Context: an optimization exercise on an open-source flow, tuned for small area. The choices shown serve that exercise and are no tape-out recipe. At most, simulation tests tie the RTL to the original design; equivalence was not proved. The series may have gaps, and a smaller design here may also do less where the tests do not look. Only the layout flow was run in run 5; the RTL was not checked for function there. Power and IR drop assume default switching activity.

===== run.sh =====
#!/bin/bash
# synth_recipe.tcl (not shown) runs the flow's synth.tcl, then flattens the netlist and writes it again
# the make line also repeats each setting of config.mk as NAME=value (left out here)
make -C /OpenROAD-flow-scripts/flow DESIGN_CONFIG=/design/flow/config.mk WORK_HOME=/design/flow/orfs CLKGATE_MAP_FILE= SYNTH_SCRIPT=/design/flow/synth_recipe.tcl finish

===== config.mk =====
export PLATFORM = sky130hd
export DESIGN_NAME = reflet_cpu
export DESIGN_NICKNAME = reflet_cpu
export VERILOG_FILES = /design/flow/design.v
export SDC_FILE = /design/flow/constraint.sdc
export NUM_CORES = 4
export LEC_CHECK = 0
export CAP_MARGIN = 20
export CORE_MARGIN = 2
export CORE_UTILIZATION = 40
export SLEW_MARGIN = 20

===== constraint.sdc =====
create_clock -name core_clock -period 8.0 [get_ports {clk}]
set_input_delay 1.6000 -clock core_clock [delete_from_list [all_inputs] [get_ports {clk}]]
set_output_delay 1.6000 -clock core_clock [all_outputs]
set_load 0.01 [all_outputs]

===== design.v =====
module reflet_alu
    #(parameter wordsize = 16
    )(
    input [wordsize-1:0] working_register,
    input [wordsize-1:0] other_register,
    input [wordsize-1:0] status_register,
    input [7:0] instruction,
    output [wordsize-1:0] out,
    output [3:0] out_reg
    );
    wire [3:0] opperand = instruction[7:4];
    wire [wordsize-1:0] defaultValue = 0;
    wire [wordsize-1:0] add_out = ( opperand == 4'h3 ? working_register + other_register : defaultValue );
    wire [wordsize-1:0] and_out = ( opperand == 4'h4 ? working_register & other_register : defaultValue );
    wire [wordsize-1:0] or_out  = ( opperand == 4'h5  ? working_register | other_register : defaultValue );
    wire [wordsize-1:0] xor_out = ( opperand == 4'h6 ? working_register ^ other_register : defaultValue );
    wire [wordsize-1:0] not_out = ( opperand == 4'h7 ? ~other_register : defaultValue );
    wire [wordsize-1:0] lsl_out = ( opperand == 4'h8 ? working_register << other_register : defaultValue );
    wire [wordsize-1:0] lsr_out = ( opperand == 4'h9 ? working_register >> other_register : defaultValue );
    wire [wordsize-1:0] cc2_out = ( instruction == 8'hE5 ? ~working_register + 1 : defaultValue );
    wire [wordsize-1:0] raw_out = ( opperand == 4'h1 || instruction == 8'hE0 || instruction == 8'hE9 ? working_register : defaultValue );
    wire [wordsize-1:0] set_out = ( opperand == 4'h2 ? instruction[3:0] : defaultValue );
    wire [wordsize-1:0] oth_out = ( opperand == 4'h0 ? other_register : defaultValue );
    wire [wordsize-1:0] out_nocmp = add_out | and_out | or_out | xor_out | not_out | lsl_out | lsr_out | cc2_out | raw_out | set_out | oth_out;
    wire [3:0] out_reg_nocmp = ( opperand == 4'h1 
                                    ? instruction[3:0] 
                                    : ( (instruction == 8'hE0 && status_register[0])
                                        ? 4'hE  
                                        : 4'h0 ));
    wire cmp_eq  = ( opperand == 4'hA ? working_register == other_register : 1'b0 );
    wire cmp_les = ( opperand == 4'hB ? working_register <  other_register : 1'b0 );
    wire cmp_cmpnot = ( instruction == 8'hE6 ? !status_register[0] : 1'b0 );
    wire cmp = cmp_eq | cmp_les | cmp_cmpnot;
    wire [wordsize-1:0] out_cmp = {status_register[wordsize-1:1], cmp};
    wire cmp_opp = (opperand == 4'hA) || (opperand == 4'hB) || (instruction == 8'hE6);
    assign out = (cmp_opp ? out_cmp : out_nocmp);
    assign out_reg = (cmp_opp ? 4'hD   : out_reg_nocmp);
endmodule
module reflet_addr #(
    parameter wordsize = 16
    )(
    input clk,
    input reset,
    input enable,
    input [wordsize-1:0] workingRegister,
    input [wordsize-1:0] programCounter,
    input [wordsize-1:0] stackPointer,
    input [wordsize-1:0] otherRegister,
    input [wordsize-1:0] statusRegister,
    input [7:0] reduced_behaviour_bits,
    input in_interrupt_context,
    output reg [7:0] instruction,
    output alignment_error,
    output reg [wordsize-1:0] addr,
    output [wordsize-1:0] data_out,
    input [wordsize-1:0] data_in,
    output write_en,
    output [wordsize-1:0] out,
    output [3:0] out_reg,
    output reg ram_not_ready
    );
    reg instruction_ok;
    wire [3:0] opperand = instruction[7:4];
    wire [wordsize-1:0] addr_pop = ( instruction == 8'hE3 || instruction == 8'hE2 ? stackPointer - wordsize/8 : 0 );  
    wire [wordsize-1:0] addr_push = ( instruction == 8'hE4 || instruction == 8'hE1 ? stackPointer : 0 );
    wire [wordsize-1:0] addr_reg = ( opperand == 4'hC || opperand == 4'hD ? otherRegister : 0 );
    wire [wordsize-1:0] addr_wr  = ( instruction == 8'hEA ? workingRegister : 0 );
    wire [wordsize-1:0] cpu_addr = ( instruction_ok ? addr_reg | addr_pop | addr_push | addr_wr : programCounter );  
    always @ (posedge clk)
        if (enable && reset)
            addr <= cpu_addr;
    assign out_reg = ( instruction == 8'hE2 || instruction == 8'hE1 ? 4'hE   : ( instruction == 8'hEA ? 4'hD   : 0 ) ); 
    wire [wordsize-1:0] data_in_cpu;
    wire returning_value = instruction == 8'hE3 || instruction == 8'hE2 || opperand == 4'hD;
    wire [wordsize-1:0] data_in_usable = ( returning_value ? (instruction == 8'hE2 ? data_in_cpu + 1 : data_in_cpu) : 0 );  
    wire [wordsize-1:0] wr_out = ( instruction == 8'hE4 || instruction == 8'hE1 || opperand == 4'hC || instruction == 8'hE7 ? workingRegister : 0 );  
    wire [wordsize-1:0] atom_out = ( instruction == 8'hEA ? ( |data_in_cpu ? statusRegister & ~1 : statusRegister | 1) : 0 );
    assign out = wr_out | data_in_usable | atom_out;
    wire [wordsize-1:0] data_out_wr   = ( instruction == 8'hE4 || opperand == 4'hC ? workingRegister : 0 );
    wire [wordsize-1:0] data_out_pc   = ( instruction == 8'hE1 ? programCounter : 0 );
    wire [wordsize-1:0] data_out_atom = (instruction == 8'hEA ? 1 : 0);
    wire [wordsize-1:0] data_out_cpu  = data_out_wr | data_out_pc | data_out_atom;
    reg byte_mode;
    wire [$clog2(wordsize/8):0] size_used_max = $clog2(wordsize/8);
    wire [$clog2(wordsize/8):0] size_normal_access = (reduced_behaviour_bits == 8'h0 ? size_used_max : reduced_behaviour_bits - 1);
    wire [$clog2(wordsize/8):0] size_used = 
        ( !instruction_ok ? 0 : 
          ( (!in_interrupt_context & byte_mode) ? 0 : (
            ( instruction_ok && (instruction == 8'hE3 || instruction == 8'hE4 || instruction == 8'hE2 || instruction == 8'hE1) ? size_used_max :
              (size_normal_access)))));
    always @ (posedge clk)
        if (!reset)
            byte_mode <= 0;
        else if(enable && (instruction == 8'hE7) && (!ram_not_ready))
            byte_mode <= !byte_mode;
    wire inst_read = opperand == 4'hD || instruction == 8'hE3 || instruction == 8'hE2 || instruction == 8'hEA;
    wire inst_write = opperand == 4'hC || instruction == 8'hE4 || instruction == 8'hE1 || instruction == 8'hEA;
    reg inst_mem, readying_ram, inst_mem_r, read_ready_reset, read_ready_latched;
    wire read_ready, write_ready;
    wire read_request = inst_mem & !inst_mem_r;
    reg [1:0] delay;  
    always @ (posedge clk)
        if (enable)
            inst_mem_r <= inst_mem;
    always @ (posedge clk)
        if (!reset)
            read_ready_latched <= 0;
        else if (enable)
            if (read_ready_reset)
                read_ready_latched <= 0;
            else if(read_ready)
                read_ready_latched <= 1;
    always @ (posedge clk)
        if (!reset)
        begin
            read_ready_reset <= 0;
            instruction_ok <= 0;
            inst_mem <= 0;
            ram_not_ready <= 1;
            readying_ram <= 0;
            delay <= 1;
        end
        else if (enable)
        begin
            if (instruction_ok)
            begin
                read_ready_reset <= 0;
                if (inst_mem)
                begin
                    if (inst_read & read_ready)
                    begin
                        readying_ram <= 1;
                        instruction_ok <= 0;
                    end
                    else if (inst_write & write_ready)
                    begin
                        readying_ram <= 1;
                        instruction_ok <= 0;
                    end
                end
                else
                begin
                    if (inst_read | inst_write)
                        inst_mem <= 1;
                    else
                    begin
                        readying_ram <= 1;
                        instruction_ok <= 0;
                    end
                end
            end
            else
            begin
                inst_mem <= 0;
                if (readying_ram)
                begin
                    ram_not_ready <= 0;
                    readying_ram <= 0;
                end
                else if (!ram_not_ready)
                begin
                    delay <= 1;
                    ram_not_ready <= 1;
                end
                else if (&delay)
                    delay <= 0;
                else if (|delay)
                    delay <= delay + 1;
                else
                begin
                    if (read_ready_latched)
                    begin
                        read_ready_reset <= 1;
                        instruction <= data_in_cpu;
                        instruction_ok <= 1;
                    end
                end
            end
        end
    reflet_mem_reader #(wordsize) reader (
        .clk(clk),
        .reset(reset),
        .enable(enable),
        .size_used(size_used),
        .addr(cpu_addr),
        .data_in_ram(data_in),
        .data_in_cpu(data_in_cpu),
        .read_request(delay == 2'b10 || read_request),
        .read_ready(read_ready));
    reflet_mem_writer #(wordsize) writer (
        .clk(clk),
        .reset(reset),
        .enable(enable),
        .size_used(size_used),
        .addr(cpu_addr),
        .data_in_ram(data_in),
        .data_out_cpu(data_out_cpu),
        .data_out_ram(data_out),
        .write_request(inst_write && read_ready && instruction_ok),
        .write_ready(write_ready));
    wire alignment_error_continuous;
    reflet_mem_shift_mask #(wordsize) rmsm (
        .addr(addr),
        .size_used(size_used),
        .mask(),
        .shift(),
        .alignment_error(alignment_error_continuous));
    assign write_en = write_ready;
    assign alignment_error = alignment_error_continuous & inst_mem;
endmodule
module reflet_mem_reader #(
    parameter wordsize = 16
    )(
    input clk,
    input reset,
    input enable,
    input [$clog2(wordsize/8):0] size_used,
    input [wordsize-1:0] addr,
    input [wordsize-1:0] data_in_ram,
    output reg [wordsize-1:0] data_in_cpu,
    input read_request,
    output reg read_ready
    );
    wire [wordsize-1:0] mask;
    wire [$clog2(wordsize):0] shift;
    reflet_mem_shift_mask #(wordsize) rmsm (
        .addr(addr),
        .size_used(size_used),
        .mask(mask),
        .shift(shift),
        .alignment_error());
    reg read_request_r;
    wire new_request = read_request & !read_request_r;
    reg new_request_r;
    always @ (posedge clk)
        if (!reset)
        begin
            read_request_r <= 0;
            new_request_r <= 0;
            read_ready <= 0;
        end
        else if(enable)
        begin
            read_request_r <= read_request;
            new_request_r <= new_request;
            if (new_request_r)
            begin
                data_in_cpu <= (data_in_ram & mask) >> shift;
                read_ready <= 1;
            end
            else
                read_ready <= 0;
        end
endmodule
module reflet_mem_writer #(
    parameter wordsize = 16
    )(
    input clk,
    input reset,
    input enable,
    input [$clog2(wordsize/8):0] size_used,
    input [wordsize-1:0] addr,
    input [wordsize-1:0] data_in_ram,
    input [wordsize-1:0] data_out_cpu,
    output reg [wordsize-1:0] data_out_ram,
    input write_request,
    output reg write_ready
    );
    wire [wordsize-1:0] mask;
    wire [$clog2(wordsize):0] shift;
    reflet_mem_shift_mask #(wordsize) rmsm (
        .addr(addr),
        .size_used(size_used),
        .mask(mask),
        .shift(shift),
        .alignment_error());
    wire [wordsize-1:0] data_to_write = (data_in_ram & ~mask) | ((data_out_cpu << shift) & mask);
    reg write_request_r;
    wire new_request = write_request & !write_request_r;
    always @ (posedge clk)
        if (!reset)
        begin
            write_request_r <= 0;
            write_ready <= 0;
        end
        else if(enable)
        begin
            write_request_r <= write_request;
            if (new_request)
            begin
                data_out_ram <= data_to_write;
                write_ready <= 1;
            end
            else
                write_ready <= 0;
        end
endmodule
module reflet_mem_shift_mask #(
    parameter wordsize = 16
)(
    input [wordsize-1:0] addr,
    input [$clog2(wordsize/8):0] size_used,
    output [wordsize-1:0] mask,
    output [$clog2(wordsize):0] shift,
    output alignment_error
    );
    wire [wordsize-1:0] invalid_addr_mask = (1 << size_used) - 1;
    assign alignment_error = |(addr & invalid_addr_mask);
    wire [wordsize-1:0] off_mask = (wordsize / 8) - 1;
    wire [wordsize-1:0] bytes_off_from_align = addr & off_mask;
    wire [wordsize-1:0] off_from_align = bytes_off_from_align * 8;
    assign shift = off_from_align[$clog2(wordsize):0];
    wire [wordsize-1:0] bits_used = (1 << size_used) * 8;
    wire [wordsize-1:0] size_mask = (1 << bits_used) - 1;
    assign mask = size_mask << shift;
endmodule
module reflet_interrupt#(
    parameter wordsize = 16
    )(
    input clk,
    input reset,
    input enable,
    input [3:0] interrupt_request,  
    input [7:0] instruction,
    input [wordsize-1:0] working_register,
    input [wordsize-1:0] program_counter,
    input [3:0] int_mask,
    output [wordsize-1:0] out,
    output [3:0] out_reg,
    output [wordsize-1:0] out_routine,
    input cpu_update,
    output interrupt,  
    output in_interrupt_context  
    );
    integer i;  
    wire [5:0] oppcode = instruction[7:2];
    wire [1:0] arg = instruction[1:0];
    wire [3:0] softint_request = (oppcode == 6'b111111 ?
        (4'h1 << arg) : 4'h0);
    wire [3:0] int_masked = (interrupt_request | softint_request) & int_mask;
    reg [3:0] int_masked_latched;
    always @ (posedge clk)
        if (!reset)
            int_masked_latched <= 0;
        else
            if (enable)
                for (i=0; i<4; i=i+1)
                begin
                if (cpu_update)
                    int_masked_latched[i] <= int_masked[i];
                else
                    if (int_masked[i])
                        int_masked_latched[i] <= 1;
                end
    reg [2:0] level;  
    assign in_interrupt_context = !(level == 4);
    reg [2:0] prev_level_slow;  
    wire [2:0] target_level = ( int_masked_latched[0] ? 0 :
                                ( int_masked_latched[1] ? 1 : 
                                  ( int_masked_latched[2] ? 2 :
                                    ( int_masked_latched[3] ? 3 : 4))));
    wire new_int = target_level < level;
    reg [2:0] level_memory [3:0];  
    reg [wordsize-1:0] addr_memory [3:0];
    wire [2:0] previous_level = ( level[2] ? 3'h4 : level_memory[level[1:0]] );
    wire [wordsize-1:0] previous_addr = ( level[2] ? 0 : addr_memory[level[1:0]] );
    always @ (posedge clk)
        if (!reset)
        begin
            level <= 4;
            for (i=0; i<4; i=i+1)
                addr_memory[i] <= 0;
        end
        else if (enable)
        begin
            if (new_int & cpu_update)
            begin
                level <= target_level;
                addr_memory[target_level] <= (oppcode == 6'b111111 ? program_counter + 1 : program_counter);
                level_memory[target_level] <= level;
            end
            else if (instruction == 8'hEB)
            begin
                if (cpu_update)
                begin
                    level <= previous_level;
                end
            end
            else if (oppcode == 6'b111110)
            begin
                addr_memory[arg] <= working_register;
            end
        end
    wire [wordsize-1:0] addr_memory_out =
        ( instruction == 8'hEB ? previous_addr :
          ( oppcode == 6'b111101 ? addr_memory[arg] :
            ( oppcode == 6'b111110 ? working_register : 0 )));
    reg [wordsize-1:0] routines [3:0];
    reg [wordsize-1:0] getint_out;
    always @ (posedge clk)
        if (!reset)
        begin
            getint_out <= 0;
            for (i=0; i<4; i=i+1)
                routines[i] <= 0;
        end
        else if(enable)
        begin
            if(oppcode == 6'b111011 && cpu_update)
            begin
                routines[arg] <= working_register;
                getint_out <= 0;
            end
            else if (oppcode == 6'b111100)
                getint_out <= routines[arg];
            else
                getint_out <= 0;
        end
    assign out = getint_out | addr_memory_out;
    assign out_reg = ( instruction == 8'hEB ? 4'hE   : 0 );
    assign interrupt = new_int;
    assign out_routine = routines[target_level]; 
endmodule
module reflet_cpu #(
    parameter wordsize = 16,
    debug_output = 1
    )(
    input clk,
    input reset,
    input enable,
    input [wordsize-1:0] data_in,
    output [wordsize-1:0] addr,
    output [wordsize-1:0] data_out,
    output write_en,
    output reg quit,  
    output debug,
    input [3:0] interrupt_request,
    output [wordsize-1:0] debug_wr
    );
    integer i;  
    reg [wordsize-1:0] registers [15:0];  
    wire [3:0] index_addr;
    wire [3:0] index_alu;
    wire [3:0] index_int;
    wire [3:0] index = index_addr | index_alu | index_int;
    wire [wordsize-1:0] content_addr, content_alu, content_int;
    reg [wordsize-1:0] content_addr_r, content_alu_r, content_int_r;
    wire [wordsize-1:0] content = content_addr_r | content_alu_r | content_int_r;
    always @ (posedge clk)
        if (!reset)
        begin
            content_alu_r <= 0;
            content_addr_r <= 0;
            content_int_r <= 0;
        end
        else
        begin
            content_alu_r <= content_alu;
            content_addr_r <= content_addr;
            content_int_r <= content_int;
        end
    wire [7:0] instruction;
    wire [3:0] argument_id = instruction[3:0];
    reg [7:0] instruction_alu, instruction_int, instruction_cpu;
    wire [wordsize-1:0] other_register = registers[argument_id];
    wire ram_not_ready;
    wire interrupt, in_interrupt_context;
    wire [wordsize-1:0] int_routine;
    wire alignment_error;
    wire [3:0] used_int = {interrupt_request[3:1], interrupt_request[0] | (registers[4'hD  ][5] & alignment_error)};  
    reflet_alu #(.wordsize(wordsize)) alu(
        .working_register(registers[4'h0  ]),
        .other_register(other_register),
        .status_register(registers[4'hD  ]),
        .instruction(instruction_alu),
        .out(content_alu),
        .out_reg(index_alu));
    wire [7:0] reduced_behaviour_bits = (wordsize == 8 ? 8'h0 : registers[4'hD  ][15:8]);
    reflet_addr #(.wordsize(wordsize)) ram_interface(
        .clk(clk),
        .reset(reset),
        .enable(enable & !quit),
        .workingRegister(registers[4'h0  ]),
        .programCounter(registers[4'hE  ]),
        .stackPointer(registers[4'hF  ]),
        .otherRegister(other_register),
        .statusRegister(registers[4'hD  ]),
        .reduced_behaviour_bits(reduced_behaviour_bits),
        .in_interrupt_context(in_interrupt_context),
        .instruction(instruction),
        .alignment_error(alignment_error),
        .addr(addr),
        .data_out(data_out),
        .data_in(data_in),
        .write_en(write_en),
        .out(content_addr),
        .out_reg(index_addr),
        .ram_not_ready(ram_not_ready));
    reflet_interrupt #(.wordsize(wordsize)) interrupt_ctrl (
        .clk(clk),
        .reset(reset),
        .enable(enable & !quit),
        .interrupt_request(used_int),
        .instruction(instruction_int),
        .working_register(registers[4'h0  ]),
        .program_counter(registers[4'hE  ]),
        .int_mask(registers[4'hD  ][4:1]),
        .out(content_int),
        .out_reg(index_int),
        .out_routine(int_routine),
        .cpu_update(!ram_not_ready),
        .interrupt(interrupt),
        .in_interrupt_context(in_interrupt_context));
    assign debug = instruction == 8'hE9 && !ram_not_ready;
    generate
        if (debug_output)
            assign debug_wr = registers[4'h0  ];
        else
            assign debug_wr = 0;
    endgenerate
    always @ (posedge clk)
        if(!reset)
        begin
           registers[4'h0  ] <= 0  ;
           registers[4'hD  ] <= 0  ;
           registers[4'hE  ] <= 4  ;
           registers[4'hF  ] <= 0  ;
           for(i=4'h1  ; i<=4'hC; i=i+1)
               registers[i] <= 0  ;
           quit = 0;
        end
        else if(enable & !quit)
        begin
            instruction_cpu <= instruction;
            instruction_int <= instruction;
            instruction_alu <= instruction;
            if(!ram_not_ready & !quit)
            begin
                if(interrupt)
                begin
                    registers[4'hE  ] <= int_routine;
                end
                else
                begin
                    case(instruction_cpu)
                        8'hE8 : quit <= 1'b1;
                        8'hE3 :
                        begin
                            registers[4'hF  ] <= registers[4'hF  ] - wordsize/8;
                            registers[index] <= content;
                        end
                        8'hE2 :
                        begin
                            registers[4'hF  ] <= registers[4'hF  ] - wordsize/8;
                            registers[index] <= content;
                        end
                        8'hE4 : registers[4'hF  ] <= registers[4'hF  ] + wordsize/8;
                        8'hE1 : 
                        begin
                            registers[4'hF  ] <= registers[4'hF  ] + wordsize/8;
                            registers[index] <= content;
                        end
                        default : registers[index] <= content;
                    endcase
                    if (index != 4'hE  )
                        registers[4'hE  ] <= registers[4'hE  ] + 1;
                end
            end
        end
endmodule

run_1/detail.png
Region (116, 172) to (166, 222) um. Cells in grey, sequential cells in the stronger grey; small squares are vias.
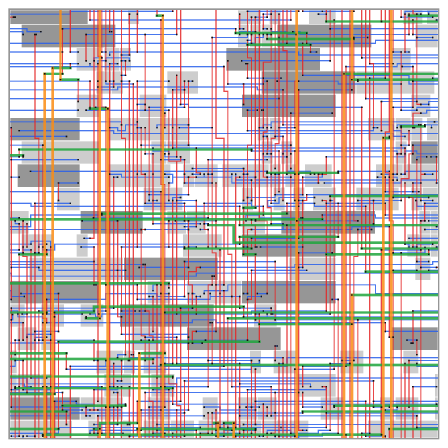
Key: blue = metal 1; green = metal 3; orange = metal 4; red = metal 2
Sequential cells in the window: 17. Most frequent: nand2_1 (21), buf_4 (15), edfxtp_1 (14). 129 logic cells have their middle in the window. Netlist names of flops here include instruction_cpu (6), ram_interface.instruction (4), ram_interface.addr (3).

run_1/clocks.png
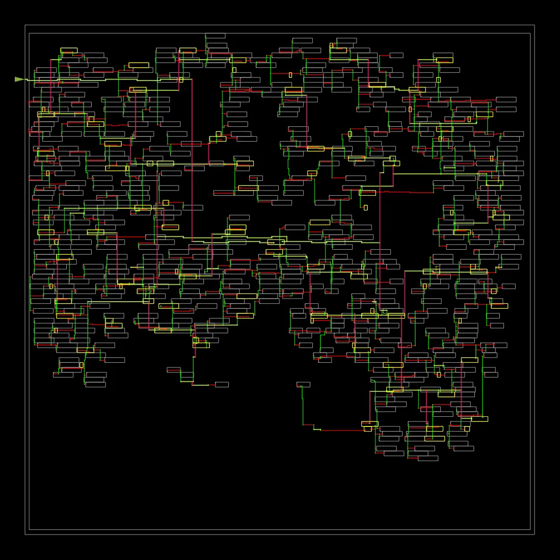
TritonCTS Sinks: 555
CLK BUF: 74

run_1/flops_by_reg.png
Other sequential cells in the stronger grey, the rest of the logic in the fainter grey.
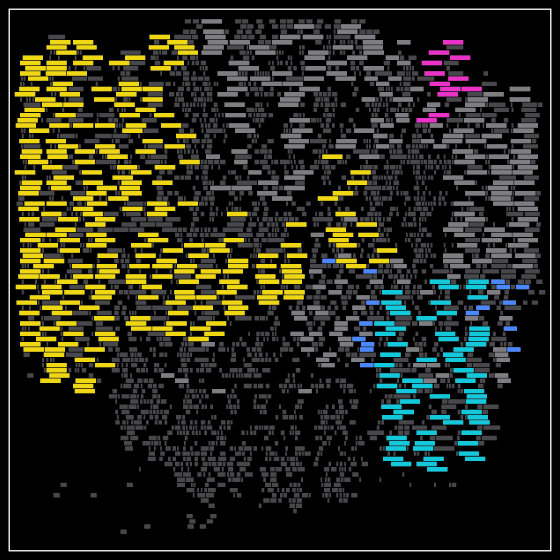
Key: yellow = registers [placed flops 256]; blue = content_int_r [placed flops 16, where east]; magenta = interrupt_ctrl.level_memory [placed flops 12, where north-east]; cyan = interrupt_ctrl.routines [placed flops 64]
Another 207 sequential cells are not coloured.
fin util: 45.75%
Storage cell area: 0.01573 sq mm
Flop+latch power: 3310 uW
Seq/total area: 45.12%

==> run_results.csv, run 1 <==
group,metric,value,unit
critical_path,critPathMaxStageDelay,0.67,ns
clock_network,cts_resized,0,
clock_network,clock_latency,0.65,ns
clock_network,clkTransAtPathRegs,0.06,ns
route,viasPerCell,6.359,
critical_path,cp_max_fo,17,
power,power_density,195.3,mW/mm^2
yosys,synth.cell_area,0.03091,sq mm
die,design.die.area,0.07953,sq mm
cells_and_area,final_nets,3004,
global_route,antenna_found_initial,1,
worst_hold_path,holdPathStages,2,
yosys,synth_area_leaders,"edfxtp_1, mux4_2, dfxtp_1, nor2_1, nand2_1",
critical_path,r2r_cells,15,
cells_and_area,syn_to_final_growth,12.77,%
cells_and_area,filler_cell_count,7054,
cells_and_area,layout_commonest_cell,"nor2_1",
yosys,synth_seq_cells,555,
critical_path,cp_common_cell,"nand2_1",
yosys,synth_area_per_cell,10.62,sq um
route,vias,25347,
critical_path,critical_path_required,8.18,ns
route,wl,118700,um
sta,fmax,171.4,MHz
yosys,ys_async_sr_fraction,0,%
sta,whs,0.4860,ns
global_route,grt_usage,29.47,%
critical_path,critPathKind,"in2reg",
critical_path,startpoint_type,"input pin",
clock_network,htree_num_levels,2,
critical_path,crit_start,"enable",
sta,clock_skew,0.03116,ns
global_route,grt_pass1_vias,24146,
critical_path,crit_path_end_kind,"register",
run,max_cap_violations,0,
clock_network,clockBufferDepth,3,
worst_hold_path,hold_start,"ram_interface.writer.write_request_r",
clock_network,clockRootBuffer,"clkbuf_16",
yosys,synth-edff-count,461,
status,status,"finished clean",
sta,fin_tns_setup,0,ns
## run 1: routing by layer
metal	track usage (%)	vias up	wire, um
li1	-	10848	-
met4	15.15	2	6900
met1	38.94	12488	44840
met5	0	-	14
met2	45.81	1672	53390
met3	6.140	337	13500
## run 1: through the flow
stage               utilization, %  instance area, sq um  total power (uW)  setup slack, ns  cells
floorplan                        -                 30910              3690            3.190   2911
global placement             43.13                 32870              3973            1.510   3875
detailed placement           43.13                 32870              3984            1.329   3875
CTS                          45.72                 34840              6793            1.995   3985
global route                 45.75                 34860              6964            1.890   3986
finish                       45.75                 34860              6810            2.166   3986
## run 1: cell type report
class	instances	area [sq um]	area share, %
sequential	555	15730	45.12
inverter	96	360.3	1.034
timing repair buffer	172	1479	4.242
clock inverter	36	452.9	1.299
tap	1030	1289	3.697
multi-input combinational	2023	14030	40.24
clock buffer	74	1521	4.364
## run 1: logic make-up (layout without fill, tap and decap cells)
kind of cell / after synthesis / after routing / share of synthesized area [%]
AOI/OAI and AO/OA: 604 / 604 / 13.50
xor gates and xnor gates: 79 / 79 / 2.238
adders and majority gates: 75 / 75 / 3.060
buffers and inverters: 333 / 378 / 4.250
DFF: 555 / 555 / 50.87
muxes: 170 / 170 / 10.21
and+or+nand+nor: 1095 / 1095 / 15.87
## run 1: report_power, final
part / internal (uW) / leakage (uW) / total [uW] / switching, uW
Clock: 1650 / 0.000954 / 2860 / 1210
Combinational: 209 / 0.00591 / 638 / 429
Sequential: 3220 / 0.00540 / 3310 / 90.1
## run 1: synthesized netlist by cell type (all sizes together) (8+ instances only)
master,count
buf,48
xor2,37
o21ai,116
xnor2,42
and3,23
a211oi,12
a31oi,23
ha,74
nand3,55
a31o,15
nor3,102
a222oi,17
nand4,23
nor2,491
inv,88
a22oi,57
dfxtp,94
o211ai,26
or3,25
o311ai,8
o22ai,22
or4,9
mux4,116
clkinv,8
a21o,15
nor4,23
or2,9
o22a,14
mux2i,51
nand2b,20
o221ai,20
a21oi,117
edfxtp,461
clkbuf,189
nor2b,30
a22o,20
nand2,251
a221oi,26
a21boi,24
## run 1: worst min-delay path, delay by kind of cell, from the launching register on
kind,cells,cell delay [ns]
flops,1,0.32
compound gates,1,0.07
simple gates,1,0.05
run_1/io_fan.png
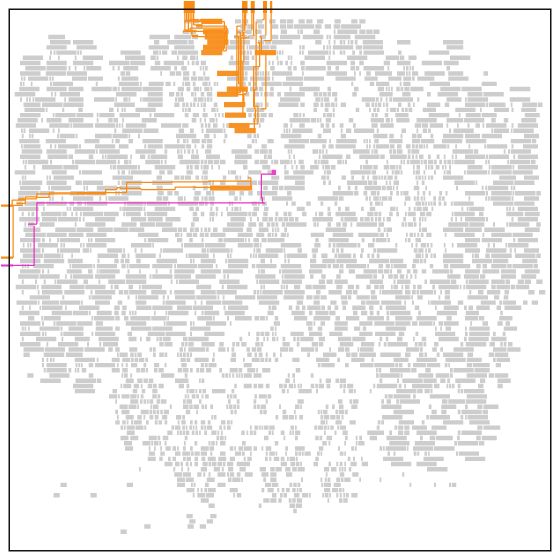

==> run 2: changes to the inputs <==
--- a/design.v
+++ b/design.v
@@ -361,7 +361,11 @@
                                     ( int_masked_latched[3] ? 3 : 4))));
     wire new_int = target_level < level;
-    reg [2:0] level_memory [3:0];  
+    reg [1:0] level_memory_0, level_memory_1;
+    reg level_memory_2;
     reg [wordsize-1:0] addr_memory [3:0];
-    wire [2:0] previous_level = ( level[2] ? 3'h4 : level_memory[level[1:0]] );
+    wire [2:0] level_memory_out = ( level[1:0] == 2'd0 ? {1'b0, level_memory_0} + 3'd1 :
+                                  ( level[1:0] == 2'd1 ? {1'b0, level_memory_1} + 3'd1 :
+                                  ( level[1:0] == 2'd2 ? {level_memory_2, ~level_memory_2, ~level_memory_2} : 3'h4 )));
+    wire [2:0] previous_level = ( level[2] ? 3'h4 : level_memory_out );
     wire [wordsize-1:0] previous_addr = ( level[2] ? 0 : addr_memory[level[1:0]] );
     always @ (posedge clk)
@@ -378,5 +382,10 @@
                 level <= target_level;
                 addr_memory[target_level] <= (oppcode == 6'b111111 ? program_counter + 1 : program_counter);
-                level_memory[target_level] <= level;
+                case (target_level[1:0])
+                    2'd0 : level_memory_0 <= level[1:0] - 2'd1;
+                    2'd1 : level_memory_1 <= level[1:0] - 2'd1;
+                    2'd2 : level_memory_2 <= level[2];
+                    default : ;
+                endcase
             end
             else if (instruction == 8'hEB)
@@ -397,9 +406,10 @@
             ( oppcode == 6'b111110 ? working_register : 0 )));
     reg [wordsize-1:0] routines [3:0];
-    reg [wordsize-1:0] getint_out;
+    reg getint_valid, getint_valid_d;
+    reg [1:0] getint_arg, getint_arg_d;
     always @ (posedge clk)
         if (!reset)
         begin
-            getint_out <= 0;
+            getint_valid <= 0;
             for (i=0; i<4; i=i+1)
                 routines[i] <= 0;
@@ -410,11 +420,20 @@
             begin
                 routines[arg] <= working_register;
-                getint_out <= 0;
+                getint_valid <= 0;
             end
             else if (oppcode == 6'b111100)
-                getint_out <= routines[arg];
+            begin
+                getint_valid <= 1;
+                getint_arg <= arg;
+            end
             else
-                getint_out <= 0;
+                getint_valid <= 0;
         end
+    always @ (posedge clk)
+    begin
+        getint_valid_d <= getint_valid;
+        getint_arg_d <= getint_arg;
+    end
+    wire [wordsize-1:0] getint_out = ( getint_valid_d ? routines[getint_arg_d] : 0 );
     assign out = getint_out | addr_memory_out;
     assign out_reg = ( instruction == 8'hEB ? 4'hE   : 0 );
@@ -445,22 +464,10 @@
     wire [3:0] index = index_addr | index_alu | index_int;
     wire [wordsize-1:0] content_addr, content_alu, content_int;
-    reg [wordsize-1:0] content_addr_r, content_alu_r, content_int_r;
-    wire [wordsize-1:0] content = content_addr_r | content_alu_r | content_int_r;
-    always @ (posedge clk)
-        if (!reset)
-        begin
-            content_alu_r <= 0;
-            content_addr_r <= 0;
-            content_int_r <= 0;
-        end
-        else
-        begin
-            content_alu_r <= content_alu;
-            content_addr_r <= content_addr;
-            content_int_r <= content_int;
-        end
+    wire [wordsize-1:0] content = content_addr | content_alu | content_int;
     wire [7:0] instruction;
     wire [3:0] argument_id = instruction[3:0];
-    reg [7:0] instruction_alu, instruction_int, instruction_cpu;
+    reg [7:0] instruction_cpu;
+    wire [7:0] instruction_alu = instruction_cpu;
+    wire [7:0] instruction_int = instruction_cpu;
     wire [wordsize-1:0] other_register = registers[argument_id];
     wire ram_not_ready;
@@ -533,6 +540,4 @@
         begin
             instruction_cpu <= instruction;
-            instruction_int <= instruction;
-            instruction_alu <= instruction;
             if(!ram_not_ready & !quit)
             begin
run_2/io_fan.png
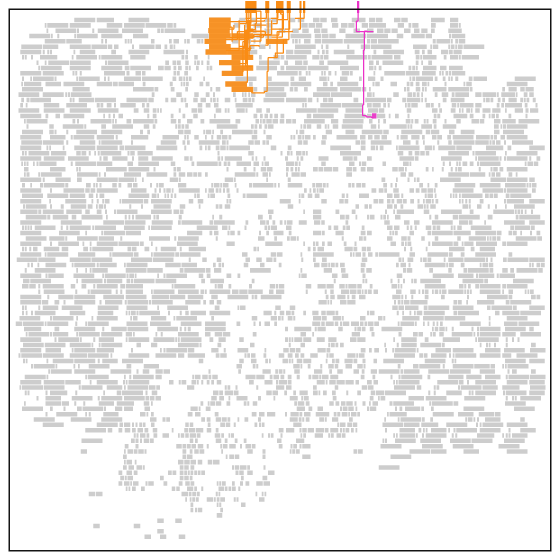
Key: magenta = debug [bits 1, direction output, end cells 1, buffers 1, wire 72.5 um]; orange = addr [bits 16, direction output, end cells 16, buffers 16, wire 583 um]

run_2/chip.png
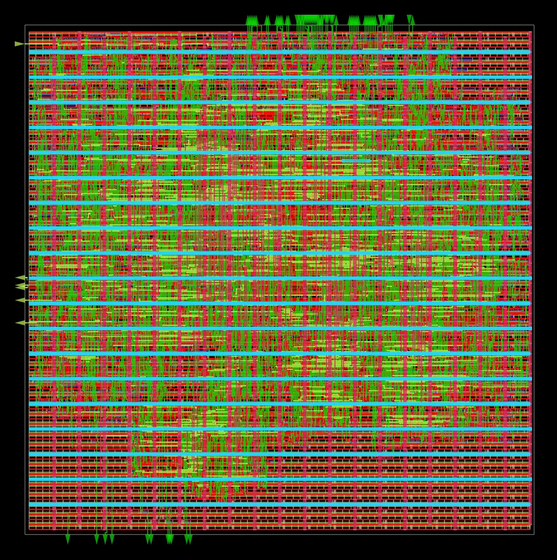
row cnt: 99
die footprint: 0.07605 sq mm
Die X: 275.8 um
fin util: 45.29%
Chip Height: 275.8 um

run_2/clocks.png
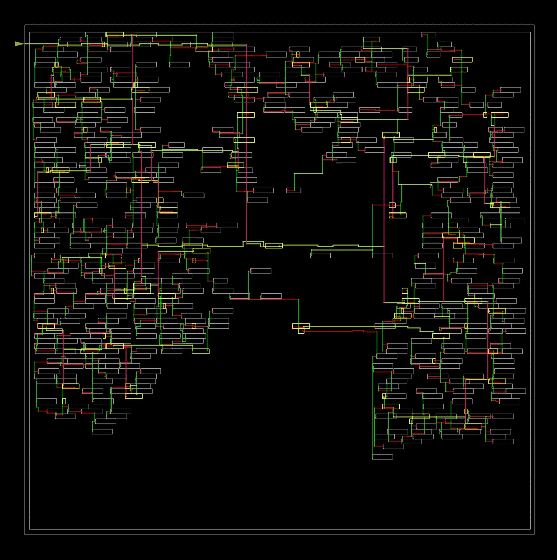
Post-Route Skew: 0.03019 ns
clock latency on the worst-skew pair: 0.63 ns
Clock net power: 2440 uW

==> run 2 against run 1 <==
Still clean; die area down 4.4%; clock power down 15%; count of clock-buffer cells in the layout down 5; sequential power down about 10%; combinational power down 1%; non-clock buffer count down 2; flip-flop and latch count down 65; register-to-register slack worse by 1.0 ns; largest power group unchanged.
==> run_results.csv, run 2 <==
group,metric,value,unit
clock_network,htree_num_levels,2,
sta,rsz0062_at_grt,"false",
yosys,synth_area_leaders,"edfxtp_1, mux4_2, nor2_1, nand2_1, ha_1",
route,wl,121800,um
critical_path,r2r_cells,16,
cells_and_area,layout_commonest_cell,"edfxtp_1",
route,vias,24755,
critical_path,critical_path_buf_inv_count,2,
critical_path,critPathKind,"reg2reg",
global_route,grt_pass1_vias,23552,
critical_path,crit_path_end_kind,"register",
power,pwr-share-clk,40.3,%
yosys,synth_flop_cell,"edfxtp_1",
power,p_sw,1569,uW
clock_network,cts.sinks,490,
power,power_density,182.9,mW/mm^2
placement,dp_hpwl,87840,um
status,status,"finished clean",
run,max_cap_violations,0,
critical_path,cp_max_fo,45,
yosys,synth_common_cells,"edfxtp_1, nor2_1, nand2_1, clkbuf_1, a21oi_1",
yosys,syn_inst,2821,
critical_path,startpoint_type,"register",
clock_network,clockRootBuffer,"clkbuf_16",
placement,gp_congestion,0.9984,
worst_hold_path,holdPathStages,0,
global_route,antenna_found_initial,1,
yosys,synth_area_per_cell,10.47,sq um
yosys,ys_async_sr_fraction,0,%
sta,setup_viol,0,
clock_network,clkTransAtPathRegs,0.07,ns
yosys,synth.cell_area,0.02954,sq mm
clock_network,clockBufferDepth,3,
route,viasPerCell,6.497,
global_route,grt_max_degree,50,
clock_network,cts_resized,0,
cells_and_area,seq_area,0.01438,sq mm
yosys,yosysMostFrequentCell,"edfxtp_1",
yosys,synth_seq_cells,490,
cells_and_area,multiInputGateArea,0.01400,sq mm
critical_path,rr_endpoint,"registers[9][11]",
sta,fin_tns_setup,0,ns
yosys,synth-edff-count,456,
power,switching_share,25.92,%
critical_path,critPathMaxStageDelay,0.94,ns
critical_path,slowest_stage,"dfxtp_4",
cells_and_area,syn_to_final_growth,12.02,%
cells_and_area,filler_cell_count,6847,
global_route,grt_usage,31.57,%
placement,port_buffers,73,
power,p_seq_share,49.3,%
clock_network,cts_tree,"yes",
worst_hold_path,hold_start,"interrupt_ctrl.getint_arg[0]",
cells_and_area,final_nets,2909,
sta,fmax,150.6,MHz
power,p_comb_share,10.4,%
power,p_int,4485,uW
critical_path,critical_path_required,8.33,ns
==> run 2: layer usage <==
layer	vias to the layer above	global-route usage [%]	share of wire, %
li1	10514	-	-
met1	12445	42.10	39
met2	1515	50.48	46
met3	279	5.420	9.6
met4	2	14.26	5.1
met5	-	0	0.011
==> run 2: how the worst max path moves through the flow <==
| stage | from | to | slack (ns) | cells past startpoint |
|---|---|---|---|---|
| global route | register | registers[14][2] | 0.96 | 16 |
| global placement | register | registers[14][8] | 1.32 | 16 |
| floorplan | register | registers[0][11] | 3.12 | 17 |
| detailed placement | enable | interrupt_ctrl.addr_memory[1][2] | 1.33 | 10 |
| finish | register | registers[9][11] | 1.36 | 16 |
| CTS | register | registers[14][4] | 1.46 | 17 |
==> run 2: per-stage QoR <==
step	std cells	hold WS, ns	power, uW	cell area, sq um	worst slack [ns]
4_1_cts	3807	0.3387	6036	33030	1.456
2_1_floorplan	2821	0.3233	3346	29540	3.124
5_1_grt	3810	0.3446	6178	33100	0.9594
3_5_place_dp	3711	0.3269	3638	31350	1.330
6_report	3810	0.3393	6054	33100	1.362
3_3_place_gp	3710	0.3260	3631	31320	1.325
==> run 2: area by class of cell <==
| type | instances | share of cell area, % |
|---|---|---|
| clock inverters | 27 | 0.7372 |
| flip-flops and latches | 490 | 43.45 |
| repair buffers | 170 | 4.499 |
| clock buffers | 69 | 4.340 |
| multi-input cells | 2003 | 42.30 |
| inverters | 92 | 1.043 |
| well taps | 959 | 3.626 |
==> run 2: cells by family after synthesis <==
kind of cell | synth area share [%]
adders and majority gates | 3.286
buffers and inverters | 4.472
AOI/OAI and AO/OA | 14.55
DFF | 48.65
xor gates and xnor gates | 2.460
muxes | 10.29
and+or+nand+nor | 16.29
==> run 2: power groups by stage <==
stage / logic, uW / registers, uW / clock network (uW)
after floorplan: 370 / 2980 / 0
after global placement: 603 / 3030 / 0
after detailed placement: 606 / 3030 / 0
after CTS: 609 / 2980 / 2450
after global routing: 656 / 2990 / 2530
final: 630 / 2980 / 2440
run_2/flops_by_reg.png
Other sequential cells in the stronger grey, the rest of the logic in the fainter grey.
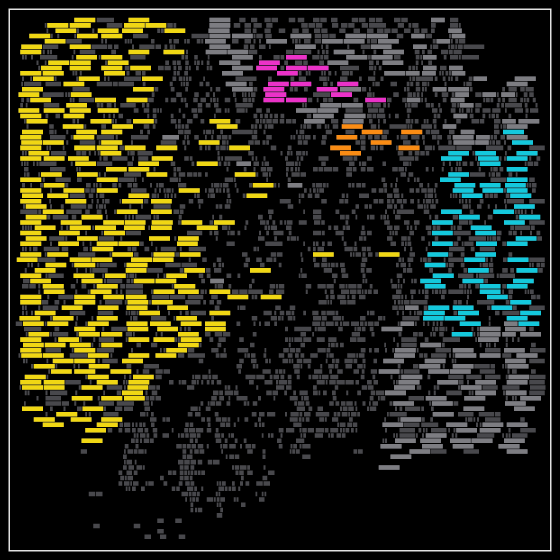

--- run 3 (changed files replaced; the others as in run 2) ---
==> design.v <==
module reflet_alu
    #(parameter wordsize = 16
    )(
    input [wordsize-1:0] working_register,
    input [wordsize-1:0] other_register,
    input [wordsize-1:0] status_register,
    input [7:0] instruction,
    output reg [wordsize-1:0] out
    );
    wire [3:0] opperand = instruction[7:4];
    wire [wordsize-1:0] wr = working_register;
    wire [wordsize-1:0] oth = other_register;
    wire big_shift = |oth[wordsize-1:$clog2(wordsize)];
    wire [wordsize-1:0] lsl = ( big_shift ? 0 : wr << oth[$clog2(wordsize)-1:0] );
    wire [wordsize-1:0] lsr = ( big_shift ? 0 : wr >> oth[$clog2(wordsize)-1:0] );
    wire cmp_eq  = wr == oth;
    wire cmp_les = wr < oth;
    always @ (*)
        case (opperand)
            4'h0 : out = oth;
            4'h1  : out = wr;
            4'h2  : out = {{(wordsize-4){1'b0}}, instruction[3:0]};
            4'h3  : out = wr + oth;
            4'h4  : out = wr & oth;
            4'h5   : out = wr | oth;
            4'h6  : out = wr ^ oth;
            4'h7  : out = ~oth;
            4'h8  : out = lsl;
            4'h9  : out = lsr;
            4'hA   : out = {status_register[wordsize-1:1], cmp_eq};
            4'hB  : out = {status_register[wordsize-1:1], cmp_les};
            4'hC  : out = wr;
            4'hE :
                case (instruction[3:0])
                    4'h0, 4'h1, 4'h4, 4'h7, 4'h9 : out = wr;  
                    4'h5 : out = ~wr + 1;  
                    4'h6 : out = {status_register[wordsize-1:1], ~status_register[0]};  
                    default : out = 0;
                endcase
            4'hF : out = ( instruction[3:2] == 2'b10 ? wr : 0 );  
            default : out = 0;
        endcase
endmodule
module reflet_cpu #(
    parameter wordsize = 16,
    debug_output = 1
    )(
    input clk,
    input reset,
    input enable,
    input [wordsize-1:0] data_in,
    output reg [wordsize-1:0] addr,
    output reg [wordsize-1:0] data_out,
    output write_en,
    output reg quit,  
    output debug,
    input [3:0] interrupt_request,
    output [wordsize-1:0] debug_wr
    );
    integer i;  
    wire en = enable & !quit;
    reg [wordsize-1:0] registers [15:0];  
    wire [wordsize-1:0] wr = registers[4'h0  ];
    wire [wordsize-1:0] sr = registers[4'hD  ];
    wire [wordsize-1:0] pc = registers[4'hE  ];
    wire [wordsize-1:0] sp = registers[4'hF  ];
    reg [7:0] instruction;
    wire [3:0] opperand = instruction[7:4];
    wire [1:0] arg = instruction[1:0];
    wire [wordsize-1:0] other_register = registers[instruction[3:0]];
    localparam [3:0] ph_a = 4'd0, ph_b = 4'd1, ph_c = 4'd2, ph_d = 4'd3,
                     ph_e = 4'd4, ph_g = 4'd5, ph_h = 4'd6,
                     ph_f = 4'd8, ph_f2 = 4'd9, ph_f3 = 4'd10, ph_f4 = 4'd11, ph_f5 = 4'd12;
    reg [3:0] phase;
    reg mem_done;  
    wire iok = phase[3];
    wire in_h = phase == ph_h;
    wire in_g = phase == ph_g;
    wire in_f = phase == ph_f;
    wire fetch = (phase == ph_d && mem_done) || phase == ph_e;
    wire i_pop  = instruction == 8'hE3;
    wire i_push = instruction == 8'hE4;
    wire i_ret  = instruction == 8'hE2;
    wire i_call = instruction == 8'hE1;
    wire i_atom = instruction == 8'hEA;
    wire i_str  = opperand == 4'hC;
    wire i_load = opperand == 4'hD;
    wire inst_read = i_load || i_pop || i_ret || i_atom;
    wire inst_write = i_str || i_push || i_call || i_atom;
    always @ (posedge clk)
        if (!reset)
        begin
            phase <= ph_a;
            mem_done <= 0;
        end
        else if (en)
        begin
            case (phase)
                ph_a : phase <= ph_b;
                ph_b : phase <= ph_c;
                ph_c : phase <= ph_d;
                ph_d : phase <= ( mem_done ? ph_f : ph_e );
                ph_e : phase <= ph_f;
                ph_f : phase <= ( inst_read || inst_write ? ph_f2 : ph_g );
                ph_f2 : phase <= ph_f3;
                ph_f3 : phase <= ph_f4;
                ph_f4 : phase <= ( inst_read ? ph_g : ph_f5 );
                ph_f5 : phase <= ph_g;
                ph_g : phase <= ph_h;
                default : phase <= ph_a;
            endcase
            if (in_f)
                mem_done <= 0;
            else if (phase == ph_d || phase == ph_f4)
                mem_done <= 1;
        end
    reg byte_mode;
    wire in_interrupt_context;
    wire [7:0] reduced_behaviour_bits = sr[15:8];
    wire [1:0] size_normal_access = ( reduced_behaviour_bits == 8'h0 ? 2'd1 : reduced_behaviour_bits[1:0] - 2'd1 );
    wire [1:0] size_used =
        ( !iok ? 2'd0 :
          ( (!in_interrupt_context & byte_mode) ? 2'd0 :
            ( i_pop || i_push || i_ret || i_call ? 2'd1 : size_normal_access )));
    wire byte_access = size_used == 2'd0;
    always @ (posedge clk)
        if (!reset)
            byte_mode <= 0;
        else if (en && (instruction == 8'hE7) && in_h)
            byte_mode <= !byte_mode;
    wire [wordsize-1:0] sp_dec = sp - wordsize/8;
    wire [wordsize-1:0] sp_inc = sp + wordsize/8;
    wire [wordsize-1:0] mem_addr = ( i_str || i_load ? other_register :
                                   ( i_pop || i_ret ? sp_dec :
                                   ( i_push || i_call ? sp :
                                   ( i_atom ? wr : 0 ))));
    wire [wordsize-1:0] cpu_addr = ( iok ? mem_addr : pc );
    always @ (posedge clk)
        if (en && reset)
            addr <= cpu_addr;
    reg [wordsize-1:0] data_in_cpu;
    always @ (posedge clk)
        if (en && (phase == ph_c || phase == ph_f3))
            data_in_cpu <= ( cpu_addr[0] ? {8'h0, data_in[15:8]} :
                           ( byte_access ? {8'h0, data_in[7:0]} : data_in ));
    wire [wordsize-1:0] data_out_cpu = ( i_push || i_str ? wr :
                                       ( i_call ? pc :
                                       ( i_atom ? 1 : 0 )));
    always @ (posedge clk)
        if (en && phase == ph_f4 && inst_write)
            data_out <= ( cpu_addr[0] ? {data_out_cpu[7:0], data_in[7:0]} :
                        ( byte_access ? {data_in[15:8], data_out_cpu[7:0]} : data_out_cpu ));
    assign write_en = phase == ph_f5 || (in_g && i_atom);
    wire alignment_error = (phase == ph_f2 || phase == ph_f3 || phase == ph_f4 || phase == ph_f5) &&
                           |(addr[2:0] & {size_used == 2'd3, size_used[1], size_used != 2'd0});
    always @ (posedge clk)
        if (en && fetch)
            instruction <= data_in_cpu[7:0];
    reg old_softint, old_setintstack, old_getint;
    reg [1:0] old_arg;
    wire op_softint      = instruction[7:2] == 6'b111111;
    wire op_setintstack  = instruction[7:2] == 6'b111110;
    wire op_getintstack  = instruction[7:2] == 6'b111101;
    wire op_getint       = instruction[7:2] == 6'b111100;
    wire op_setint       = instruction[7:2] == 6'b111011;
    always @ (posedge clk)
        if (en && fetch)
        begin
            old_softint <= op_softint;
            old_setintstack <= op_setintstack;
            old_getint <= op_getint;
            old_arg <= arg;
        end
    wire d_softint     = ( in_f ? old_softint : op_softint );
    wire d_setintstack = ( in_f ? old_setintstack : op_setintstack );
    wire [1:0] d_arg   = ( in_f ? old_arg : arg );
    wire [3:0] used_int = {interrupt_request[3:1], interrupt_request[0] | (sr[5] & alignment_error)};
    wire [3:0] softint_request = ( d_softint ? (4'h1 << d_arg) : 4'h0 );
    wire [3:0] int_masked = (used_int | softint_request) & sr[4:1];
    reg [3:0] int_masked_latched;
    always @ (posedge clk)
        if (!reset)
            int_masked_latched <= 0;
        else if (en)
            int_masked_latched <= ( in_h ? int_masked : int_masked_latched | int_masked );
    reg [2:0] level;  
    assign in_interrupt_context = !level[2];
    wire [2:0] target_level = ( int_masked_latched[0] ? 3'd0 :
                              ( int_masked_latched[1] ? 3'd1 :
                              ( int_masked_latched[2] ? 3'd2 :
                              ( int_masked_latched[3] ? 3'd3 : 3'd4))));
    wire new_int = target_level < level;
    wire take_int = new_int & in_h;
    reg [1:0] level_memory_0, level_memory_1;
    reg level_memory_2;
    wire [2:0] previous_level = ( level[2] ? 3'h4 :
                                ( level[1:0] == 2'd0 ? {1'b0, level_memory_0} + 3'd1 :
                                ( level[1:0] == 2'd1 ? {1'b0, level_memory_1} + 3'd1 :
                                ( level[1:0] == 2'd2 ? {level_memory_2, ~level_memory_2, ~level_memory_2} : 3'h4 ))));
    reg [wordsize-1:0] addr_memory [3:0];
    reg [wordsize-1:0] routines [3:0];
    always @ (posedge clk)
        if (!reset)
        begin
            level <= 4;
            for (i=0; i<4; i=i+1)
                addr_memory[i] <= 0;
        end
        else if (en)
        begin
            if (take_int)
            begin
                level <= target_level;
                addr_memory[target_level[1:0]] <= ( op_softint ? pc + 1 : pc );
                case (target_level[1:0])
                    2'd0 : level_memory_0 <= level[1:0] - 2'd1;
                    2'd1 : level_memory_1 <= level[1:0] - 2'd1;
                    2'd2 : level_memory_2 <= level[2];
                    default : ;
                endcase
            end
            else if (instruction == 8'hEB && !in_f)
            begin
                if (in_h)
                    level <= previous_level;
            end
            else if (d_setintstack)
                addr_memory[d_arg] <= wr;
        end
    always @ (posedge clk)
        if (!reset)
        begin
            for (i=0; i<4; i=i+1)
                routines[i] <= 0;
        end
        else if (en && op_setint && in_h)
            routines[arg] <= wr;
    reg h_first;
    always @ (posedge clk)
        h_first <= in_g;
    wire getint_valid = ( h_first ? old_getint & !(inst_read || inst_write) : op_getint );
    wire [1:0] routine_index = ( new_int ? target_level[1:0] : ( h_first ? old_arg : arg ) );
    wire [wordsize-1:0] routine = routines[routine_index];
    wire [wordsize-1:0] getint_out = ( getint_valid ? routine : 0 );
    wire i_retint = instruction == 8'hEB;
    wire [wordsize-1:0] addr_memory_out = addr_memory[i_retint ? level[1:0] : arg];
    wire [wordsize-1:0] int_out = ( (i_retint && !level[2]) || op_getintstack ? addr_memory_out : 0 );
    wire [wordsize-1:0] alu_out;
    reflet_alu #(.wordsize(wordsize)) alu(
        .working_register(wr),
        .other_register(other_register),
        .status_register(sr),
        .instruction(instruction),
        .out(alu_out));
    wire [wordsize-1:0] mem_out = ( i_load || i_pop ? data_in_cpu :
                                  ( i_ret ? data_in_cpu + 1 :
                                  ( i_atom ? ( |data_in_cpu ? sr & ~1 : sr | 1 ) : 0 )));
    wire [wordsize-1:0] content = alu_out | mem_out | int_out | getint_out;
    wire [3:0] index = ( opperand == 4'h1 ? instruction[3:0] :
                       ( opperand == 4'hA || opperand == 4'hB || instruction == 8'hE6 || i_atom ? 4'hD   :
                       ( i_ret || i_call || i_retint || (instruction == 8'hE0 && sr[0]) ? 4'hE   : 4'h0   )));
    wire write_back = en && in_h;
    wire write_reg = write_back && !new_int && !i_push && instruction != 8'hE8;
    always @ (posedge clk)
        if(!reset)
        begin
            for(i=0; i<16; i=i+1)
                registers[i] <= ( i == 4'hE   ? 4   : 0 );
            quit <= 0;
        end
        else if (write_back)
        begin
            if (new_int)
                registers[4'hE  ] <= routine;
            else
            begin
                if (instruction == 8'hE8)
                    quit <= 1;
                if (i_pop || i_ret)
                    registers[4'hF  ] <= sp_dec;
                if (i_push || i_call)
                    registers[4'hF  ] <= sp_inc;
                if (write_reg)
                    registers[index] <= content;
                if (index != 4'hE  )
                    registers[4'hE  ] <= pc + 1;
            end
        end
    assign debug = instruction == 8'hE9 && in_h;
    generate
        if (debug_output)
            assign debug_wr = wr;
        else
            assign debug_wr = 0;
    endgenerate
endmodule
run_3/flops_by_reg.png
Other sequential cells in the stronger grey, the rest of the logic in the fainter grey.
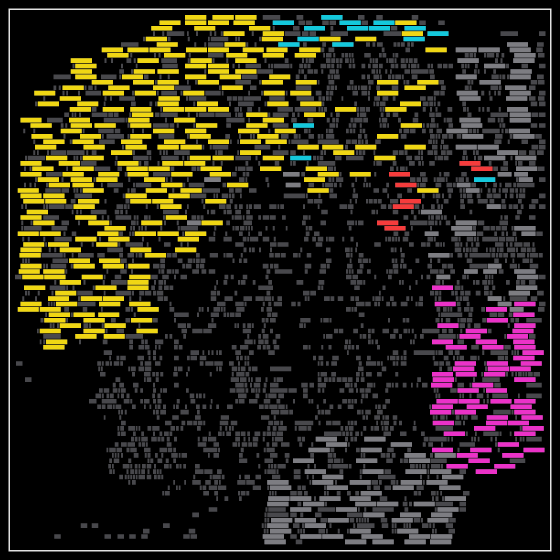
Key: yellow = registers [placed flops 256]; red = instruction [placed flops 8]; cyan = addr [placed flops 16]; magenta = addr_memory [placed flops 64]

run_3/chip.png
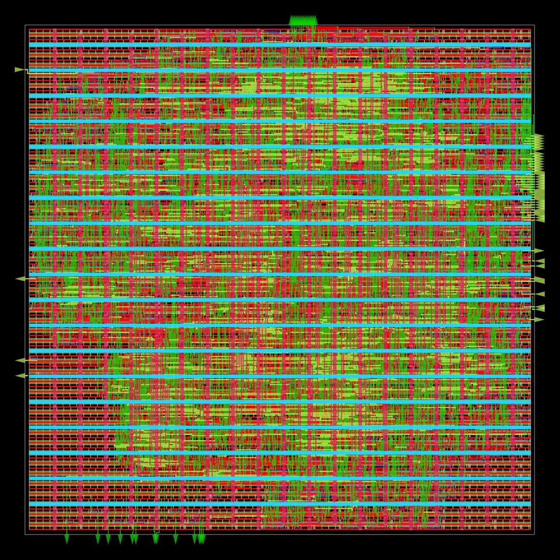
Detailed Route WL: 130,400 um
Chip Height: 271.6 um
Non-Filler Instances: 3,807
fin util: 45.02%
row cnt: 98

==> run 3 against run 2 <==
Worst setup slack lost 0.28 ns; count of clock-buffer cells in the layout shrank 9; register-to-register slack lost 0.28 ns; highest routed layer is now met4; clock skew grew 0.020 ns; sequential power shrank 5%; die area shrank 3.0%; core utilization shrank 0.26 points; critical endpoint is now registers[2][12].
==> run_results.csv, run 3 <==
group,metric,value,unit
status,status,"finished clean",
global_route,grt_pass1_vias,23853,
sta,fmax,144.5,MHz
critical_path,r2r_cells,14,
sta,setup_viol,0,
clock_network,clock_latency,0.64,ns
cells_and_area,layout_commonest_cell,"nor2_1",
clock_network,clkTransAtPathRegs,0.06,ns
critical_path,cp_max_fo,50,
global_route,grt_usage,34.81,%
sta,fin_tns_setup,0,ns
cells_and_area,final_nets,2908,
power,power_density,195.0,mW/mm^2
yosys,synth_flop_cell,"edfxtp_1",
yosys,synth_area_leaders,"edfxtp_1, nor2_1, mux4_2, nand2_1, ha_1",
cells_and_area,fin_area,0.03207,sq mm
critical_path,critPathMaxStageDelay,0.92,ns
clock_network,clockBufferDepth,3,
sta,rsz0062_at_grt,"false",
clock_network,cts_resized,0,
critical_path,crit_path_end_kind,"register",
yosys,synth_common_cells,"nor2_1, edfxtp_1, nand2_1, a21oi_1, clkbuf_1",
die,design.die.area,0.07379,sq mm
clock_network,cts.sinks,469,
critical_path,critPathKind,"reg2reg",
global_route,grt_max_degree,51,
route,vias,25059,
yosys,syn_inst,2819,
critical_path,slowest_stage,"dfxtp_4",
placement,placed_area,0.03027,sq mm
yosys,synth-edff-count,450,
placement,dp_hpwl,91940,um
global_route,antenna_found_initial,7,
cells_and_area,syn_to_final_growth,11.94,%
die,dieWidth,271.6,um
cells_and_area,filler_cell_count,6720,
clock_network,htree_num_levels,2,
critical_path,critical_path_required,8.36,ns
sta,whs,0.4993,ns
yosys,synth.cell_area,0.02865,sq mm
placement,gp_congestion,1.044,
yosys,synth_area_per_cell,10.16,sq um
worst_hold_path,holdPathStages,2,
sta,clock_skew,0.05009,ns
yosys,ys_async_sr_fraction,0,%
run,max_cap_violations,0,
clock_network,clockRootBuffer,"clkbuf_16",
critical_path,startpoint_type,"register",
route,viasPerCell,6.582,
clock_network,cts_tree,"yes",
run_3/io_fan.png
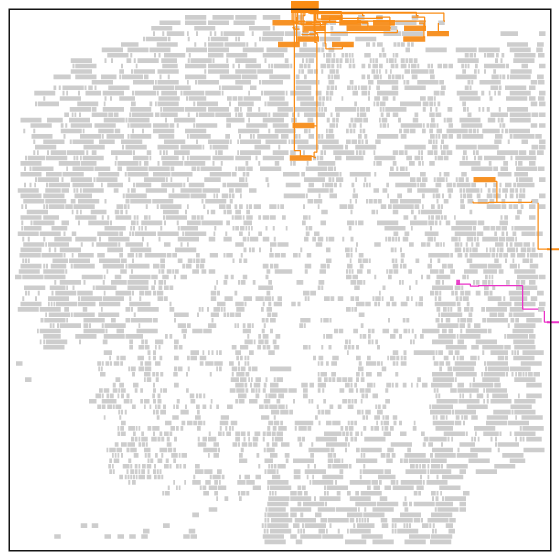
Key: orange = addr [bits 16, direction output, end cells 16, buffers 16, wire 817 um]; magenta = debug [bits 1, direction output, end cells 1, buffers 1, wire 61.5 um]
I/O pin cnt: 74
I/O Buffers: 73

run 3: cell type report:
class	count	area (sq um)	share of cell area, %
Tap cell	950	1189	3.706
Inverter	104	392.9	1.225
Clock buffer	60	1320	4.115
Multi-Input combinational cell	2022	13380	41.72
Sequential cell	469	13900	43.34
Clock inverter	36	471.7	1.471
Antenna cell	3	7.507	0.02341
Timing Repair Buffer	163	1410	4.396
run 3: cells by family after synthesis:
| kind of cell | share of synthesized area [%] |
|---|---|
| simple gates | 16.83 |
| compound gates | 14.77 |
| flops | 48.49 |
| buf+inv | 5.083 |
| mux | 9.611 |
| fa+ha+maj | 3.258 |
| xor+xnor | 1.956 |
run 3: worst paths after layout:
kind,startpoint,endpoint,slack (ns)
setup / recovery,register,registers[2][12],1.08
hold / removal,int_masked_latched[2],int_masked_latched[2],0.50
setup reg to reg,register,registers[2][12],1.08
hold reg to reg,int_masked_latched[2],int_masked_latched[2],0.50
run 3: routing by layer:
metal / track usage, % / part of all wire [%] / vias up / wire [um]
li1: - / - / 10435 / -
met1: 46.35 / 38 / 12393 / 49790
met2: 51.77 / 43 / 1832 / 56650
met3: 8.226 / 11 / 399 / 14870
met4: 20.43 / 6.9 / 0 / 9050
met5: 0 / 0 / - / 0
run 3: metrics by stage:
step                      total power (uW)  setup slack [ns]
after floorplan                       3370             3.116
after global placement                3742            0.3330
after detailed placement              3748             1.330
after CTS                             6234             1.320
after global routing                  6393            0.9122
final                                 6254             1.082
run 3: power by group:
part,switching [uW],leakage [uW],internal (uW)
combinational,627,0.00584,265
clock,1060,0.000856,1460
sequential,78.2,0.00472,2760
total,1770,0.0114,4480
run 3: worst max-delay path, delay by kind of cell, from the launching register on:
| kind | cells | cell delay, ns |
|---|---|---|
| DFF | 1 | 0.92 |
| muxes | 2 | 0.36 |
| buffers and inverters | 2 | 0.62 |
| AOI/OAI and AO/OA | 8 | 4.13 |
| adders and majority gates | 1 | 0.45 |
| and+or+nand+nor | 1 | 0.11 |
run_3/clocks.png
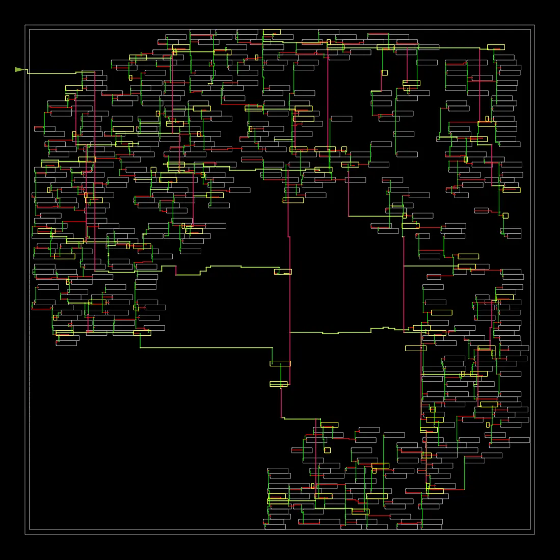

--- run 4 (changed files replaced; the others as in run 3) ---
==> design.v <==
module reflet_alu
    #(parameter wordsize = 16
    )(
    input [wordsize-1:0] working_register,
    input [wordsize-1:0] other_register,
    input [wordsize-1:0] status_register,
    input [7:0] instruction,
    output [wordsize-1:0] out
    );
    wire [3:0] opperand = instruction[7:4];
    wire [wordsize-1:0] wr = working_register;
    wire [wordsize-1:0] oth = other_register;
    wire is_e = opperand == 4'hE;
    wire op_read = opperand == 4'h0;
    wire op_wr   = opperand == 4'h1 || opperand == 4'hC ||
                   (is_e && (instruction[3:0] == 4'h0 || instruction[3:0] == 4'h1 || instruction[3:0] == 4'h4 ||
                             instruction[3:0] == 4'h7 || instruction[3:0] == 4'h9)) ||
                   instruction[7:2] == 6'b111110;
    wire op_set  = opperand == 4'h2;
    wire op_add  = opperand == 4'h3;
    wire op_and  = opperand == 4'h4;
    wire op_or   = opperand == 4'h5;
    wire op_xor  = opperand == 4'h6;
    wire op_not  = opperand == 4'h7;
    wire op_lsl  = opperand == 4'h8;
    wire op_lsr  = opperand == 4'h9;
    wire op_eq   = opperand == 4'hA;
    wire op_les  = opperand == 4'hB;
    wire op_cc2  = instruction == 8'hE5;
    wire op_cmpnot = instruction == 8'hE6;
    wire [wordsize-1:0] add_a = ( op_cc2 ? 0 : wr );
    wire [wordsize-1:0] add_b = ( op_cc2 ? ~wr : ( op_les ? ~oth : oth ) );
    wire [wordsize:0] carry;
    wire [wordsize:0] sum;
    assign carry[0] = op_les | op_cc2;
    genvar j;
    generate for (j=0; j<wordsize; j=j+1) begin : adder
        assign sum[j] = add_a[j] ^ add_b[j] ^ carry[j];
        assign carry[j+1] = (add_a[j] & add_b[j]) | (carry[j] & (add_a[j] ^ add_b[j]));
    end endgenerate
    assign sum[wordsize] = carry[wordsize];
    wire cmp_les = !sum[wordsize];
    wire [wordsize-1:0] x = wr ^ oth;
    wire cmp_eq = ~|x;
    wire [wordsize-1:0] wr_rev;
    genvar k;
    generate for (k=0; k<wordsize; k=k+1) begin : rev_in
        assign wr_rev[k] = wr[wordsize-1-k];
    end endgenerate
    wire big_shift = |oth[wordsize-1:$clog2(wordsize)];
    wire [wordsize-1:0] sh = ( op_lsr ? wr_rev : wr ) << oth[$clog2(wordsize)-1:0];
    wire [wordsize-1:0] sh_rev;
    generate for (k=0; k<wordsize; k=k+1) begin : rev_out
        assign sh_rev[k] = sh[wordsize-1-k];
    end endgenerate
    wire cmp = (op_eq & cmp_eq) | (op_les & cmp_les) | (op_cmpnot & ~status_register[0]);
    wire cmp_op = op_eq | op_les | op_cmpnot;
    assign out = ( {wordsize{op_read}} & oth ) |
                 ( {wordsize{op_wr}} & wr ) |
                 ( {wordsize{op_set}} & {{(wordsize-4){1'b0}}, instruction[3:0]} ) |
                 ( {wordsize{op_add | op_cc2}} & sum[wordsize-1:0] ) |
                 ( {wordsize{op_and}} & (wr & oth) ) |
                 ( {wordsize{op_or}} & (wr | oth) ) |
                 ( {wordsize{op_xor}} & x ) |
                 ( {wordsize{op_not}} & ~oth ) |
                 ( {wordsize{op_lsl & !big_shift}} & sh ) |
                 ( {wordsize{op_lsr & !big_shift}} & sh_rev ) |
                 ( {wordsize{cmp_op}} & {status_register[wordsize-1:1], cmp} );
endmodule
module reflet_cpu #(
    parameter wordsize = 16,
    debug_output = 1
    )(
    input clk,
    input reset,
    input enable,
    input [wordsize-1:0] data_in,
    output reg [wordsize-1:0] addr,
    output reg [wordsize-1:0] data_out,
    output write_en,
    output reg quit,  
    output debug,
    input [3:0] interrupt_request,
    output [wordsize-1:0] debug_wr
    );
    integer i;  
    function [wordsize-1:0] inc(input [wordsize-1:0] a);
        integer b;
        reg c;
        begin
            c = 1;
            for (b=0; b<wordsize; b=b+1)
            begin
                inc[b] = a[b] ^ c;
                c = c & a[b];
            end
        end
    endfunction
    function [wordsize-1:0] dec(input [wordsize-1:0] a);
        integer b;
        reg c;
        begin
            c = 1;
            for (b=0; b<wordsize; b=b+1)
            begin
                dec[b] = a[b] ^ c;
                c = c & !a[b];
            end
        end
    endfunction
    wire en = enable & !quit;
    wire [wordsize-1:0] registers [15:0];  
    wire [wordsize-1:0] wr = registers[4'h0  ];
    wire [wordsize-1:0] sr = registers[4'hD  ];
    wire [wordsize-1:0] pc = registers[4'hE  ];
    wire [wordsize-1:0] sp = registers[4'hF  ];
    reg [7:0] instruction;
    wire [3:0] opperand = instruction[7:4];
    wire [1:0] arg = instruction[1:0];
    wire [wordsize-1:0] other_register = registers[instruction[3:0]];
    localparam [3:0] ph_a = 4'd0, ph_b = 4'd1, ph_c = 4'd2, ph_d = 4'd3,
                     ph_e = 4'd4, ph_g = 4'd5, ph_h = 4'd6,
                     ph_f = 4'd8, ph_f2 = 4'd9, ph_f3 = 4'd10, ph_f4 = 4'd11, ph_f5 = 4'd12;
    reg [3:0] phase;
    reg mem_done;  
    wire iok = phase[3];
    wire in_h = phase == ph_h;
    wire in_g = phase == ph_g;
    wire in_f = phase == ph_f;
    wire fetch = (phase == ph_d && mem_done) || phase == ph_e;
    wire i_pop  = instruction == 8'hE3;
    wire i_push = instruction == 8'hE4;
    wire i_ret  = instruction == 8'hE2;
    wire i_call = instruction == 8'hE1;
    wire i_atom = instruction == 8'hEA;
    wire i_str  = opperand == 4'hC;
    wire i_load = opperand == 4'hD;
    wire inst_read = i_load || i_pop || i_ret || i_atom;
    wire inst_write = i_str || i_push || i_call || i_atom;
    always @ (posedge clk)
        if (!reset)
        begin
            phase <= ph_a;
            mem_done <= 0;
        end
        else if (en)
        begin
            case (phase)
                ph_a : phase <= ph_b;
                ph_b : phase <= ph_c;
                ph_c : phase <= ph_d;
                ph_d : phase <= ( mem_done ? ph_f : ph_e );
                ph_e : phase <= ph_f;
                ph_f : phase <= ( inst_read || inst_write ? ph_f2 : ph_g );
                ph_f2 : phase <= ph_f3;
                ph_f3 : phase <= ph_f4;
                ph_f4 : phase <= ( inst_read ? ph_g : ph_f5 );
                ph_f5 : phase <= ph_g;
                ph_g : phase <= ph_h;
                default : phase <= ph_a;
            endcase
            if (in_f)
                mem_done <= 0;
            else if (phase == ph_d || phase == ph_f4)
                mem_done <= 1;
        end
    reg byte_mode;
    wire in_interrupt_context;
    wire [7:0] reduced_behaviour_bits = sr[15:8];
    wire [1:0] size_normal_access = ( reduced_behaviour_bits == 8'h0 ? 2'd1 : reduced_behaviour_bits[1:0] - 2'd1 );
    wire [1:0] size_used =
        ( !iok ? 2'd0 :
          ( (!in_interrupt_context & byte_mode) ? 2'd0 :
            ( i_pop || i_push || i_ret || i_call ? 2'd1 : size_normal_access )));
    wire byte_access = size_used == 2'd0;
    always @ (posedge clk)
        if (!reset)
            byte_mode <= 0;
        else if (en && (instruction == 8'hE7) && in_h)
            byte_mode <= !byte_mode;
    wire [wordsize-1:0] sp_dec = {dec(sp >> 1), sp[0]};
    wire [wordsize-1:0] sp_inc = {inc(sp >> 1), sp[0]};
    wire [wordsize-1:0] mem_addr = ( i_str || i_load ? other_register :
                                   ( i_pop || i_ret ? sp_dec :
                                   ( i_push || i_call ? sp :
                                   ( i_atom ? wr : 0 ))));
    wire [wordsize-1:0] cpu_addr = ( iok ? mem_addr : pc );
    always @ (posedge clk)
        if (en && reset)
            addr <= cpu_addr;
    reg [wordsize-1:0] data_in_cpu;
    always @ (posedge clk)
        if (en && (phase == ph_c || phase == ph_f3))
            data_in_cpu <= ( cpu_addr[0] ? {8'h0, data_in[15:8]} :
                           ( byte_access ? {8'h0, data_in[7:0]} : data_in ));
    wire [wordsize-1:0] pc_inc = inc( i_ret ? data_in_cpu : pc );
    wire [wordsize-1:0] data_out_cpu = ( i_push || i_str ? wr :
                                       ( i_call ? pc :
                                       ( i_atom ? 1 : 0 )));
    always @ (posedge clk)
        if (en && phase == ph_f4 && inst_write)
            data_out <= ( cpu_addr[0] ? {data_out_cpu[7:0], data_in[7:0]} :
                        ( byte_access ? {data_in[15:8], data_out_cpu[7:0]} : data_out_cpu ));
    assign write_en = phase == ph_f5 || (in_g && i_atom);
    wire alignment_error = (phase == ph_f2 || phase == ph_f3 || phase == ph_f4 || phase == ph_f5) &&
                           |(addr[2:0] & {size_used == 2'd3, size_used[1], size_used != 2'd0});
    always @ (posedge clk)
        if (en && fetch)
            instruction <= data_in_cpu[7:0];
    reg old_softint, old_setintstack, old_getint;
    reg [1:0] old_arg;
    wire op_softint      = instruction[7:2] == 6'b111111;
    wire op_setintstack  = instruction[7:2] == 6'b111110;
    wire op_getintstack  = instruction[7:2] == 6'b111101;
    wire op_getint       = instruction[7:2] == 6'b111100;
    wire op_setint       = instruction[7:2] == 6'b111011;
    always @ (posedge clk)
        if (en && fetch)
        begin
            old_softint <= op_softint;
            old_setintstack <= op_setintstack;
            old_getint <= op_getint;
            old_arg <= arg;
        end
    wire d_softint     = ( in_f ? old_softint : op_softint );
    wire d_setintstack = ( in_f ? old_setintstack : op_setintstack );
    wire [1:0] d_arg   = ( in_f ? old_arg : arg );
    wire [3:0] used_int = {interrupt_request[3:1], interrupt_request[0] | (sr[5] & alignment_error)};
    wire [3:0] softint_request = ( d_softint ? (4'h1 << d_arg) : 4'h0 );
    wire [3:0] int_masked = (used_int | softint_request) & sr[4:1];
    reg [3:0] int_masked_latched;
    always @ (posedge clk)
        if (!reset)
            int_masked_latched <= 0;
        else if (en)
            int_masked_latched <= ( in_h ? int_masked : int_masked_latched | int_masked );
    reg [2:0] level;  
    assign in_interrupt_context = !level[2];
    wire [2:0] target_level = ( int_masked_latched[0] ? 3'd0 :
                              ( int_masked_latched[1] ? 3'd1 :
                              ( int_masked_latched[2] ? 3'd2 :
                              ( int_masked_latched[3] ? 3'd3 : 3'd4))));
    wire new_int = target_level < level;
    wire take_int = new_int & in_h;
    reg [1:0] level_memory_0, level_memory_1;
    reg level_memory_2;
    wire [2:0] previous_level = ( level[2] ? 3'h4 :
                                ( level[1:0] == 2'd0 ? {1'b0, level_memory_0} + 3'd1 :
                                ( level[1:0] == 2'd1 ? {1'b0, level_memory_1} + 3'd1 :
                                ( level[1:0] == 2'd2 ? {level_memory_2, ~level_memory_2, ~level_memory_2} : 3'h4 ))));
    wire [3:0] addr_memory_load, routine_load;
    wire [wordsize-1:0] addr_memory_in = ( !reset ? 0 : ( take_int ? ( op_softint ? pc_inc : pc ) : wr ) );
    wire [wordsize-1:0] routine_in = ( !reset ? 0 : wr );
    wire [wordsize-1:0] addr_memory [3:0];
    wire [wordsize-1:0] routines [3:0];
    genvar k;
    generate for (k=0; k<4; k=k+1) begin : int_tables
        reg [wordsize-1:0] addr_memory_q, routines_q;
        assign addr_memory_load[k] = !reset || (en && ( take_int ? target_level[1:0] == k :
                                     !(instruction == 8'hEB && !in_f) && d_setintstack && d_arg == k ));
        assign routine_load[k] = !reset || (en && op_setint && in_h && arg == k);
        always @ (posedge clk)
        begin
            if (addr_memory_load[k])
                addr_memory_q <= addr_memory_in;
            if (routine_load[k])
                routines_q <= routine_in;
        end
        assign addr_memory[k] = addr_memory_q;
        assign routines[k] = routines_q;
    end endgenerate
    always @ (posedge clk)
        if (!reset)
            level <= 4;
        else if (en)
        begin
            if (take_int)
            begin
                level <= target_level;
                case (target_level[1:0])
                    2'd0 : level_memory_0 <= level[1:0] - 2'd1;
                    2'd1 : level_memory_1 <= level[1:0] - 2'd1;
                    2'd2 : level_memory_2 <= level[2];
                    default : ;
                endcase
            end
            else if (instruction == 8'hEB && in_h)
                level <= previous_level;
        end
    reg h_first;
    always @ (posedge clk)
        h_first <= in_g;
    wire getint_valid = ( h_first ? old_getint & !(inst_read || inst_write) : op_getint );
    wire [1:0] routine_index = ( new_int ? target_level[1:0] : ( h_first ? old_arg : arg ) );
    wire [wordsize-1:0] routine = routines[routine_index];
    wire [wordsize-1:0] getint_out = ( getint_valid ? routine : 0 );
    wire i_retint = instruction == 8'hEB;
    wire [wordsize-1:0] addr_memory_out = addr_memory[i_retint ? level[1:0] : arg];
    wire [wordsize-1:0] int_out = ( (i_retint && !level[2]) || op_getintstack ? addr_memory_out : 0 );
    wire [wordsize-1:0] alu_out;
    reflet_alu #(.wordsize(wordsize)) alu(
        .working_register(wr),
        .other_register(other_register),
        .status_register(sr),
        .instruction(instruction),
        .out(alu_out));
    wire [wordsize-1:0] mem_out = ( i_load || i_pop ? data_in_cpu :
                                  ( i_ret ? pc_inc :
                                  ( i_atom ? ( |data_in_cpu ? sr & ~1 : sr | 1 ) : 0 )));
    wire [wordsize-1:0] content = alu_out | mem_out | int_out | getint_out;
    wire [3:0] index = ( opperand == 4'h1 ? instruction[3:0] :
                       ( opperand == 4'hA || opperand == 4'hB || instruction == 8'hE6 || i_atom ? 4'hD   :
                       ( i_ret || i_call || i_retint || (instruction == 8'hE0 && sr[0]) ? 4'hE   : 4'h0   )));
    wire write_back = en && in_h;
    wire write_reg = write_back && !new_int && !i_push && instruction != 8'hE8;
    always @ (posedge clk)
        if (!reset)
            quit <= 0;
        else if (write_back && !new_int && instruction == 8'hE8)
            quit <= 1;
    wire [wordsize-1:0] reg_in = ( !reset ? 0 : content );
    wire [wordsize-1:0] pc_in = ( !reset ? 4   : ( new_int ? routine : ( index == 4'hE   ? content : pc_inc ) ) );
    wire [wordsize-1:0] sp_in = ( !reset ? 0   : ( index == 4'hF   ? content : ( i_pop || i_ret ? sp_dec : sp_inc ) ) );
    generate for (k=0; k<16; k=k+1) begin : regs
        reg [wordsize-1:0] q;
        wire load;
        if (k == 4'hE  )
        begin
            assign load = !reset || write_back;
            always @ (posedge clk)
                if (load)
                    q <= pc_in;
        end
        else if (k == 4'hF  )
        begin
            assign load = !reset || (write_back && !new_int && (i_pop || i_ret || i_push || i_call || index == 4'hF  ));
            always @ (posedge clk)
                if (load)
                    q <= sp_in;
        end
        else
        begin
            assign load = !reset || (write_reg && index == k);
            always @ (posedge clk)
                if (load)
                    q <= reg_in;
        end
        assign registers[k] = q;
    end endgenerate
    assign debug = instruction == 8'hE9 && in_h;
    generate
        if (debug_output)
            assign debug_wr = wr;
        else
            assign debug_wr = 0;
    endgenerate
endmodule
run_4/clocks.png
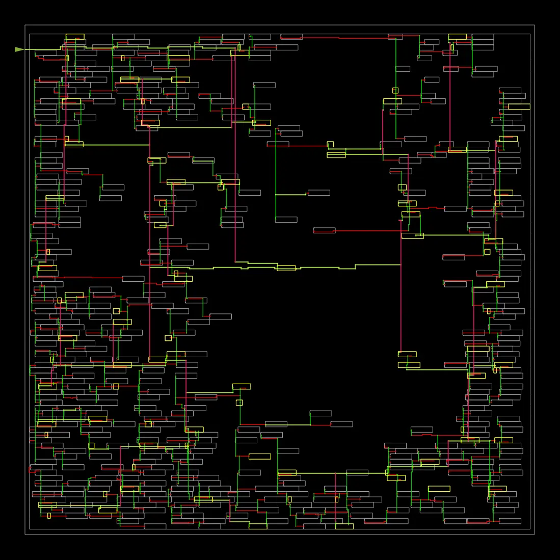
TritonCTS Sinks: 465
CLK BUF: 62
Post-Route Skew: 0.06129 ns
clock latency on the worst-skew pair: 0.65 ns
Clock net power: 2450 uW

run_4/sizes.png
Bar = 100 um.
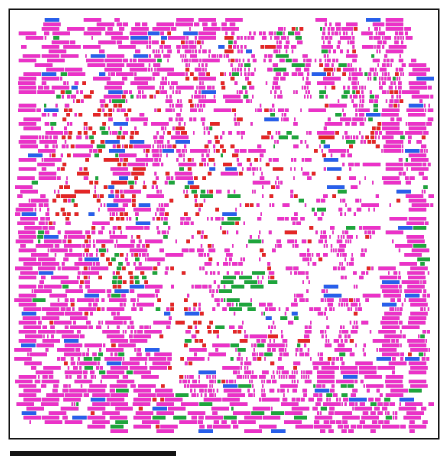
Key: red = _3 and _4 cells [cells 302, share 12%]; blue = _6 and larger [cells 81, share 3.1%]; green = _2 cells [cells 165, share 6.4%]; magenta = _0 and _1 cells [cells 2,031, share 79%]

==> run 4 against run 3 <==
Now fails the layout checks on negative setup slack; count of clock-buffer cells in the layout increased by 2; first-iteration DRC count fell by 9.5%; flip-flop and latch count down 4; non-clock buffer count up 188; clock skew up 0.011 ns; register-to-register slack worse by 2.0 ns; die area is 10% lower; combinational power shrank 11%; clock power shrank 3%; area after synthesis is 10% lower; largest power group unchanged.
==> run_results.csv, run 4 <==
group,metric,value,unit
status,status,"complete, but fails checks",
status,check.faults,"negative setup slack",
critical_path,critPathMaxStageDelay,0.44,ns
yosys,synthXorXnorAreaFrac,0.2044,%
route,wl,132100,um
yosys,synth-edff-count,450,
sta,setup_viol,80,
critical_path,worstReg2RegStart,"instruction[1]",
critical_path,rrSetupSlack,-0.89,ns
cells_and_area,final_nets,2656,
global_route,grt_pass1_vias,21322,
route,viasPerCell,6.617,
sta,rsz0062_at_grt,"true",
critical_path,path_depth,32,
global_route,grt_usage,39.01,%
critical_path,crit_path_end_kind,"register",
yosys,synth_area_per_cell,11.13,sq um
clock_network,clkTransAtPathRegs,0.07,ns
yosys,ys_async_sr_fraction,0,%
yosys,synthSimpleGateAreaFrac,12.54,%
power,finalPower,6136,uW
yosys,synth_top_family_by_area,"compound AO/OA/AOI/OAI gates",
placement,dp_cells,3314,
clock_network,htree_num_levels,2,
global_route,antenna_found_initial,8,
placement,dp_hpwl,99210,um
yosys,synth-compound-area-share,17.56,%
critical_path,critPathTopFamily,"adder cells",
route,vias,22684,
cells_and_area,syn_to_final_growth,22.02,%
sta,setup_ws,-0.8886,ns
cells_and_area,layout_commonest_cell,"edfxtp_1",
die,ios,74,
run_4/chip.png
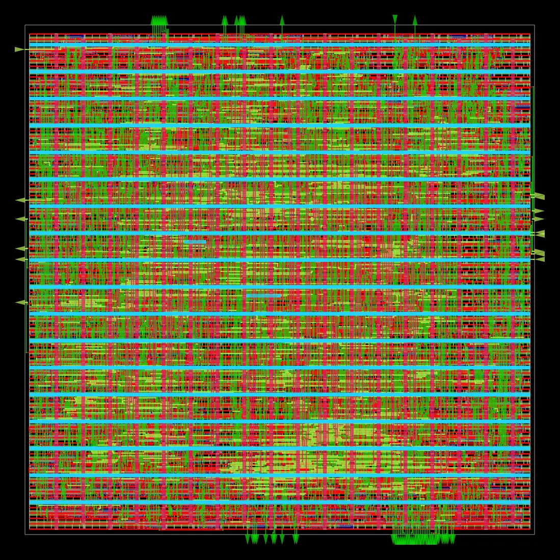
row cnt: 92
fin util: 49.55%
Non-Filler Instances: 3,428

## run 4: cell types whose count changed in the layout (fill, tap and decap cells not counted), moves of 22 or more
cell,previous run,this run
a22oi_1,61,39
buf_4,89,258
nor2_1,494,176
mux4_2,70,21
nand2_1,275,224
o22ai_1,42,18
a211oi_1,20,42
nor4_1,38,12
xnor2_1,44,5
## run 4: repair_timing
item | 4_1_cts | 5_1_grt
resized for setup | 35 | 38
endpoints found under the hold margin | 0 | 0
pin swaps | 10 | 9
endpoints found under the setup margin | 94 | 111
gates cloned | 2 | 1
buffers inserted | 5 | 7
## run 4: per-stage QoR
stage                     setup WS, ns  cell area [sq um]
after global placement         -0.9116              29110
after floorplan                 -1.041              25940
after global routing            -1.050              31360
final                          -0.8886              31370
after detailed placement        -1.013              29110
after CTS                      -0.8158              31090
## run 4: layer usage
metal / track usage (%) / vias up / part of all wire, %
met4: 22.93 / 4 / 7.2
met5: 0 / - / 0.018
met1: 50.83 / 11341 / 38
li1: - / 9342 / -
met3: 7.398 / 382 / 9.9
met2: 60.77 / 1615 / 45
## run 4: how the worst min path moves through the flow
| stage | startpoint | end | slack, ns | cells after the start |
|---|---|---|---|---|
| final | int_masked_latched[2] | int_masked_latched[2] | 0.53 | 1 |
| after global placement | int_masked_latched[2] | int_masked_latched[2] | 0.49 | 1 |
| after CTS | int_masked_latched[2] | int_masked_latched[2] | 0.53 | 1 |
| after global routing | int_masked_latched[2] | int_masked_latched[2] | 0.56 | 1 |
| after floorplan | int_masked_latched[2] | int_masked_latched[2] | 0.47 | 1 |
| after detailed placement | int_masked_latched[2] | int_masked_latched[2] | 0.51 | 1 |
## run 4: report_power, final
part | total (uW) | internal, uW | switching, uW
clock | 2450 | 1380 | 1070
sequential | 2900 | 2810 | 83.6
combinational | 792 | 249 | 543
## run 4: layout make-up
cell class                      count  area (sq um)  area share (%)
Antenna cell                        3         7.507         0.02393
Clock buffer                       62          1339           4.268
Clock inverter                     34         394.1           1.256
Inverter                           85         320.3           1.021
Multi-Input combinational cell   1582         11470           36.58
Sequential cell                   465         13810           44.03
Tap cell                          846          1059           3.374
Timing Repair Buffer              351          2962           9.441
## run 4: worst reg2reg max path: cells and delay by family, from the launching register on
family	cells	cell delay (ns)
buffers and inverters	3	0.28
flip-flops	1	0.44
AND/OR/NAND/NOR	2	0.51
AO/OA/AOI/OAI	11	2.00
adder cells (fa/ha/maj)	16	5.36
run_4/detail.png
Region (104, 155) to (154, 205) um. Cells in grey, sequential cells in the stronger grey; small squares are vias.
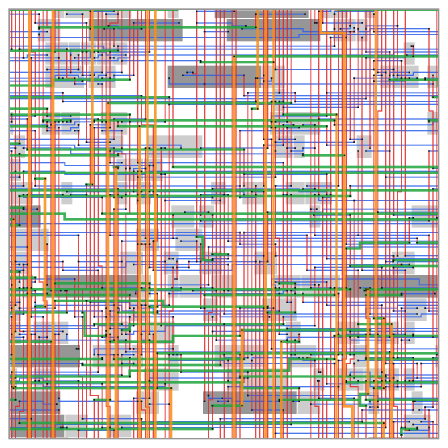

==> run 5: changes to the inputs <==
--- a/design.v
+++ b/design.v
@@ -190,16 +190,23 @@
             addr <= cpu_addr;
     reg [wordsize-1:0] data_in_cpu;
-    always @ (posedge clk)
-        if (en && (phase == ph_c || phase == ph_f3))
-            data_in_cpu <= ( cpu_addr[0] ? {8'h0, data_in[15:8]} :
-                           ( byte_access ? {8'h0, data_in[7:0]} : data_in ));
-    wire [wordsize-1:0] pc_inc = inc( i_ret ? data_in_cpu : pc );
+    reg atom_zero;
     wire [wordsize-1:0] data_out_cpu = ( i_push || i_str ? wr :
                                        ( i_call ? pc :
                                        ( i_atom ? 1 : 0 )));
+    wire [wordsize-1:0] data_read = ( cpu_addr[0] ? {8'h0, data_in[15:8]} :
+                                    ( byte_access ? {8'h0, data_in[7:0]} : data_in ));
+    wire [wordsize-1:0] data_write = ( cpu_addr[0] ? {data_out_cpu[7:0], data_in[7:0]} :
+                                     ( byte_access ? {data_in[15:8], data_out_cpu[7:0]} : data_out_cpu ));
     always @ (posedge clk)
-        if (en && phase == ph_f4 && inst_write)
-            data_out <= ( cpu_addr[0] ? {data_out_cpu[7:0], data_in[7:0]} :
-                        ( byte_access ? {data_in[15:8], data_out_cpu[7:0]} : data_out_cpu ));
+        if (en && (phase == ph_c || phase == ph_f3))
+            data_in_cpu <= data_read;
+        else if (en && phase == ph_f4 && inst_write)
+            data_in_cpu <= data_write;
+    always @ (posedge clk)
+        if (en && phase == ph_f3)
+            atom_zero <= ~|data_read;
+    always @ (*)
+        data_out = data_in_cpu;
+    wire [wordsize-1:0] pc_inc = inc( i_ret ? data_in_cpu : pc );
     assign write_en = phase == ph_f5 || (in_g && i_atom);
     wire alignment_error = (phase == ph_f2 || phase == ph_f3 || phase == ph_f4 || phase == ph_f5) &&
@@ -307,5 +314,5 @@
     wire [wordsize-1:0] mem_out = ( i_load || i_pop ? data_in_cpu :
                                   ( i_ret ? pc_inc :
-                                  ( i_atom ? ( |data_in_cpu ? sr & ~1 : sr | 1 ) : 0 )));
+                                  ( i_atom ? {sr[wordsize-1:1], atom_zero} : 0 )));
     wire [wordsize-1:0] content = alu_out | mem_out | int_out | getint_out;
     wire [3:0] index = ( opperand == 4'h1 ? instruction[3:0] :
--- a/config.mk
+++ b/config.mk
@@ -9,3 +9,4 @@
 export CORE_MARGIN = 2
 export CORE_UTILIZATION = 40
+export GPL_TIMING_DRIVEN = 0
 export SLEW_MARGIN = 20
run_5/detail.png
Region (103, 154) to (153, 204) um. Cells in grey, sequential cells in the stronger grey; small squares are vias.
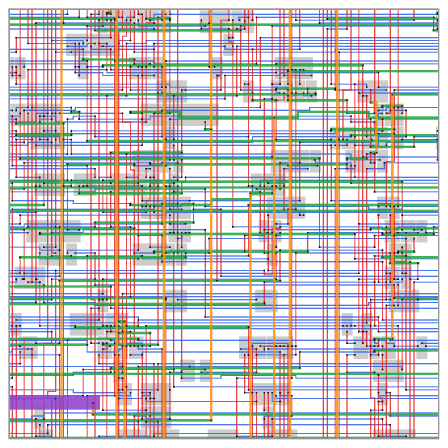
Key: blue = metal 1; purple = metal 5; green = metal 3; red = metal 2; orange = metal 4
Sequential cells in the window: 0. 106 logic cells have their middle in the window. Most frequent: nand2_1 (29), nor2_1 (18), mux2i_1 (12).

run_5/flops_by_reg.png
Other sequential cells in the stronger grey, the rest of the logic in the fainter grey.
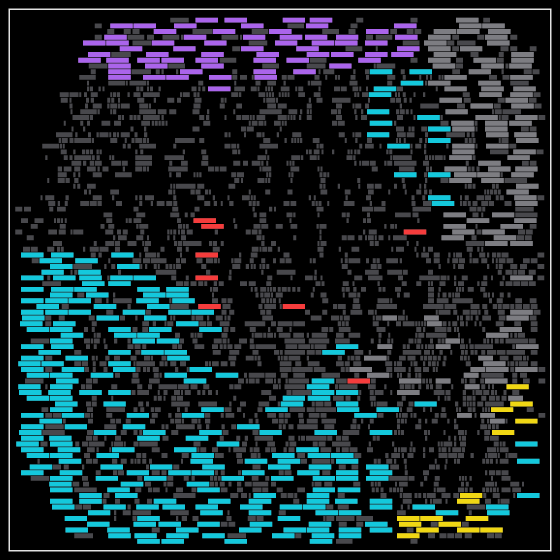
Key: yellow = addr [placed flops 16, where south-east]; purple = int_tables.addr_memory_q [placed flops 64]; red = instruction [placed flops 8]; cyan = regs.q [placed flops 256]
Another 106 sequential cells are not coloured.
fin util: 49.22%
Flop+latch power: 2900 uW
Storage cell area: 0.01336 sq mm

==> run 5 against run 4 <==
The layout still fails its checks (negative setup slack); combinational power up about 40%; final area down 1.0%; global-route usage up 0.89 points; sequential power about the same; area after synthesis down 0.87%; worst hold slack worse by 0.019 ns.
==> run_results.csv, run 5 <==
group,metric,value,unit
critical_path,cp_common_cell,"fa_2",
global_route,antenna_found_initial,12,
critical_path,slowest_stage,"a221oi_2",
critical_path,critical_path_buf_inv_count,6,
sta,whs,0.5085,ns
sta,setup_viol,101,
placement,gp_congestion,1.055,
die,fp.dieH,256.4,um
placement,port_buffers,73,
critical_path,startpoint_type,"register",
global_route,grt_max_degree,20,
critical_path,critPathMaxStageDelay,0.53,ns
power,pwr-share-clk,37.7,%
global_route,grt_usage,39.90,%
yosys,yosysMostFrequentCell,"edfxtp_1",
power,p_comb_share,17.3,%
die,design.die.area,0.06574,sq mm
sta,setup_ws,-1.477,ns
yosys,syn_inst,2282,
critical_path,critPathTopFamily,"adder cells",
clock_network,clockBufferDepth,3,
route,viasPerCell,6.877,
status,check.faults,"negative setup slack",
yosys,synth_area_leaders,"edfxtp_1, mux2i_1, ha_1, nor2_1, a21oi_1",
cells_and_area,syn_to_final_growth,21.84,%
status,status,"complete, but fails checks",
clock_network,htree_num_levels,2,
critical_path,cp_max_fo,10,
power,p_int,4508,uW
sta,clock_skew,0.06589,ns
clock_network,clockRootBuffer,"clkbuf_16",
clock_network,cts_tree,"yes",
sta,fmax,105.5,MHz
power,power_density,207.4,mW/mm^2
sta,rsz0062_at_grt,"true",
clock_network,cts.sinks,450,
yosys,synth-edff-count,435,
cells_and_area,final_nets,2595,
power,switching_share,30.00,%
power,p_sw,1932,uW
critical_path,crit_path_end_kind,"register",
run_5/io_fan.png
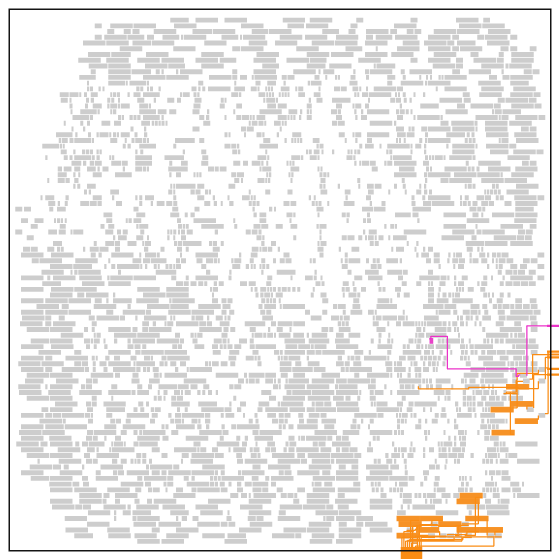
Key: orange = addr [bits 16, direction output, end cells 16, buffers 16, wire 649 um]; magenta = debug [bits 1, direction output, end cells 1, buffers 1, wire 98.3 um]

==> run 5: worst min-delay path, cell delays in order (launching register included) <==
cell and delay [ns]:
dfxtp_1 0.35, nand2_1 0.07, nand2_1 0.04
==> run 5: stage by stage <==
stage                     setup WS [ns]  instance area (sq um)  total power (uW)  cells
after floorplan                 -0.5484                  25640              3378   2282
after global placement           -2.831                  27430              3888   3201
after detailed placement         -2.588                  28510              3938   3243
after CTS                        -1.478                  30910              6372   3357
after global routing             -1.560                  31040              6557   3362
final                            -1.477                  31050              6439   3367
==> run 5: logic make-up (layout without fill, tap and decap cells) <==
family	count (synthesis)	count (layout)	synth area share (%)
simple gates	670	670	12.81
other cells	0	6	0
mux	162	162	7.306
flops	450	450	52.44
buf+inv	261	493	4.483
compound gates	632	633	17.40
fa+ha+maj	96	96	5.185
xor+xnor	11	11	0.3781
==> run 5: repair_timing <==
item,4_1_cts,5_1_grt
setup endpoints to repair,172,142
cloned,3,0
gates resized for setup,93,37
pin swaps,25,14
setup buffers,27,9
hold buffers,0,0
==> run 5: area by class of cell <==
class / instances / area [sq um] / share of cell area (%)
clock buffers: 56 / 1274 / 4.102
plain buffers: 157 / 835.8 / 2.692
diodes: 6 / 15.01 / 0.04836
well taps: 846 / 1059 / 3.409
clock inverters: 35 / 435.4 / 1.402
repair buffers: 150 / 1784 / 5.746
multi-input cells: 1572 / 11910 / 38.37
inverters: 95 / 370.4 / 1.193
flip-flops and latches: 450 / 13360 / 43.04
==> run 5: final timing paths <==
check | endpoint | cells past startpoint | from
max reg2reg | regs[7].q[15] | 32 | instruction[2]
max | regs[7].q[15] | 32 | instruction[2]
min | int_masked_latched[2] | 2 | int_masked_latched[2]
min reg2reg | int_masked_latched[2] | 2 | int_masked_latched[2]
==> run 5: per-layer routing <==
layer  share of wire, %  GRT usage (%)  vias to the layer above
li1                   -              -                     9220
met4                6.9          22.09                        8
met5              0.039              0                        -
met2                 39          54.47                     2036
met1                 38          53.21                    11452
met3                 15          16.58                      438
==> run 5: power by group through the flow <==
stage          Sequential [uW]  Clock, uW  Combinational, uW
6_report                  2900       2430               1110
5_1_grt                   2900       2530               1130
3_5_place_dp              2930          0               1010
3_3_place_gp              2940          0                950
2_1_floorplan             2860          0                519
4_1_cts                   2880       2430               1050
run_5/sizes.png
Bar = 100 um.
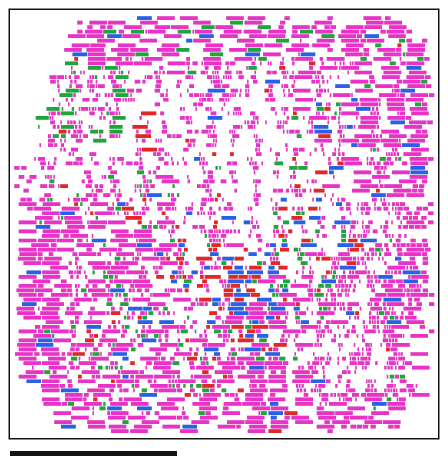

==> run 6: changes to the inputs <==
--- a/design.v
+++ b/design.v
@@ -31,13 +31,5 @@
     wire [wordsize-1:0] add_a = ( op_cc2 ? 0 : wr );
     wire [wordsize-1:0] add_b = ( op_cc2 ? ~wr : ( op_les ? ~oth : oth ) );
-    wire [wordsize:0] carry;
-    wire [wordsize:0] sum;
-    assign carry[0] = op_les | op_cc2;
-    genvar j;
-    generate for (j=0; j<wordsize; j=j+1) begin : adder
-        assign sum[j] = add_a[j] ^ add_b[j] ^ carry[j];
-        assign carry[j+1] = (add_a[j] & add_b[j]) | (carry[j] & (add_a[j] ^ add_b[j]));
-    end endgenerate
-    assign sum[wordsize] = carry[wordsize];
+    wire [wordsize:0] sum = add_a + add_b + (op_les | op_cc2);
     wire cmp_les = !sum[wordsize];
     wire [wordsize-1:0] x = wr ^ oth;
--- a/config.mk
+++ b/config.mk
@@ -9,4 +9,3 @@
 export CORE_MARGIN = 2
 export CORE_UTILIZATION = 40
-export GPL_TIMING_DRIVEN = 0
 export SLEW_MARGIN = 20
run_6/sizes.png
Bar = 100 um.
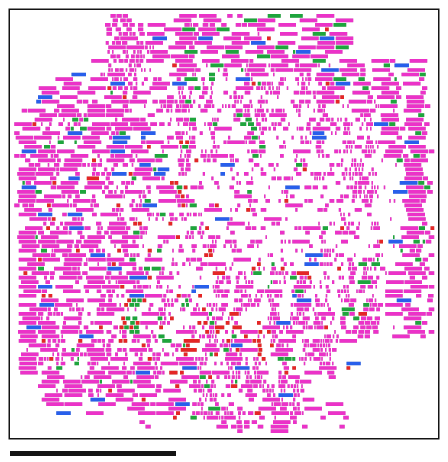
Key: green = _2 cells [cells 136, share 5.7%]; blue = _6 and larger [cells 67, share 2.8%]; red = _3 and _4 cells [cells 122, share 5.1%]; magenta = _0 and _1 cells [cells 2,055, share 86%]

run_6/io_fan.png
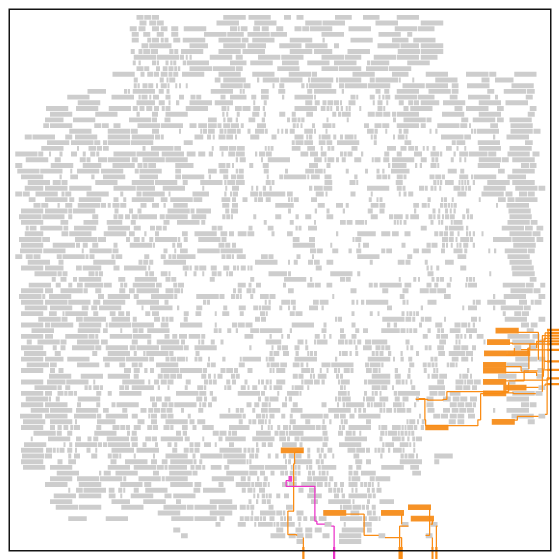
Key: magenta = debug [bits 1, direction output, end cells 1, buffers 1, wire 53.0 um]; orange = addr [bits 16, direction output, end cells 16, buffers 16, wire 569 um]

run_6/detail.png
Region (104, 155) to (154, 205) um. Cells in grey, sequential cells in the stronger grey; small squares are vias.
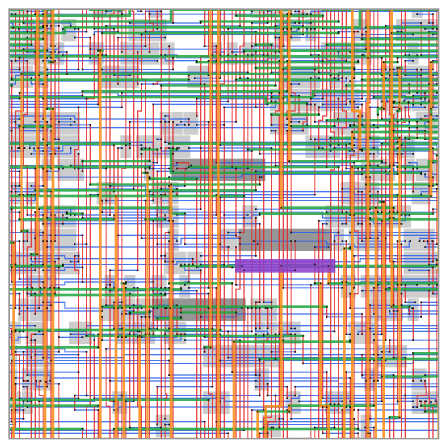
Key: purple = metal 5; red = metal 2; green = metal 3; orange = metal 4; blue = metal 1
Sequential cells in the window: 3. 126 logic cells have their middle in the window. Netlist names of flops here include regs.q (3). Most frequent: nor2_1 (17), ha_1 (17).

==> run 6 against run 5 <==
Clock power fell by 4%; die area rose by 1.1%; sequential power fell by 2%; first-iteration DRC count fell by 14%; the run now finishes clean; non-clock buffer count fell by 127.
==> run_results.csv, run 6 <==
group,metric,value,unit
status,status,"finished clean",
critical_path,critPathKind,"reg2reg",
critical_path,critical_path_required,8.29,ns
cells_and_area,fin_area,0.02946,sq mm
global_route,grt_usage,34.67,%
sta,rsz0062_at_grt,"false",
clock_network,clkTransAtPathRegs,0.07,ns
placement,port_buffers,73,
placement,dp_hpwl,84410,um
die,fp.dieH,257.8,um
cells_and_area,filler_cell_count,5871,
power,switching_share,27.59,%
power,pwr-share-clk,39.5,%
cells_and_area,layout_commonest_cell,"edfxtp_1",
cells_and_area,stdcell_count,3240,
placement,dp_cells,3141,
route,viasPerCell,6.677,
yosys,synth-edff-count,435,
clock_network,cts_resized,0,
global_route,grt_pass1_vias,20158,
clock_network,htree_num_levels,2,
die,rows,93,
power,p_comb_share,12.5,%
sta,whs,0.5448,ns
yosys,syn_inst,2279,
-- run 6: cell type report --
class	count	area (sq um)	area share (%)
flip-flops and latches	450	13360	45.36
multi-input cells	1583	11490	39.01
repair buffers	180	1592	5.402
clock buffers	54	1287	4.370
well taps	855	1070	3.631
clock inverters	39	365.4	1.240
inverters	74	277.8	0.9428
diodes	5	12.51	0.04247
-- run 6: worst max-delay path: stages (launching register included) --
cell and delay [ns]:
edfxtp_1 0.78, nand4b_1 0.22, nor3_2 0.20, buf_4 0.28, mux2i_1 0.34, inv_1 0.08, ha_1 0.19, ha_1 0.19
ha_1 0.19, ha_1 0.18, ha_1 0.19, ha_1 0.20, ha_1 0.19, ha_1 0.20, ha_1 0.19, ha_1 0.18
ha_1 0.19, ha_1 0.19, ha_1 0.19, ha_1 0.33, a222oi_1 0.30, a21boi_0 0.23, o2111a_1 0.21, o211ai_1 0.11
a41oi_1 0.24, o21ai_1 0.16, o21a_1 0.42
-- run 6: kinds of logic (layout without fill, tap and decap cells) --
logic type	count (synthesis)	in the layout	share of synthesized area (%)
AO/OA/AOI/OAI	640	640	17.36
AND/OR/NAND/NOR	616	616	11.76
flip-flops	450	450	51.85
buffers and inverters	246	347	4.219
multiplexers	209	209	9.346
adder cells (fa/ha/maj)	97	97	4.739
XOR/XNOR	21	21	0.7137
other	0	5	0
-- run 6: routing by layer --
metal  vias up  GRT usage, %  wire [um]
li1       8995             -          -
met1     10676         45.65      44760
met2      1594         49.88      49330
met3       361         9.609      14290
met4         6         23.12       9131
met5         -             0         35
-- run 6: final timing paths --
path	start	endpoint	slack [ns]	depth (start not counted)
min	byte_mode	byte_mode	0.54	2
max	instruction[6]	regs[4].q[14]	1.25	26
min reg2reg	byte_mode	byte_mode	0.54	2
max reg2reg	instruction[6]	regs[4].q[14]	1.25	26
-- run 6: through the flow --
stage	setup WS [ns]	util, %
floorplan	1.424	-
global placement	1.529	43.25
detailed placement	1.472	43.31
CTS	1.402	45.88
global route	0.9219	45.93
finish	1.249	45.95
-- run 6: power groups by stage --
stage	clock, uW	combinational [uW]	sequential [uW]
after floorplan	0	384	2820
after global placement	0	706	2870
after detailed placement	0	710	2870
after CTS	2360	714	2830
after global routing	2440	764	2840
final	2330	741	2840
run_6/flops_by_reg.png
Other sequential cells in the stronger grey, the rest of the logic in the fainter grey.
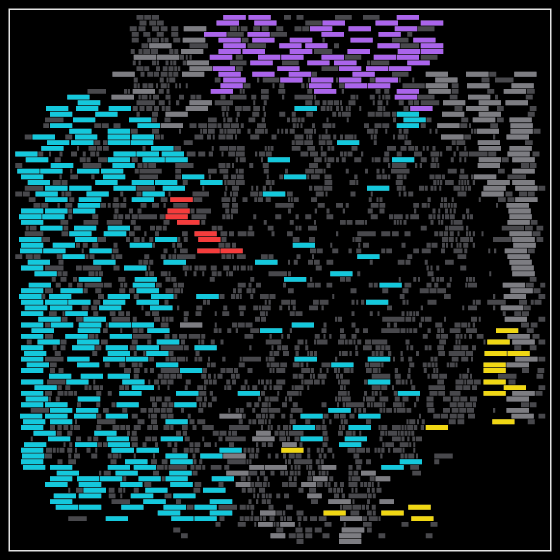

==> run 7: changes to the inputs <==
==> flow/run.sh (new file) <==
#!/bin/bash
set -euo pipefail
cd "$(dirname "$0")/.."
export REMOVE_ABC_BUFFERS=1
export BUFFER_PORTS_ARGS="-buffer_cell sky130_fd_sc_hd__buf_1"
export CTS_ARGS="-sink_clustering_enable -repair_clock_nets -dont_use_dummy_load"
bash standard.sh > run.log 2>&1
==> standard.sh (new file) <==
#!/bin/bash
# synth_recipe.tcl (not shown) runs the flow's synth.tcl, then flattens the netlist and writes it again
# the make line also repeats each setting of config.mk as NAME=value (left out here)
make -C /OpenROAD-flow-scripts/flow DESIGN_CONFIG=/design/flow/config.mk WORK_HOME=/design/flow/orfs CLKGATE_MAP_FILE= SYNTH_SCRIPT=/design/flow/synth_recipe.tcl "${@:-finish}"
--- a/config.mk
+++ b/config.mk
@@ -9,3 +9,4 @@
 export CORE_MARGIN = 2
 export CORE_UTILIZATION = 40
+export GPL_TIMING_DRIVEN = 0
 export SLEW_MARGIN = 20
removed: run.sh
run_7/flops_by_reg.png
Other sequential cells in the stronger grey, the rest of the logic in the fainter grey.
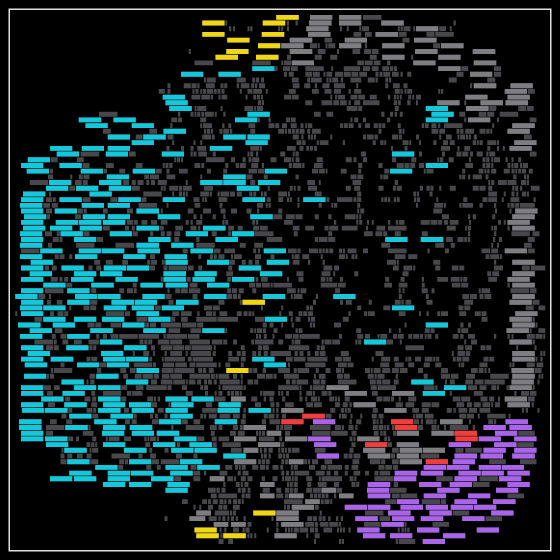
Key: cyan = regs.q [placed flops 256]; yellow = addr [placed flops 16]; red = instruction [placed flops 8]; purple = int_tables.addr_memory_q [placed flops 64, where south-east]

run_7/clocks.png
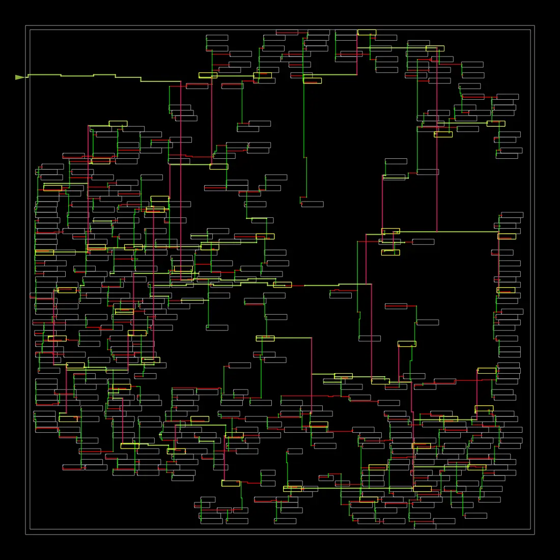
FF+latch count: 450
clock latency on the worst-skew pair: 0.61 ns
TritonCTS Sinks: 450
CLK BUF: 51

==> run 7 against run 6 <==
Via count fell by 1.7%; combinational power shrank 9.0%; global-route usage decreased by 1.7 points; sequential share of layout area rose by 0.19 points; clock power shrank 15%; die area unchanged; wire length shrank 4.9%.
==> run_results.csv, run 7 <==
group,metric,value,unit
yosys,synth_seq_cells,450,
sta,rsz0062_at_grt,"false",
route,viasPerCell,6.716,
critical_path,startpoint_type,"register",
worst_hold_path,hp-class,"reg2reg",
yosys,synth-edff-count,435,
yosys,synth.cell_area,0.02577,sq mm
global_route,grt_pass1_vias,20300,
clock_network,cts_tree,"yes",
critical_path,cp_max_fo,23,
clock_network,clockRootBuffer,"clkbuf_16",
cells_and_area,layout_commonest_cell,"edfxtp_1",
critical_path,rrSetupSlack,0.20,ns
route,vias,21262,
power,switching_share,26.23,%
power,p_comb_share,12.2,%
die,dieWidth,257.8,um
sta,whs,0.5536,ns
route,wl,111800,um
yosys,synth_area_leaders,"edfxtp_1, mux2i_1, ha_1, nor2_1, o21ai_0",
power,p_seq_share,51.9,%
run,max_cap_violations,0,
power,p_sw,1450,uW
yosys,ys_async_sr_fraction,0,%
global_route,antenna_found_initial,3,
placement,port_buffers,73,
placement,post-place-ws,-0.8241,ns
critical_path,crit_path_end_kind,"register",
clock_network,clockBufferDepth,3,
sta,setup_viol,0,
cells_and_area,largest-register,"regs.q",
yosys,synth_area_per_cell,11.31,sq um
critical_path,critPathKind,"reg2reg",
global_route,grt_max_degree,63,
power,pwr-share-clk,36.0,%
clock_network,htree_num_levels,2,
clock_network,clkTransAtPathRegs,0.06,ns
status,status,"finished clean",
die,rows,93,
yosys,yosysMostFrequentCell,"edfxtp_1",
power,finalPower,5527,uW
yosys,synth_flop_cell,"edfxtp_1",
sta,clock_skew,0.06857,ns
die,design.die.area,0.06647,sq mm
die,ios,74,
placement,dp_hpwl,80940,um
die,fp.dieH,257.8,um
global_route,grt_usage,32.98,%
power,p_int,4077,uW
yosys,syn_inst,2279,
cells_and_area,final_nets,2429,
run_7/sizes.png
Bar = 100 um.
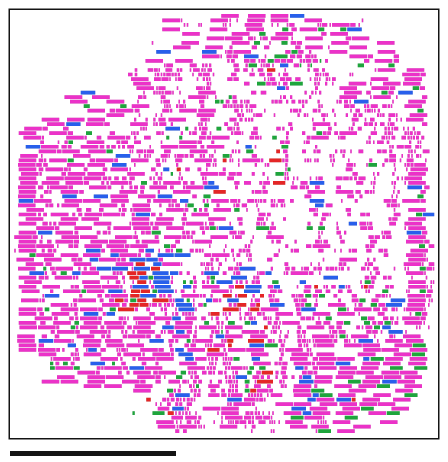
Key: green = _2 cells [cells 132, share 5.7%]; red = _3 and _4 cells [cells 44, share 1.9%]; magenta = _0 and _1 cells [cells 2,015, share 87%]; blue = _6 and larger [cells 116, share 5.0%]
final worst setup slack: 0.2043 ns
Synth-to-Final Area Change: 13.86%
Post-Layout Inst Area: 0.02934 sq mm
Buffers, non-clock: 149

==> run 7: cell counts after synthesis <==
Identical to the previous run, type by type.
==> run 7: worst paths after layout <==
check	depth (start not counted)	startpoint	to
setup / recovery	19	instruction[3]	regs[13].q[2]
hold / removal	1	int_masked_latched[3]	int_masked_latched[3]
setup reg to reg	19	instruction[3]	regs[13].q[2]
hold reg to reg	1	int_masked_latched[3]	int_masked_latched[3]
==> run 7: metrics by stage <==
step | TNS [ns] | utilization (%) | std cells | instance area, sq um
after global placement | -1300.47 | 41.03 | 3035 | 26300
after CTS | 0 | 45.70 | 3162 | 29300
after floorplan | -15.79 | - | 2107 | 24960
after detailed placement | -38.67 | 43.68 | 3109 | 28000
final | 0 | 45.76 | 3166 | 29340
after global routing | 0 | 45.75 | 3162 | 29330
==> run 7: cell families after synthesis <==
family	synth area share [%]
adder cells (fa/ha/maj)	4.739
multiplexers	9.346
AND/OR/NAND/NOR	11.76
XOR/XNOR	0.7137
flip-flops	51.85
buffers and inverters	4.219
AO/OA/AOI/OAI	17.36
==> run 7: critical path, stage by stage (launching register included) <==
cell       delay, ns
edfxtp_1        0.82
buf_16          0.24
buf_8           0.19
nor2b_2         0.70
a22oi_1         0.24
o2111ai_1       0.25
o32a_2          0.55
inv_2           0.34
nor2_1          0.17
a21oi_1         0.07
a21boi_0        0.21
fa_1            0.41
nand2b_1        0.26
a32oi_1         0.56
nand3_1         0.30
a221oi_1        0.28
o2111ai_1       0.38
nor2_1          0.20
o21a_1          0.70
nor2_1          0.44
==> run 7: what timing repair did <==
action,in CTS,in global routing
pin swaps,2,0
buffers inserted,2,0
resized for setup,1,3
endpoints found under the setup margin,92,28
endpoints found under the hold margin,0,0
==> run 7: final cells by class <==
class                      instances  area (sq um)
inverter                          74         282.8
sequential                       450         13360
timing repair buffer             149          1570
fill                            5917         34770
multi-input combinational       1583         11770
clock buffer                      51          1276
antenna                            4         10.01
tap                              855          1070
==> run 7: layer usage <==
layer,track usage (%),part of all wire (%),wire length (um)
met1,42.52,38,42280
met2,50.55,44,49540
met3,8.265,11,12600
met4,19.04,6.6,7399
met5,0,0,0
==> run 7: power by group through the flow <==
stage / registers (uW) / clock network (uW) / logic [uW]
after floorplan: 2830 / 0 / 362
after detailed placement: 2900 / 0 / 656
final: 2870 / 1990 / 674
after global routing: 2870 / 2090 / 705
after CTS: 2850 / 2010 / 659
after global placement: 2910 / 0 / 596
run_7/detail.png
Region (104, 155) to (154, 205) um. Cells in grey, sequential cells in the stronger grey; small squares are vias.
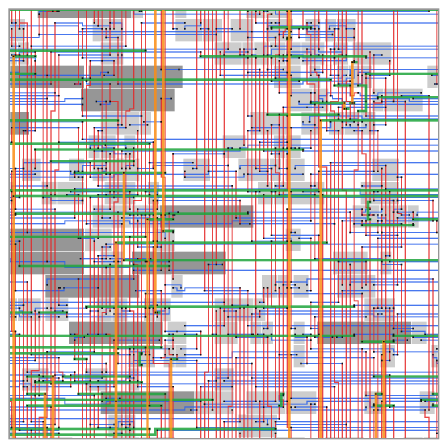

==> run 8: changes to the inputs <==
==> flow/run.sh (replaced) <==
#!/bin/bash
# The standard layout (standard.sh), changed in three ways:
#  - synthesis is synth_recipe.tcl unchanged except that ABC maps the logic
#    with flow/abc.script, an area-oriented script (registers are mapped
#    before ABC runs, so they are the standard synthesis's);
#  - ports are buffered with sky130_fd_sc_hd__buf_1;
#    placement removes the synthesis buffers as usual;
#  - the clock tree is built with CTS_ARGS below, without dummy loads.
# make's output goes to run.log; each ORFS step keeps its own log under
# orfs/logs/.
set -euo pipefail
cd "$(dirname "$0")/.."
W=$PWD
cat > flow_synth.tcl <<EOT
proc abc {args} {
  set i [lsearch \$args -script]
  if {\$i >= 0} { lset args [expr {\$i + 1}] $W/flow/abc.script }
  yosys abc {*}\$args
}
source $W/synth_recipe.tcl
EOT
sed "s#SYNTH_SCRIPT=[^ ]*#SYNTH_SCRIPT=$W/flow_synth.tcl#" standard.sh > flow_standard.sh
grep -q "SYNTH_SCRIPT=$W/flow_synth.tcl" flow_standard.sh
export BUFFER_PORTS_ARGS="-buffer_cell sky130_fd_sc_hd__buf_1"
export CTS_ARGS="-sink_clustering_enable -repair_clock_nets -dont_use_dummy_load -buf_list sky130_fd_sc_hd__clkbuf_8"
bash flow_standard.sh > run.log 2>&1
==> flow/abc.script (new file) <==
strash
dch
map -a
strash
dch
map -a
topo
stime -c
--- a/config.mk
+++ b/config.mk
@@ -9,4 +9,4 @@
 export CORE_MARGIN = 2
 export CORE_UTILIZATION = 40
-export GPL_TIMING_DRIVEN = 0
+export SETUP_SLACK_MARGIN = 0.15
 export SLEW_MARGIN = 20
run_8/detail.png
Region (98, 147) to (148, 197) um. Cells in grey, sequential cells in the stronger grey; small squares are vias.
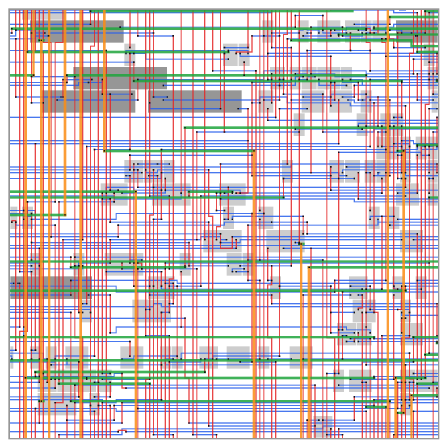
Key: red = metal 2; green = metal 3; orange = metal 4; blue = metal 1
Most frequent: nor2_1 (22), clkinv_1 (17), buf_4 (10). Netlist names of flops here include instruction (2), old_arg (2). 96 logic cells have their middle in the window. Sequential cells in the window: 5.

run_8/chip.png
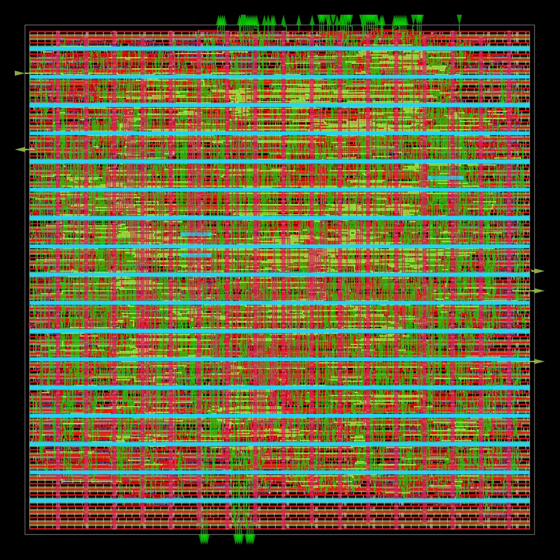
Non-Filler Instances: 3,291
die footprint: 0.06015 sq mm
fin util: 45.99%

==> run 8 against run 7 <==
Register-to-register slack gained 0.62 ns; clock skew grew 0.036 ns; final cell count grew 3.9%; area after synthesis shrank 9.7%; worst setup slack gained 0.62 ns; sequential power shrank 1%; worst hold slack lost 0.084 ns; flip-flop and latch count is the same; count of clock-buffer cells in the layout grew 25; first-iteration DRC count grew 3.9%; core utilization grew 0.22 points; clock power shrank 16%; largest power group unchanged.
==> run_results.csv, run 8 <==
group,metric,value,unit
status,status,"finished clean",
critical_path,critical_path_required,8.41,ns
yosys,synth_common_cells,"edfxtp_1, nor2_1, o21ai_0, clkinv_1, a21oi_1",
clock_network,clkTransAtPathRegs,0.07,ns
yosys,yosysMostFrequentCell,"edfxtp_1",
yosys,yosysWarnings,1,
sta,fmax,139.3,MHz
route,wl,109100,um
placement,port_buffers,73,
critical_path,cp_max_fo,36,
critical_path,critPathTopFamily,"adder cells",
die,ios,74,
die,fp.dieH,245.2,um
critical_path,startpoint_type,"register",
run,max_cap_violations,0,
sta,rsz0062_at_grt,"false",
cells_and_area,syn_to_final_growth,13.75,%
worst_hold_path,hp-class,"reg2reg",
yosys,netlist-cell-type-count,39,
yosys,synth_seq_cells,450,
critical_path,cp_common_cell,"ha_1",
critical_path,critPathMaxStageDelay,0.60,ns
critical_path,slowest_stage,"a2111oi_0",
route,viasPerCell,6.406,
clock_network,cts_tree,"yes",
global_route,grt_usage,36.07,%
clock_network,clock_latency,0.72,ns
sta,timing.final.hold_violations,0,
placement,gp_congestion,1.045,
die,dieWidth,245.2,um
die,rows,88,
critical_path,critical_path_buf_inv_count,4,
clock_network,cts.sinks,450,
critical_path,critPathKind,"reg2reg",
yosys,synth_area_leaders,"edfxtp_1, o21ai_0, ha_1, a21oi_1, nor2_1",
cells_and_area,largest-register,"regs.q",
global_route,antenna_found_initial,6,
power,power_density,201.2,mW/mm^2
clock_network,clockBufferDepth,3,
sta,setup_viol,0,
global_route,grt_pass1_vias,19798,
sta,fin_tns_setup,0,ns
yosys,syn_inst,2261,
yosys,synth_area_per_cell,10.30,sq um
global_route,grt_max_degree,63,
sta,clock_skew,0.1042,ns
cells_and_area,final_nets,2645,
critical_path,crit_path_end_kind,"register",
cells_and_area,layout_commonest_cell,"edfxtp_1",
route,vias,21082,
yosys,synth_flop_cell,"edfxtp_1",
clock_network,htree_num_levels,3,
yosys,ys_async_sr_fraction,0,%
global_route,grt_overflow,0,
die,start_util,40.43,%
yosys,synth.cell_area,0.02328,sq mm
clock_network,clockRootBuffer,"clkbuf_8",
placement,dp_hpwl,80000,um
yosys,synth-edff-count,435,
placement,dp_cells,3212,
run_8/io_fan.png
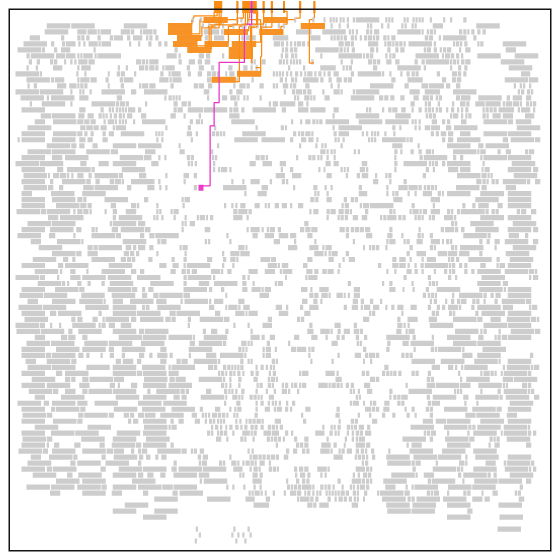
Key: orange = addr [bits 16, direction output, end cells 16, buffers 16, wire 353 um]; magenta = debug [bits 1, direction output, end cells 1, buffers 1, wire 102 um]

run 8: cell count changes in the layout (fill, tap and decap cells not counted), sizes merged, moves of 29 or more:
cell,previous run,this run
clkinv,1,252
o21ai,136,271
mux2i,133,3
a21oi,120,220
nor2,198,277
inv,73,0
nand2,148,218
a22oi,55,116
mux2,57,0
nor2b,37,0
buf,149,185
nand2b,35,0
a221oi,34,63
run 8: cells by family after synthesis:
group | Yosys count | synth area share (%)
AND/OR/NAND/NOR | 613 | 10.84
buffers and inverters | 253 | 4.079
adder cells (fa/ha/maj) | 97 | 5.246
XOR/XNOR | 5 | 0.1881
AO/OA/AOI/OAI | 840 | 22.12
flip-flops | 450 | 57.40
multiplexers | 3 | 0.1290
run 8: final cells by class:
type,count,area (sq um)
Antenna cell,3,7.507
Clock buffer,76,1046
Fill cell,5507,31100
Inverter,253,953.4
Multi-Input combinational cell,1558,9031
Sequential cell,450,13360
Tap cell,765,957.2
Timing Repair Buffer,186,1124
run 8: metrics by stage:
step | area [sq um] | hold slack, ns | total power (uW) | setup WS [ns]
detailed placement | 25420 | 0.4628 | 3657 | 0.8348
finish | 26480 | 0.4700 | 5327 | 0.8193
floorplan | 23280 | 0.4625 | 3236 | 0.3530
CTS | 26470 | 0.4712 | 5311 | 0.8039
global placement | 25420 | 0.4661 | 3652 | 0.7128
global route | 26470 | 0.5111 | 5476 | 0.2378
run 8: power breakdown:
group	switching (uW)	internal (uW)	leakage, uW
clock	847	835	0.000546
sequential	82.7	2750	0.00451
combinational	616	198	0.00407
run 8: final timing paths:
| path | endpoint | slack (ns) | cells after the start | from |
|---|---|---|---|---|
| worst max-delay path | regs[15].q[15] | 0.82 | 31 | instruction[5] |
| worst min-delay path | quit | 0.47 | 2 | quit |
| worst max register to register | regs[15].q[15] | 0.82 | 31 | instruction[5] |
| worst min register to register | quit | 0.47 | 2 | quit |
run 8: timing repair:
action                     in CTS  in global routing
buffers inserted                0                  0
resized for setup               0                  1
setup endpoints to repair       0                  1
hold buffers                    0                  0
run 8: routing by layer:
layer  track usage (%)  part of all wire, %  vias up
li1                  -                    -     9108
met1             46.82                   39    10294
met2             54.38                   44     1350
met3             8.200                  9.8      324
met4             23.13                  7.2        6
met5                 0                0.038        -

==> screenshots <==
Cell sizes after repair.
shot_01.png
Bar = 100 um.
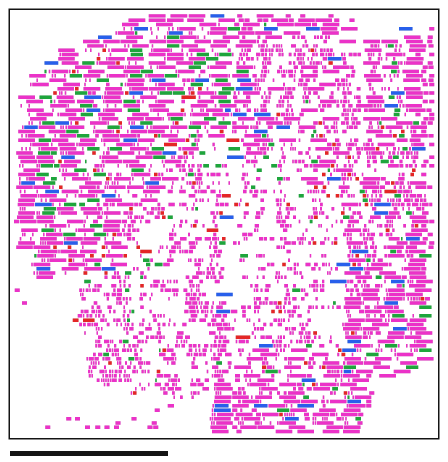
shot_02.png
Bar = 50 um.
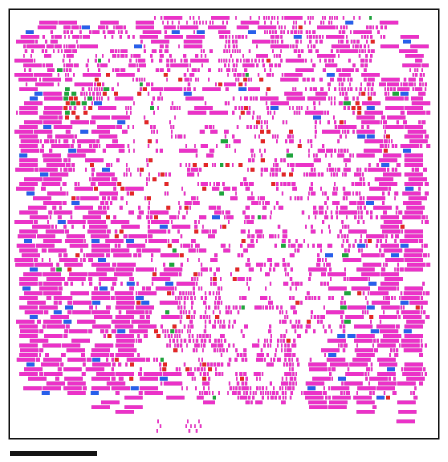
shot_03.png
Bar = 100 um.
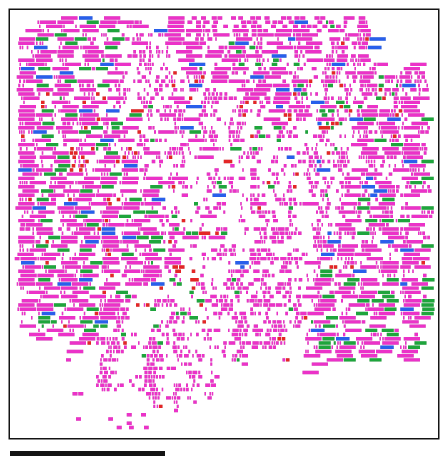
| from | picture |
|---|---|
| run 2 | shot_03.png |
| run 3 | shot_01.png |
| run 8 | shot_02.png |
The one with the fewest cells is shot_02.png.

Key to shot_01.png:
Key: magenta = _0 and _1 cells [cells 2,529, share 89%]; green = _2 cells [cells 153, share 5.4%]; blue = _6 and larger [cells 64, share 2.2%]; red = _3 and _4 cells [cells 108, share 3.8%]


## Gallery

Clock nets.
Plate I
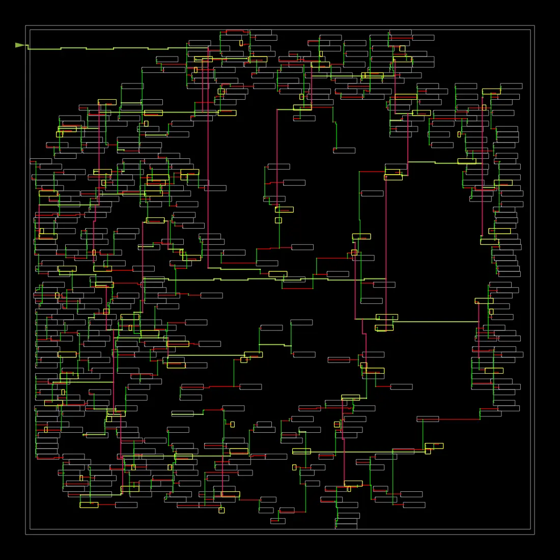
Plate II
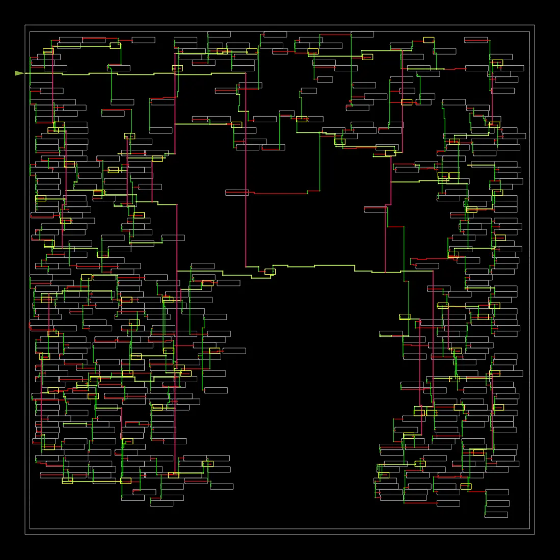
Plate III
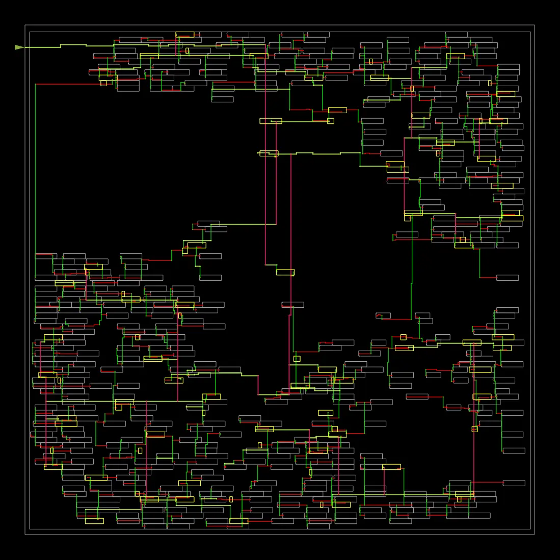
Plate II -> run 8
Plate III -> run 5
Plate I -> run 6
The one with the most clock buffers is Plate II.

==> static timing again, ports no longer ideal <==
The flow's constraints put no driver on any port. The routed layouts listed below were extracted and timed again, unchanged, in two steps.
Step 1: set_driving_cell puts a clkbuf_16 on clk and a buf_2 on each other input, an assumption about the parent block.
Step 2 adds t to the input delays and takes it off the output delays; t is the mean of the earliest and latest rising clock arrival at the registers after step 1. Input paths then give back, and output paths get back, about the clock's delay inside the block.
Three values: ideal, step 1, step 2; two values: the first two.
run	t, ns	slack for setup (ns)	clock arrival spread, ns
run 1	0.698	2.166 / 2.200 / 1.503	0.032 / 0.031
run 2	0.677	1.362 / 1.362 / 1.362	0.030 / 0.030
run 3	0.690	1.082 / 1.082 / 1.082	0.050 / 0.050
run 4	0.691	-0.889 / -0.889 / -0.889	0.062 / 0.061
run 5	0.683	-1.477 / -1.477 / -1.477	0.065 / 0.066
run 6	0.673	1.249 / 1.249 / 1.249	0.044 / 0.044
run 7	0.635	0.204 / 0.204 / 0.204	0.070 / 0.070
run 8	0.733	0.819 / 0.819 / 0.819	0.105 / 0.105
For run 1, which loses most, drivers alone change the setup slack by +0.034 ns; drivers and shift together by -0.663 ns.
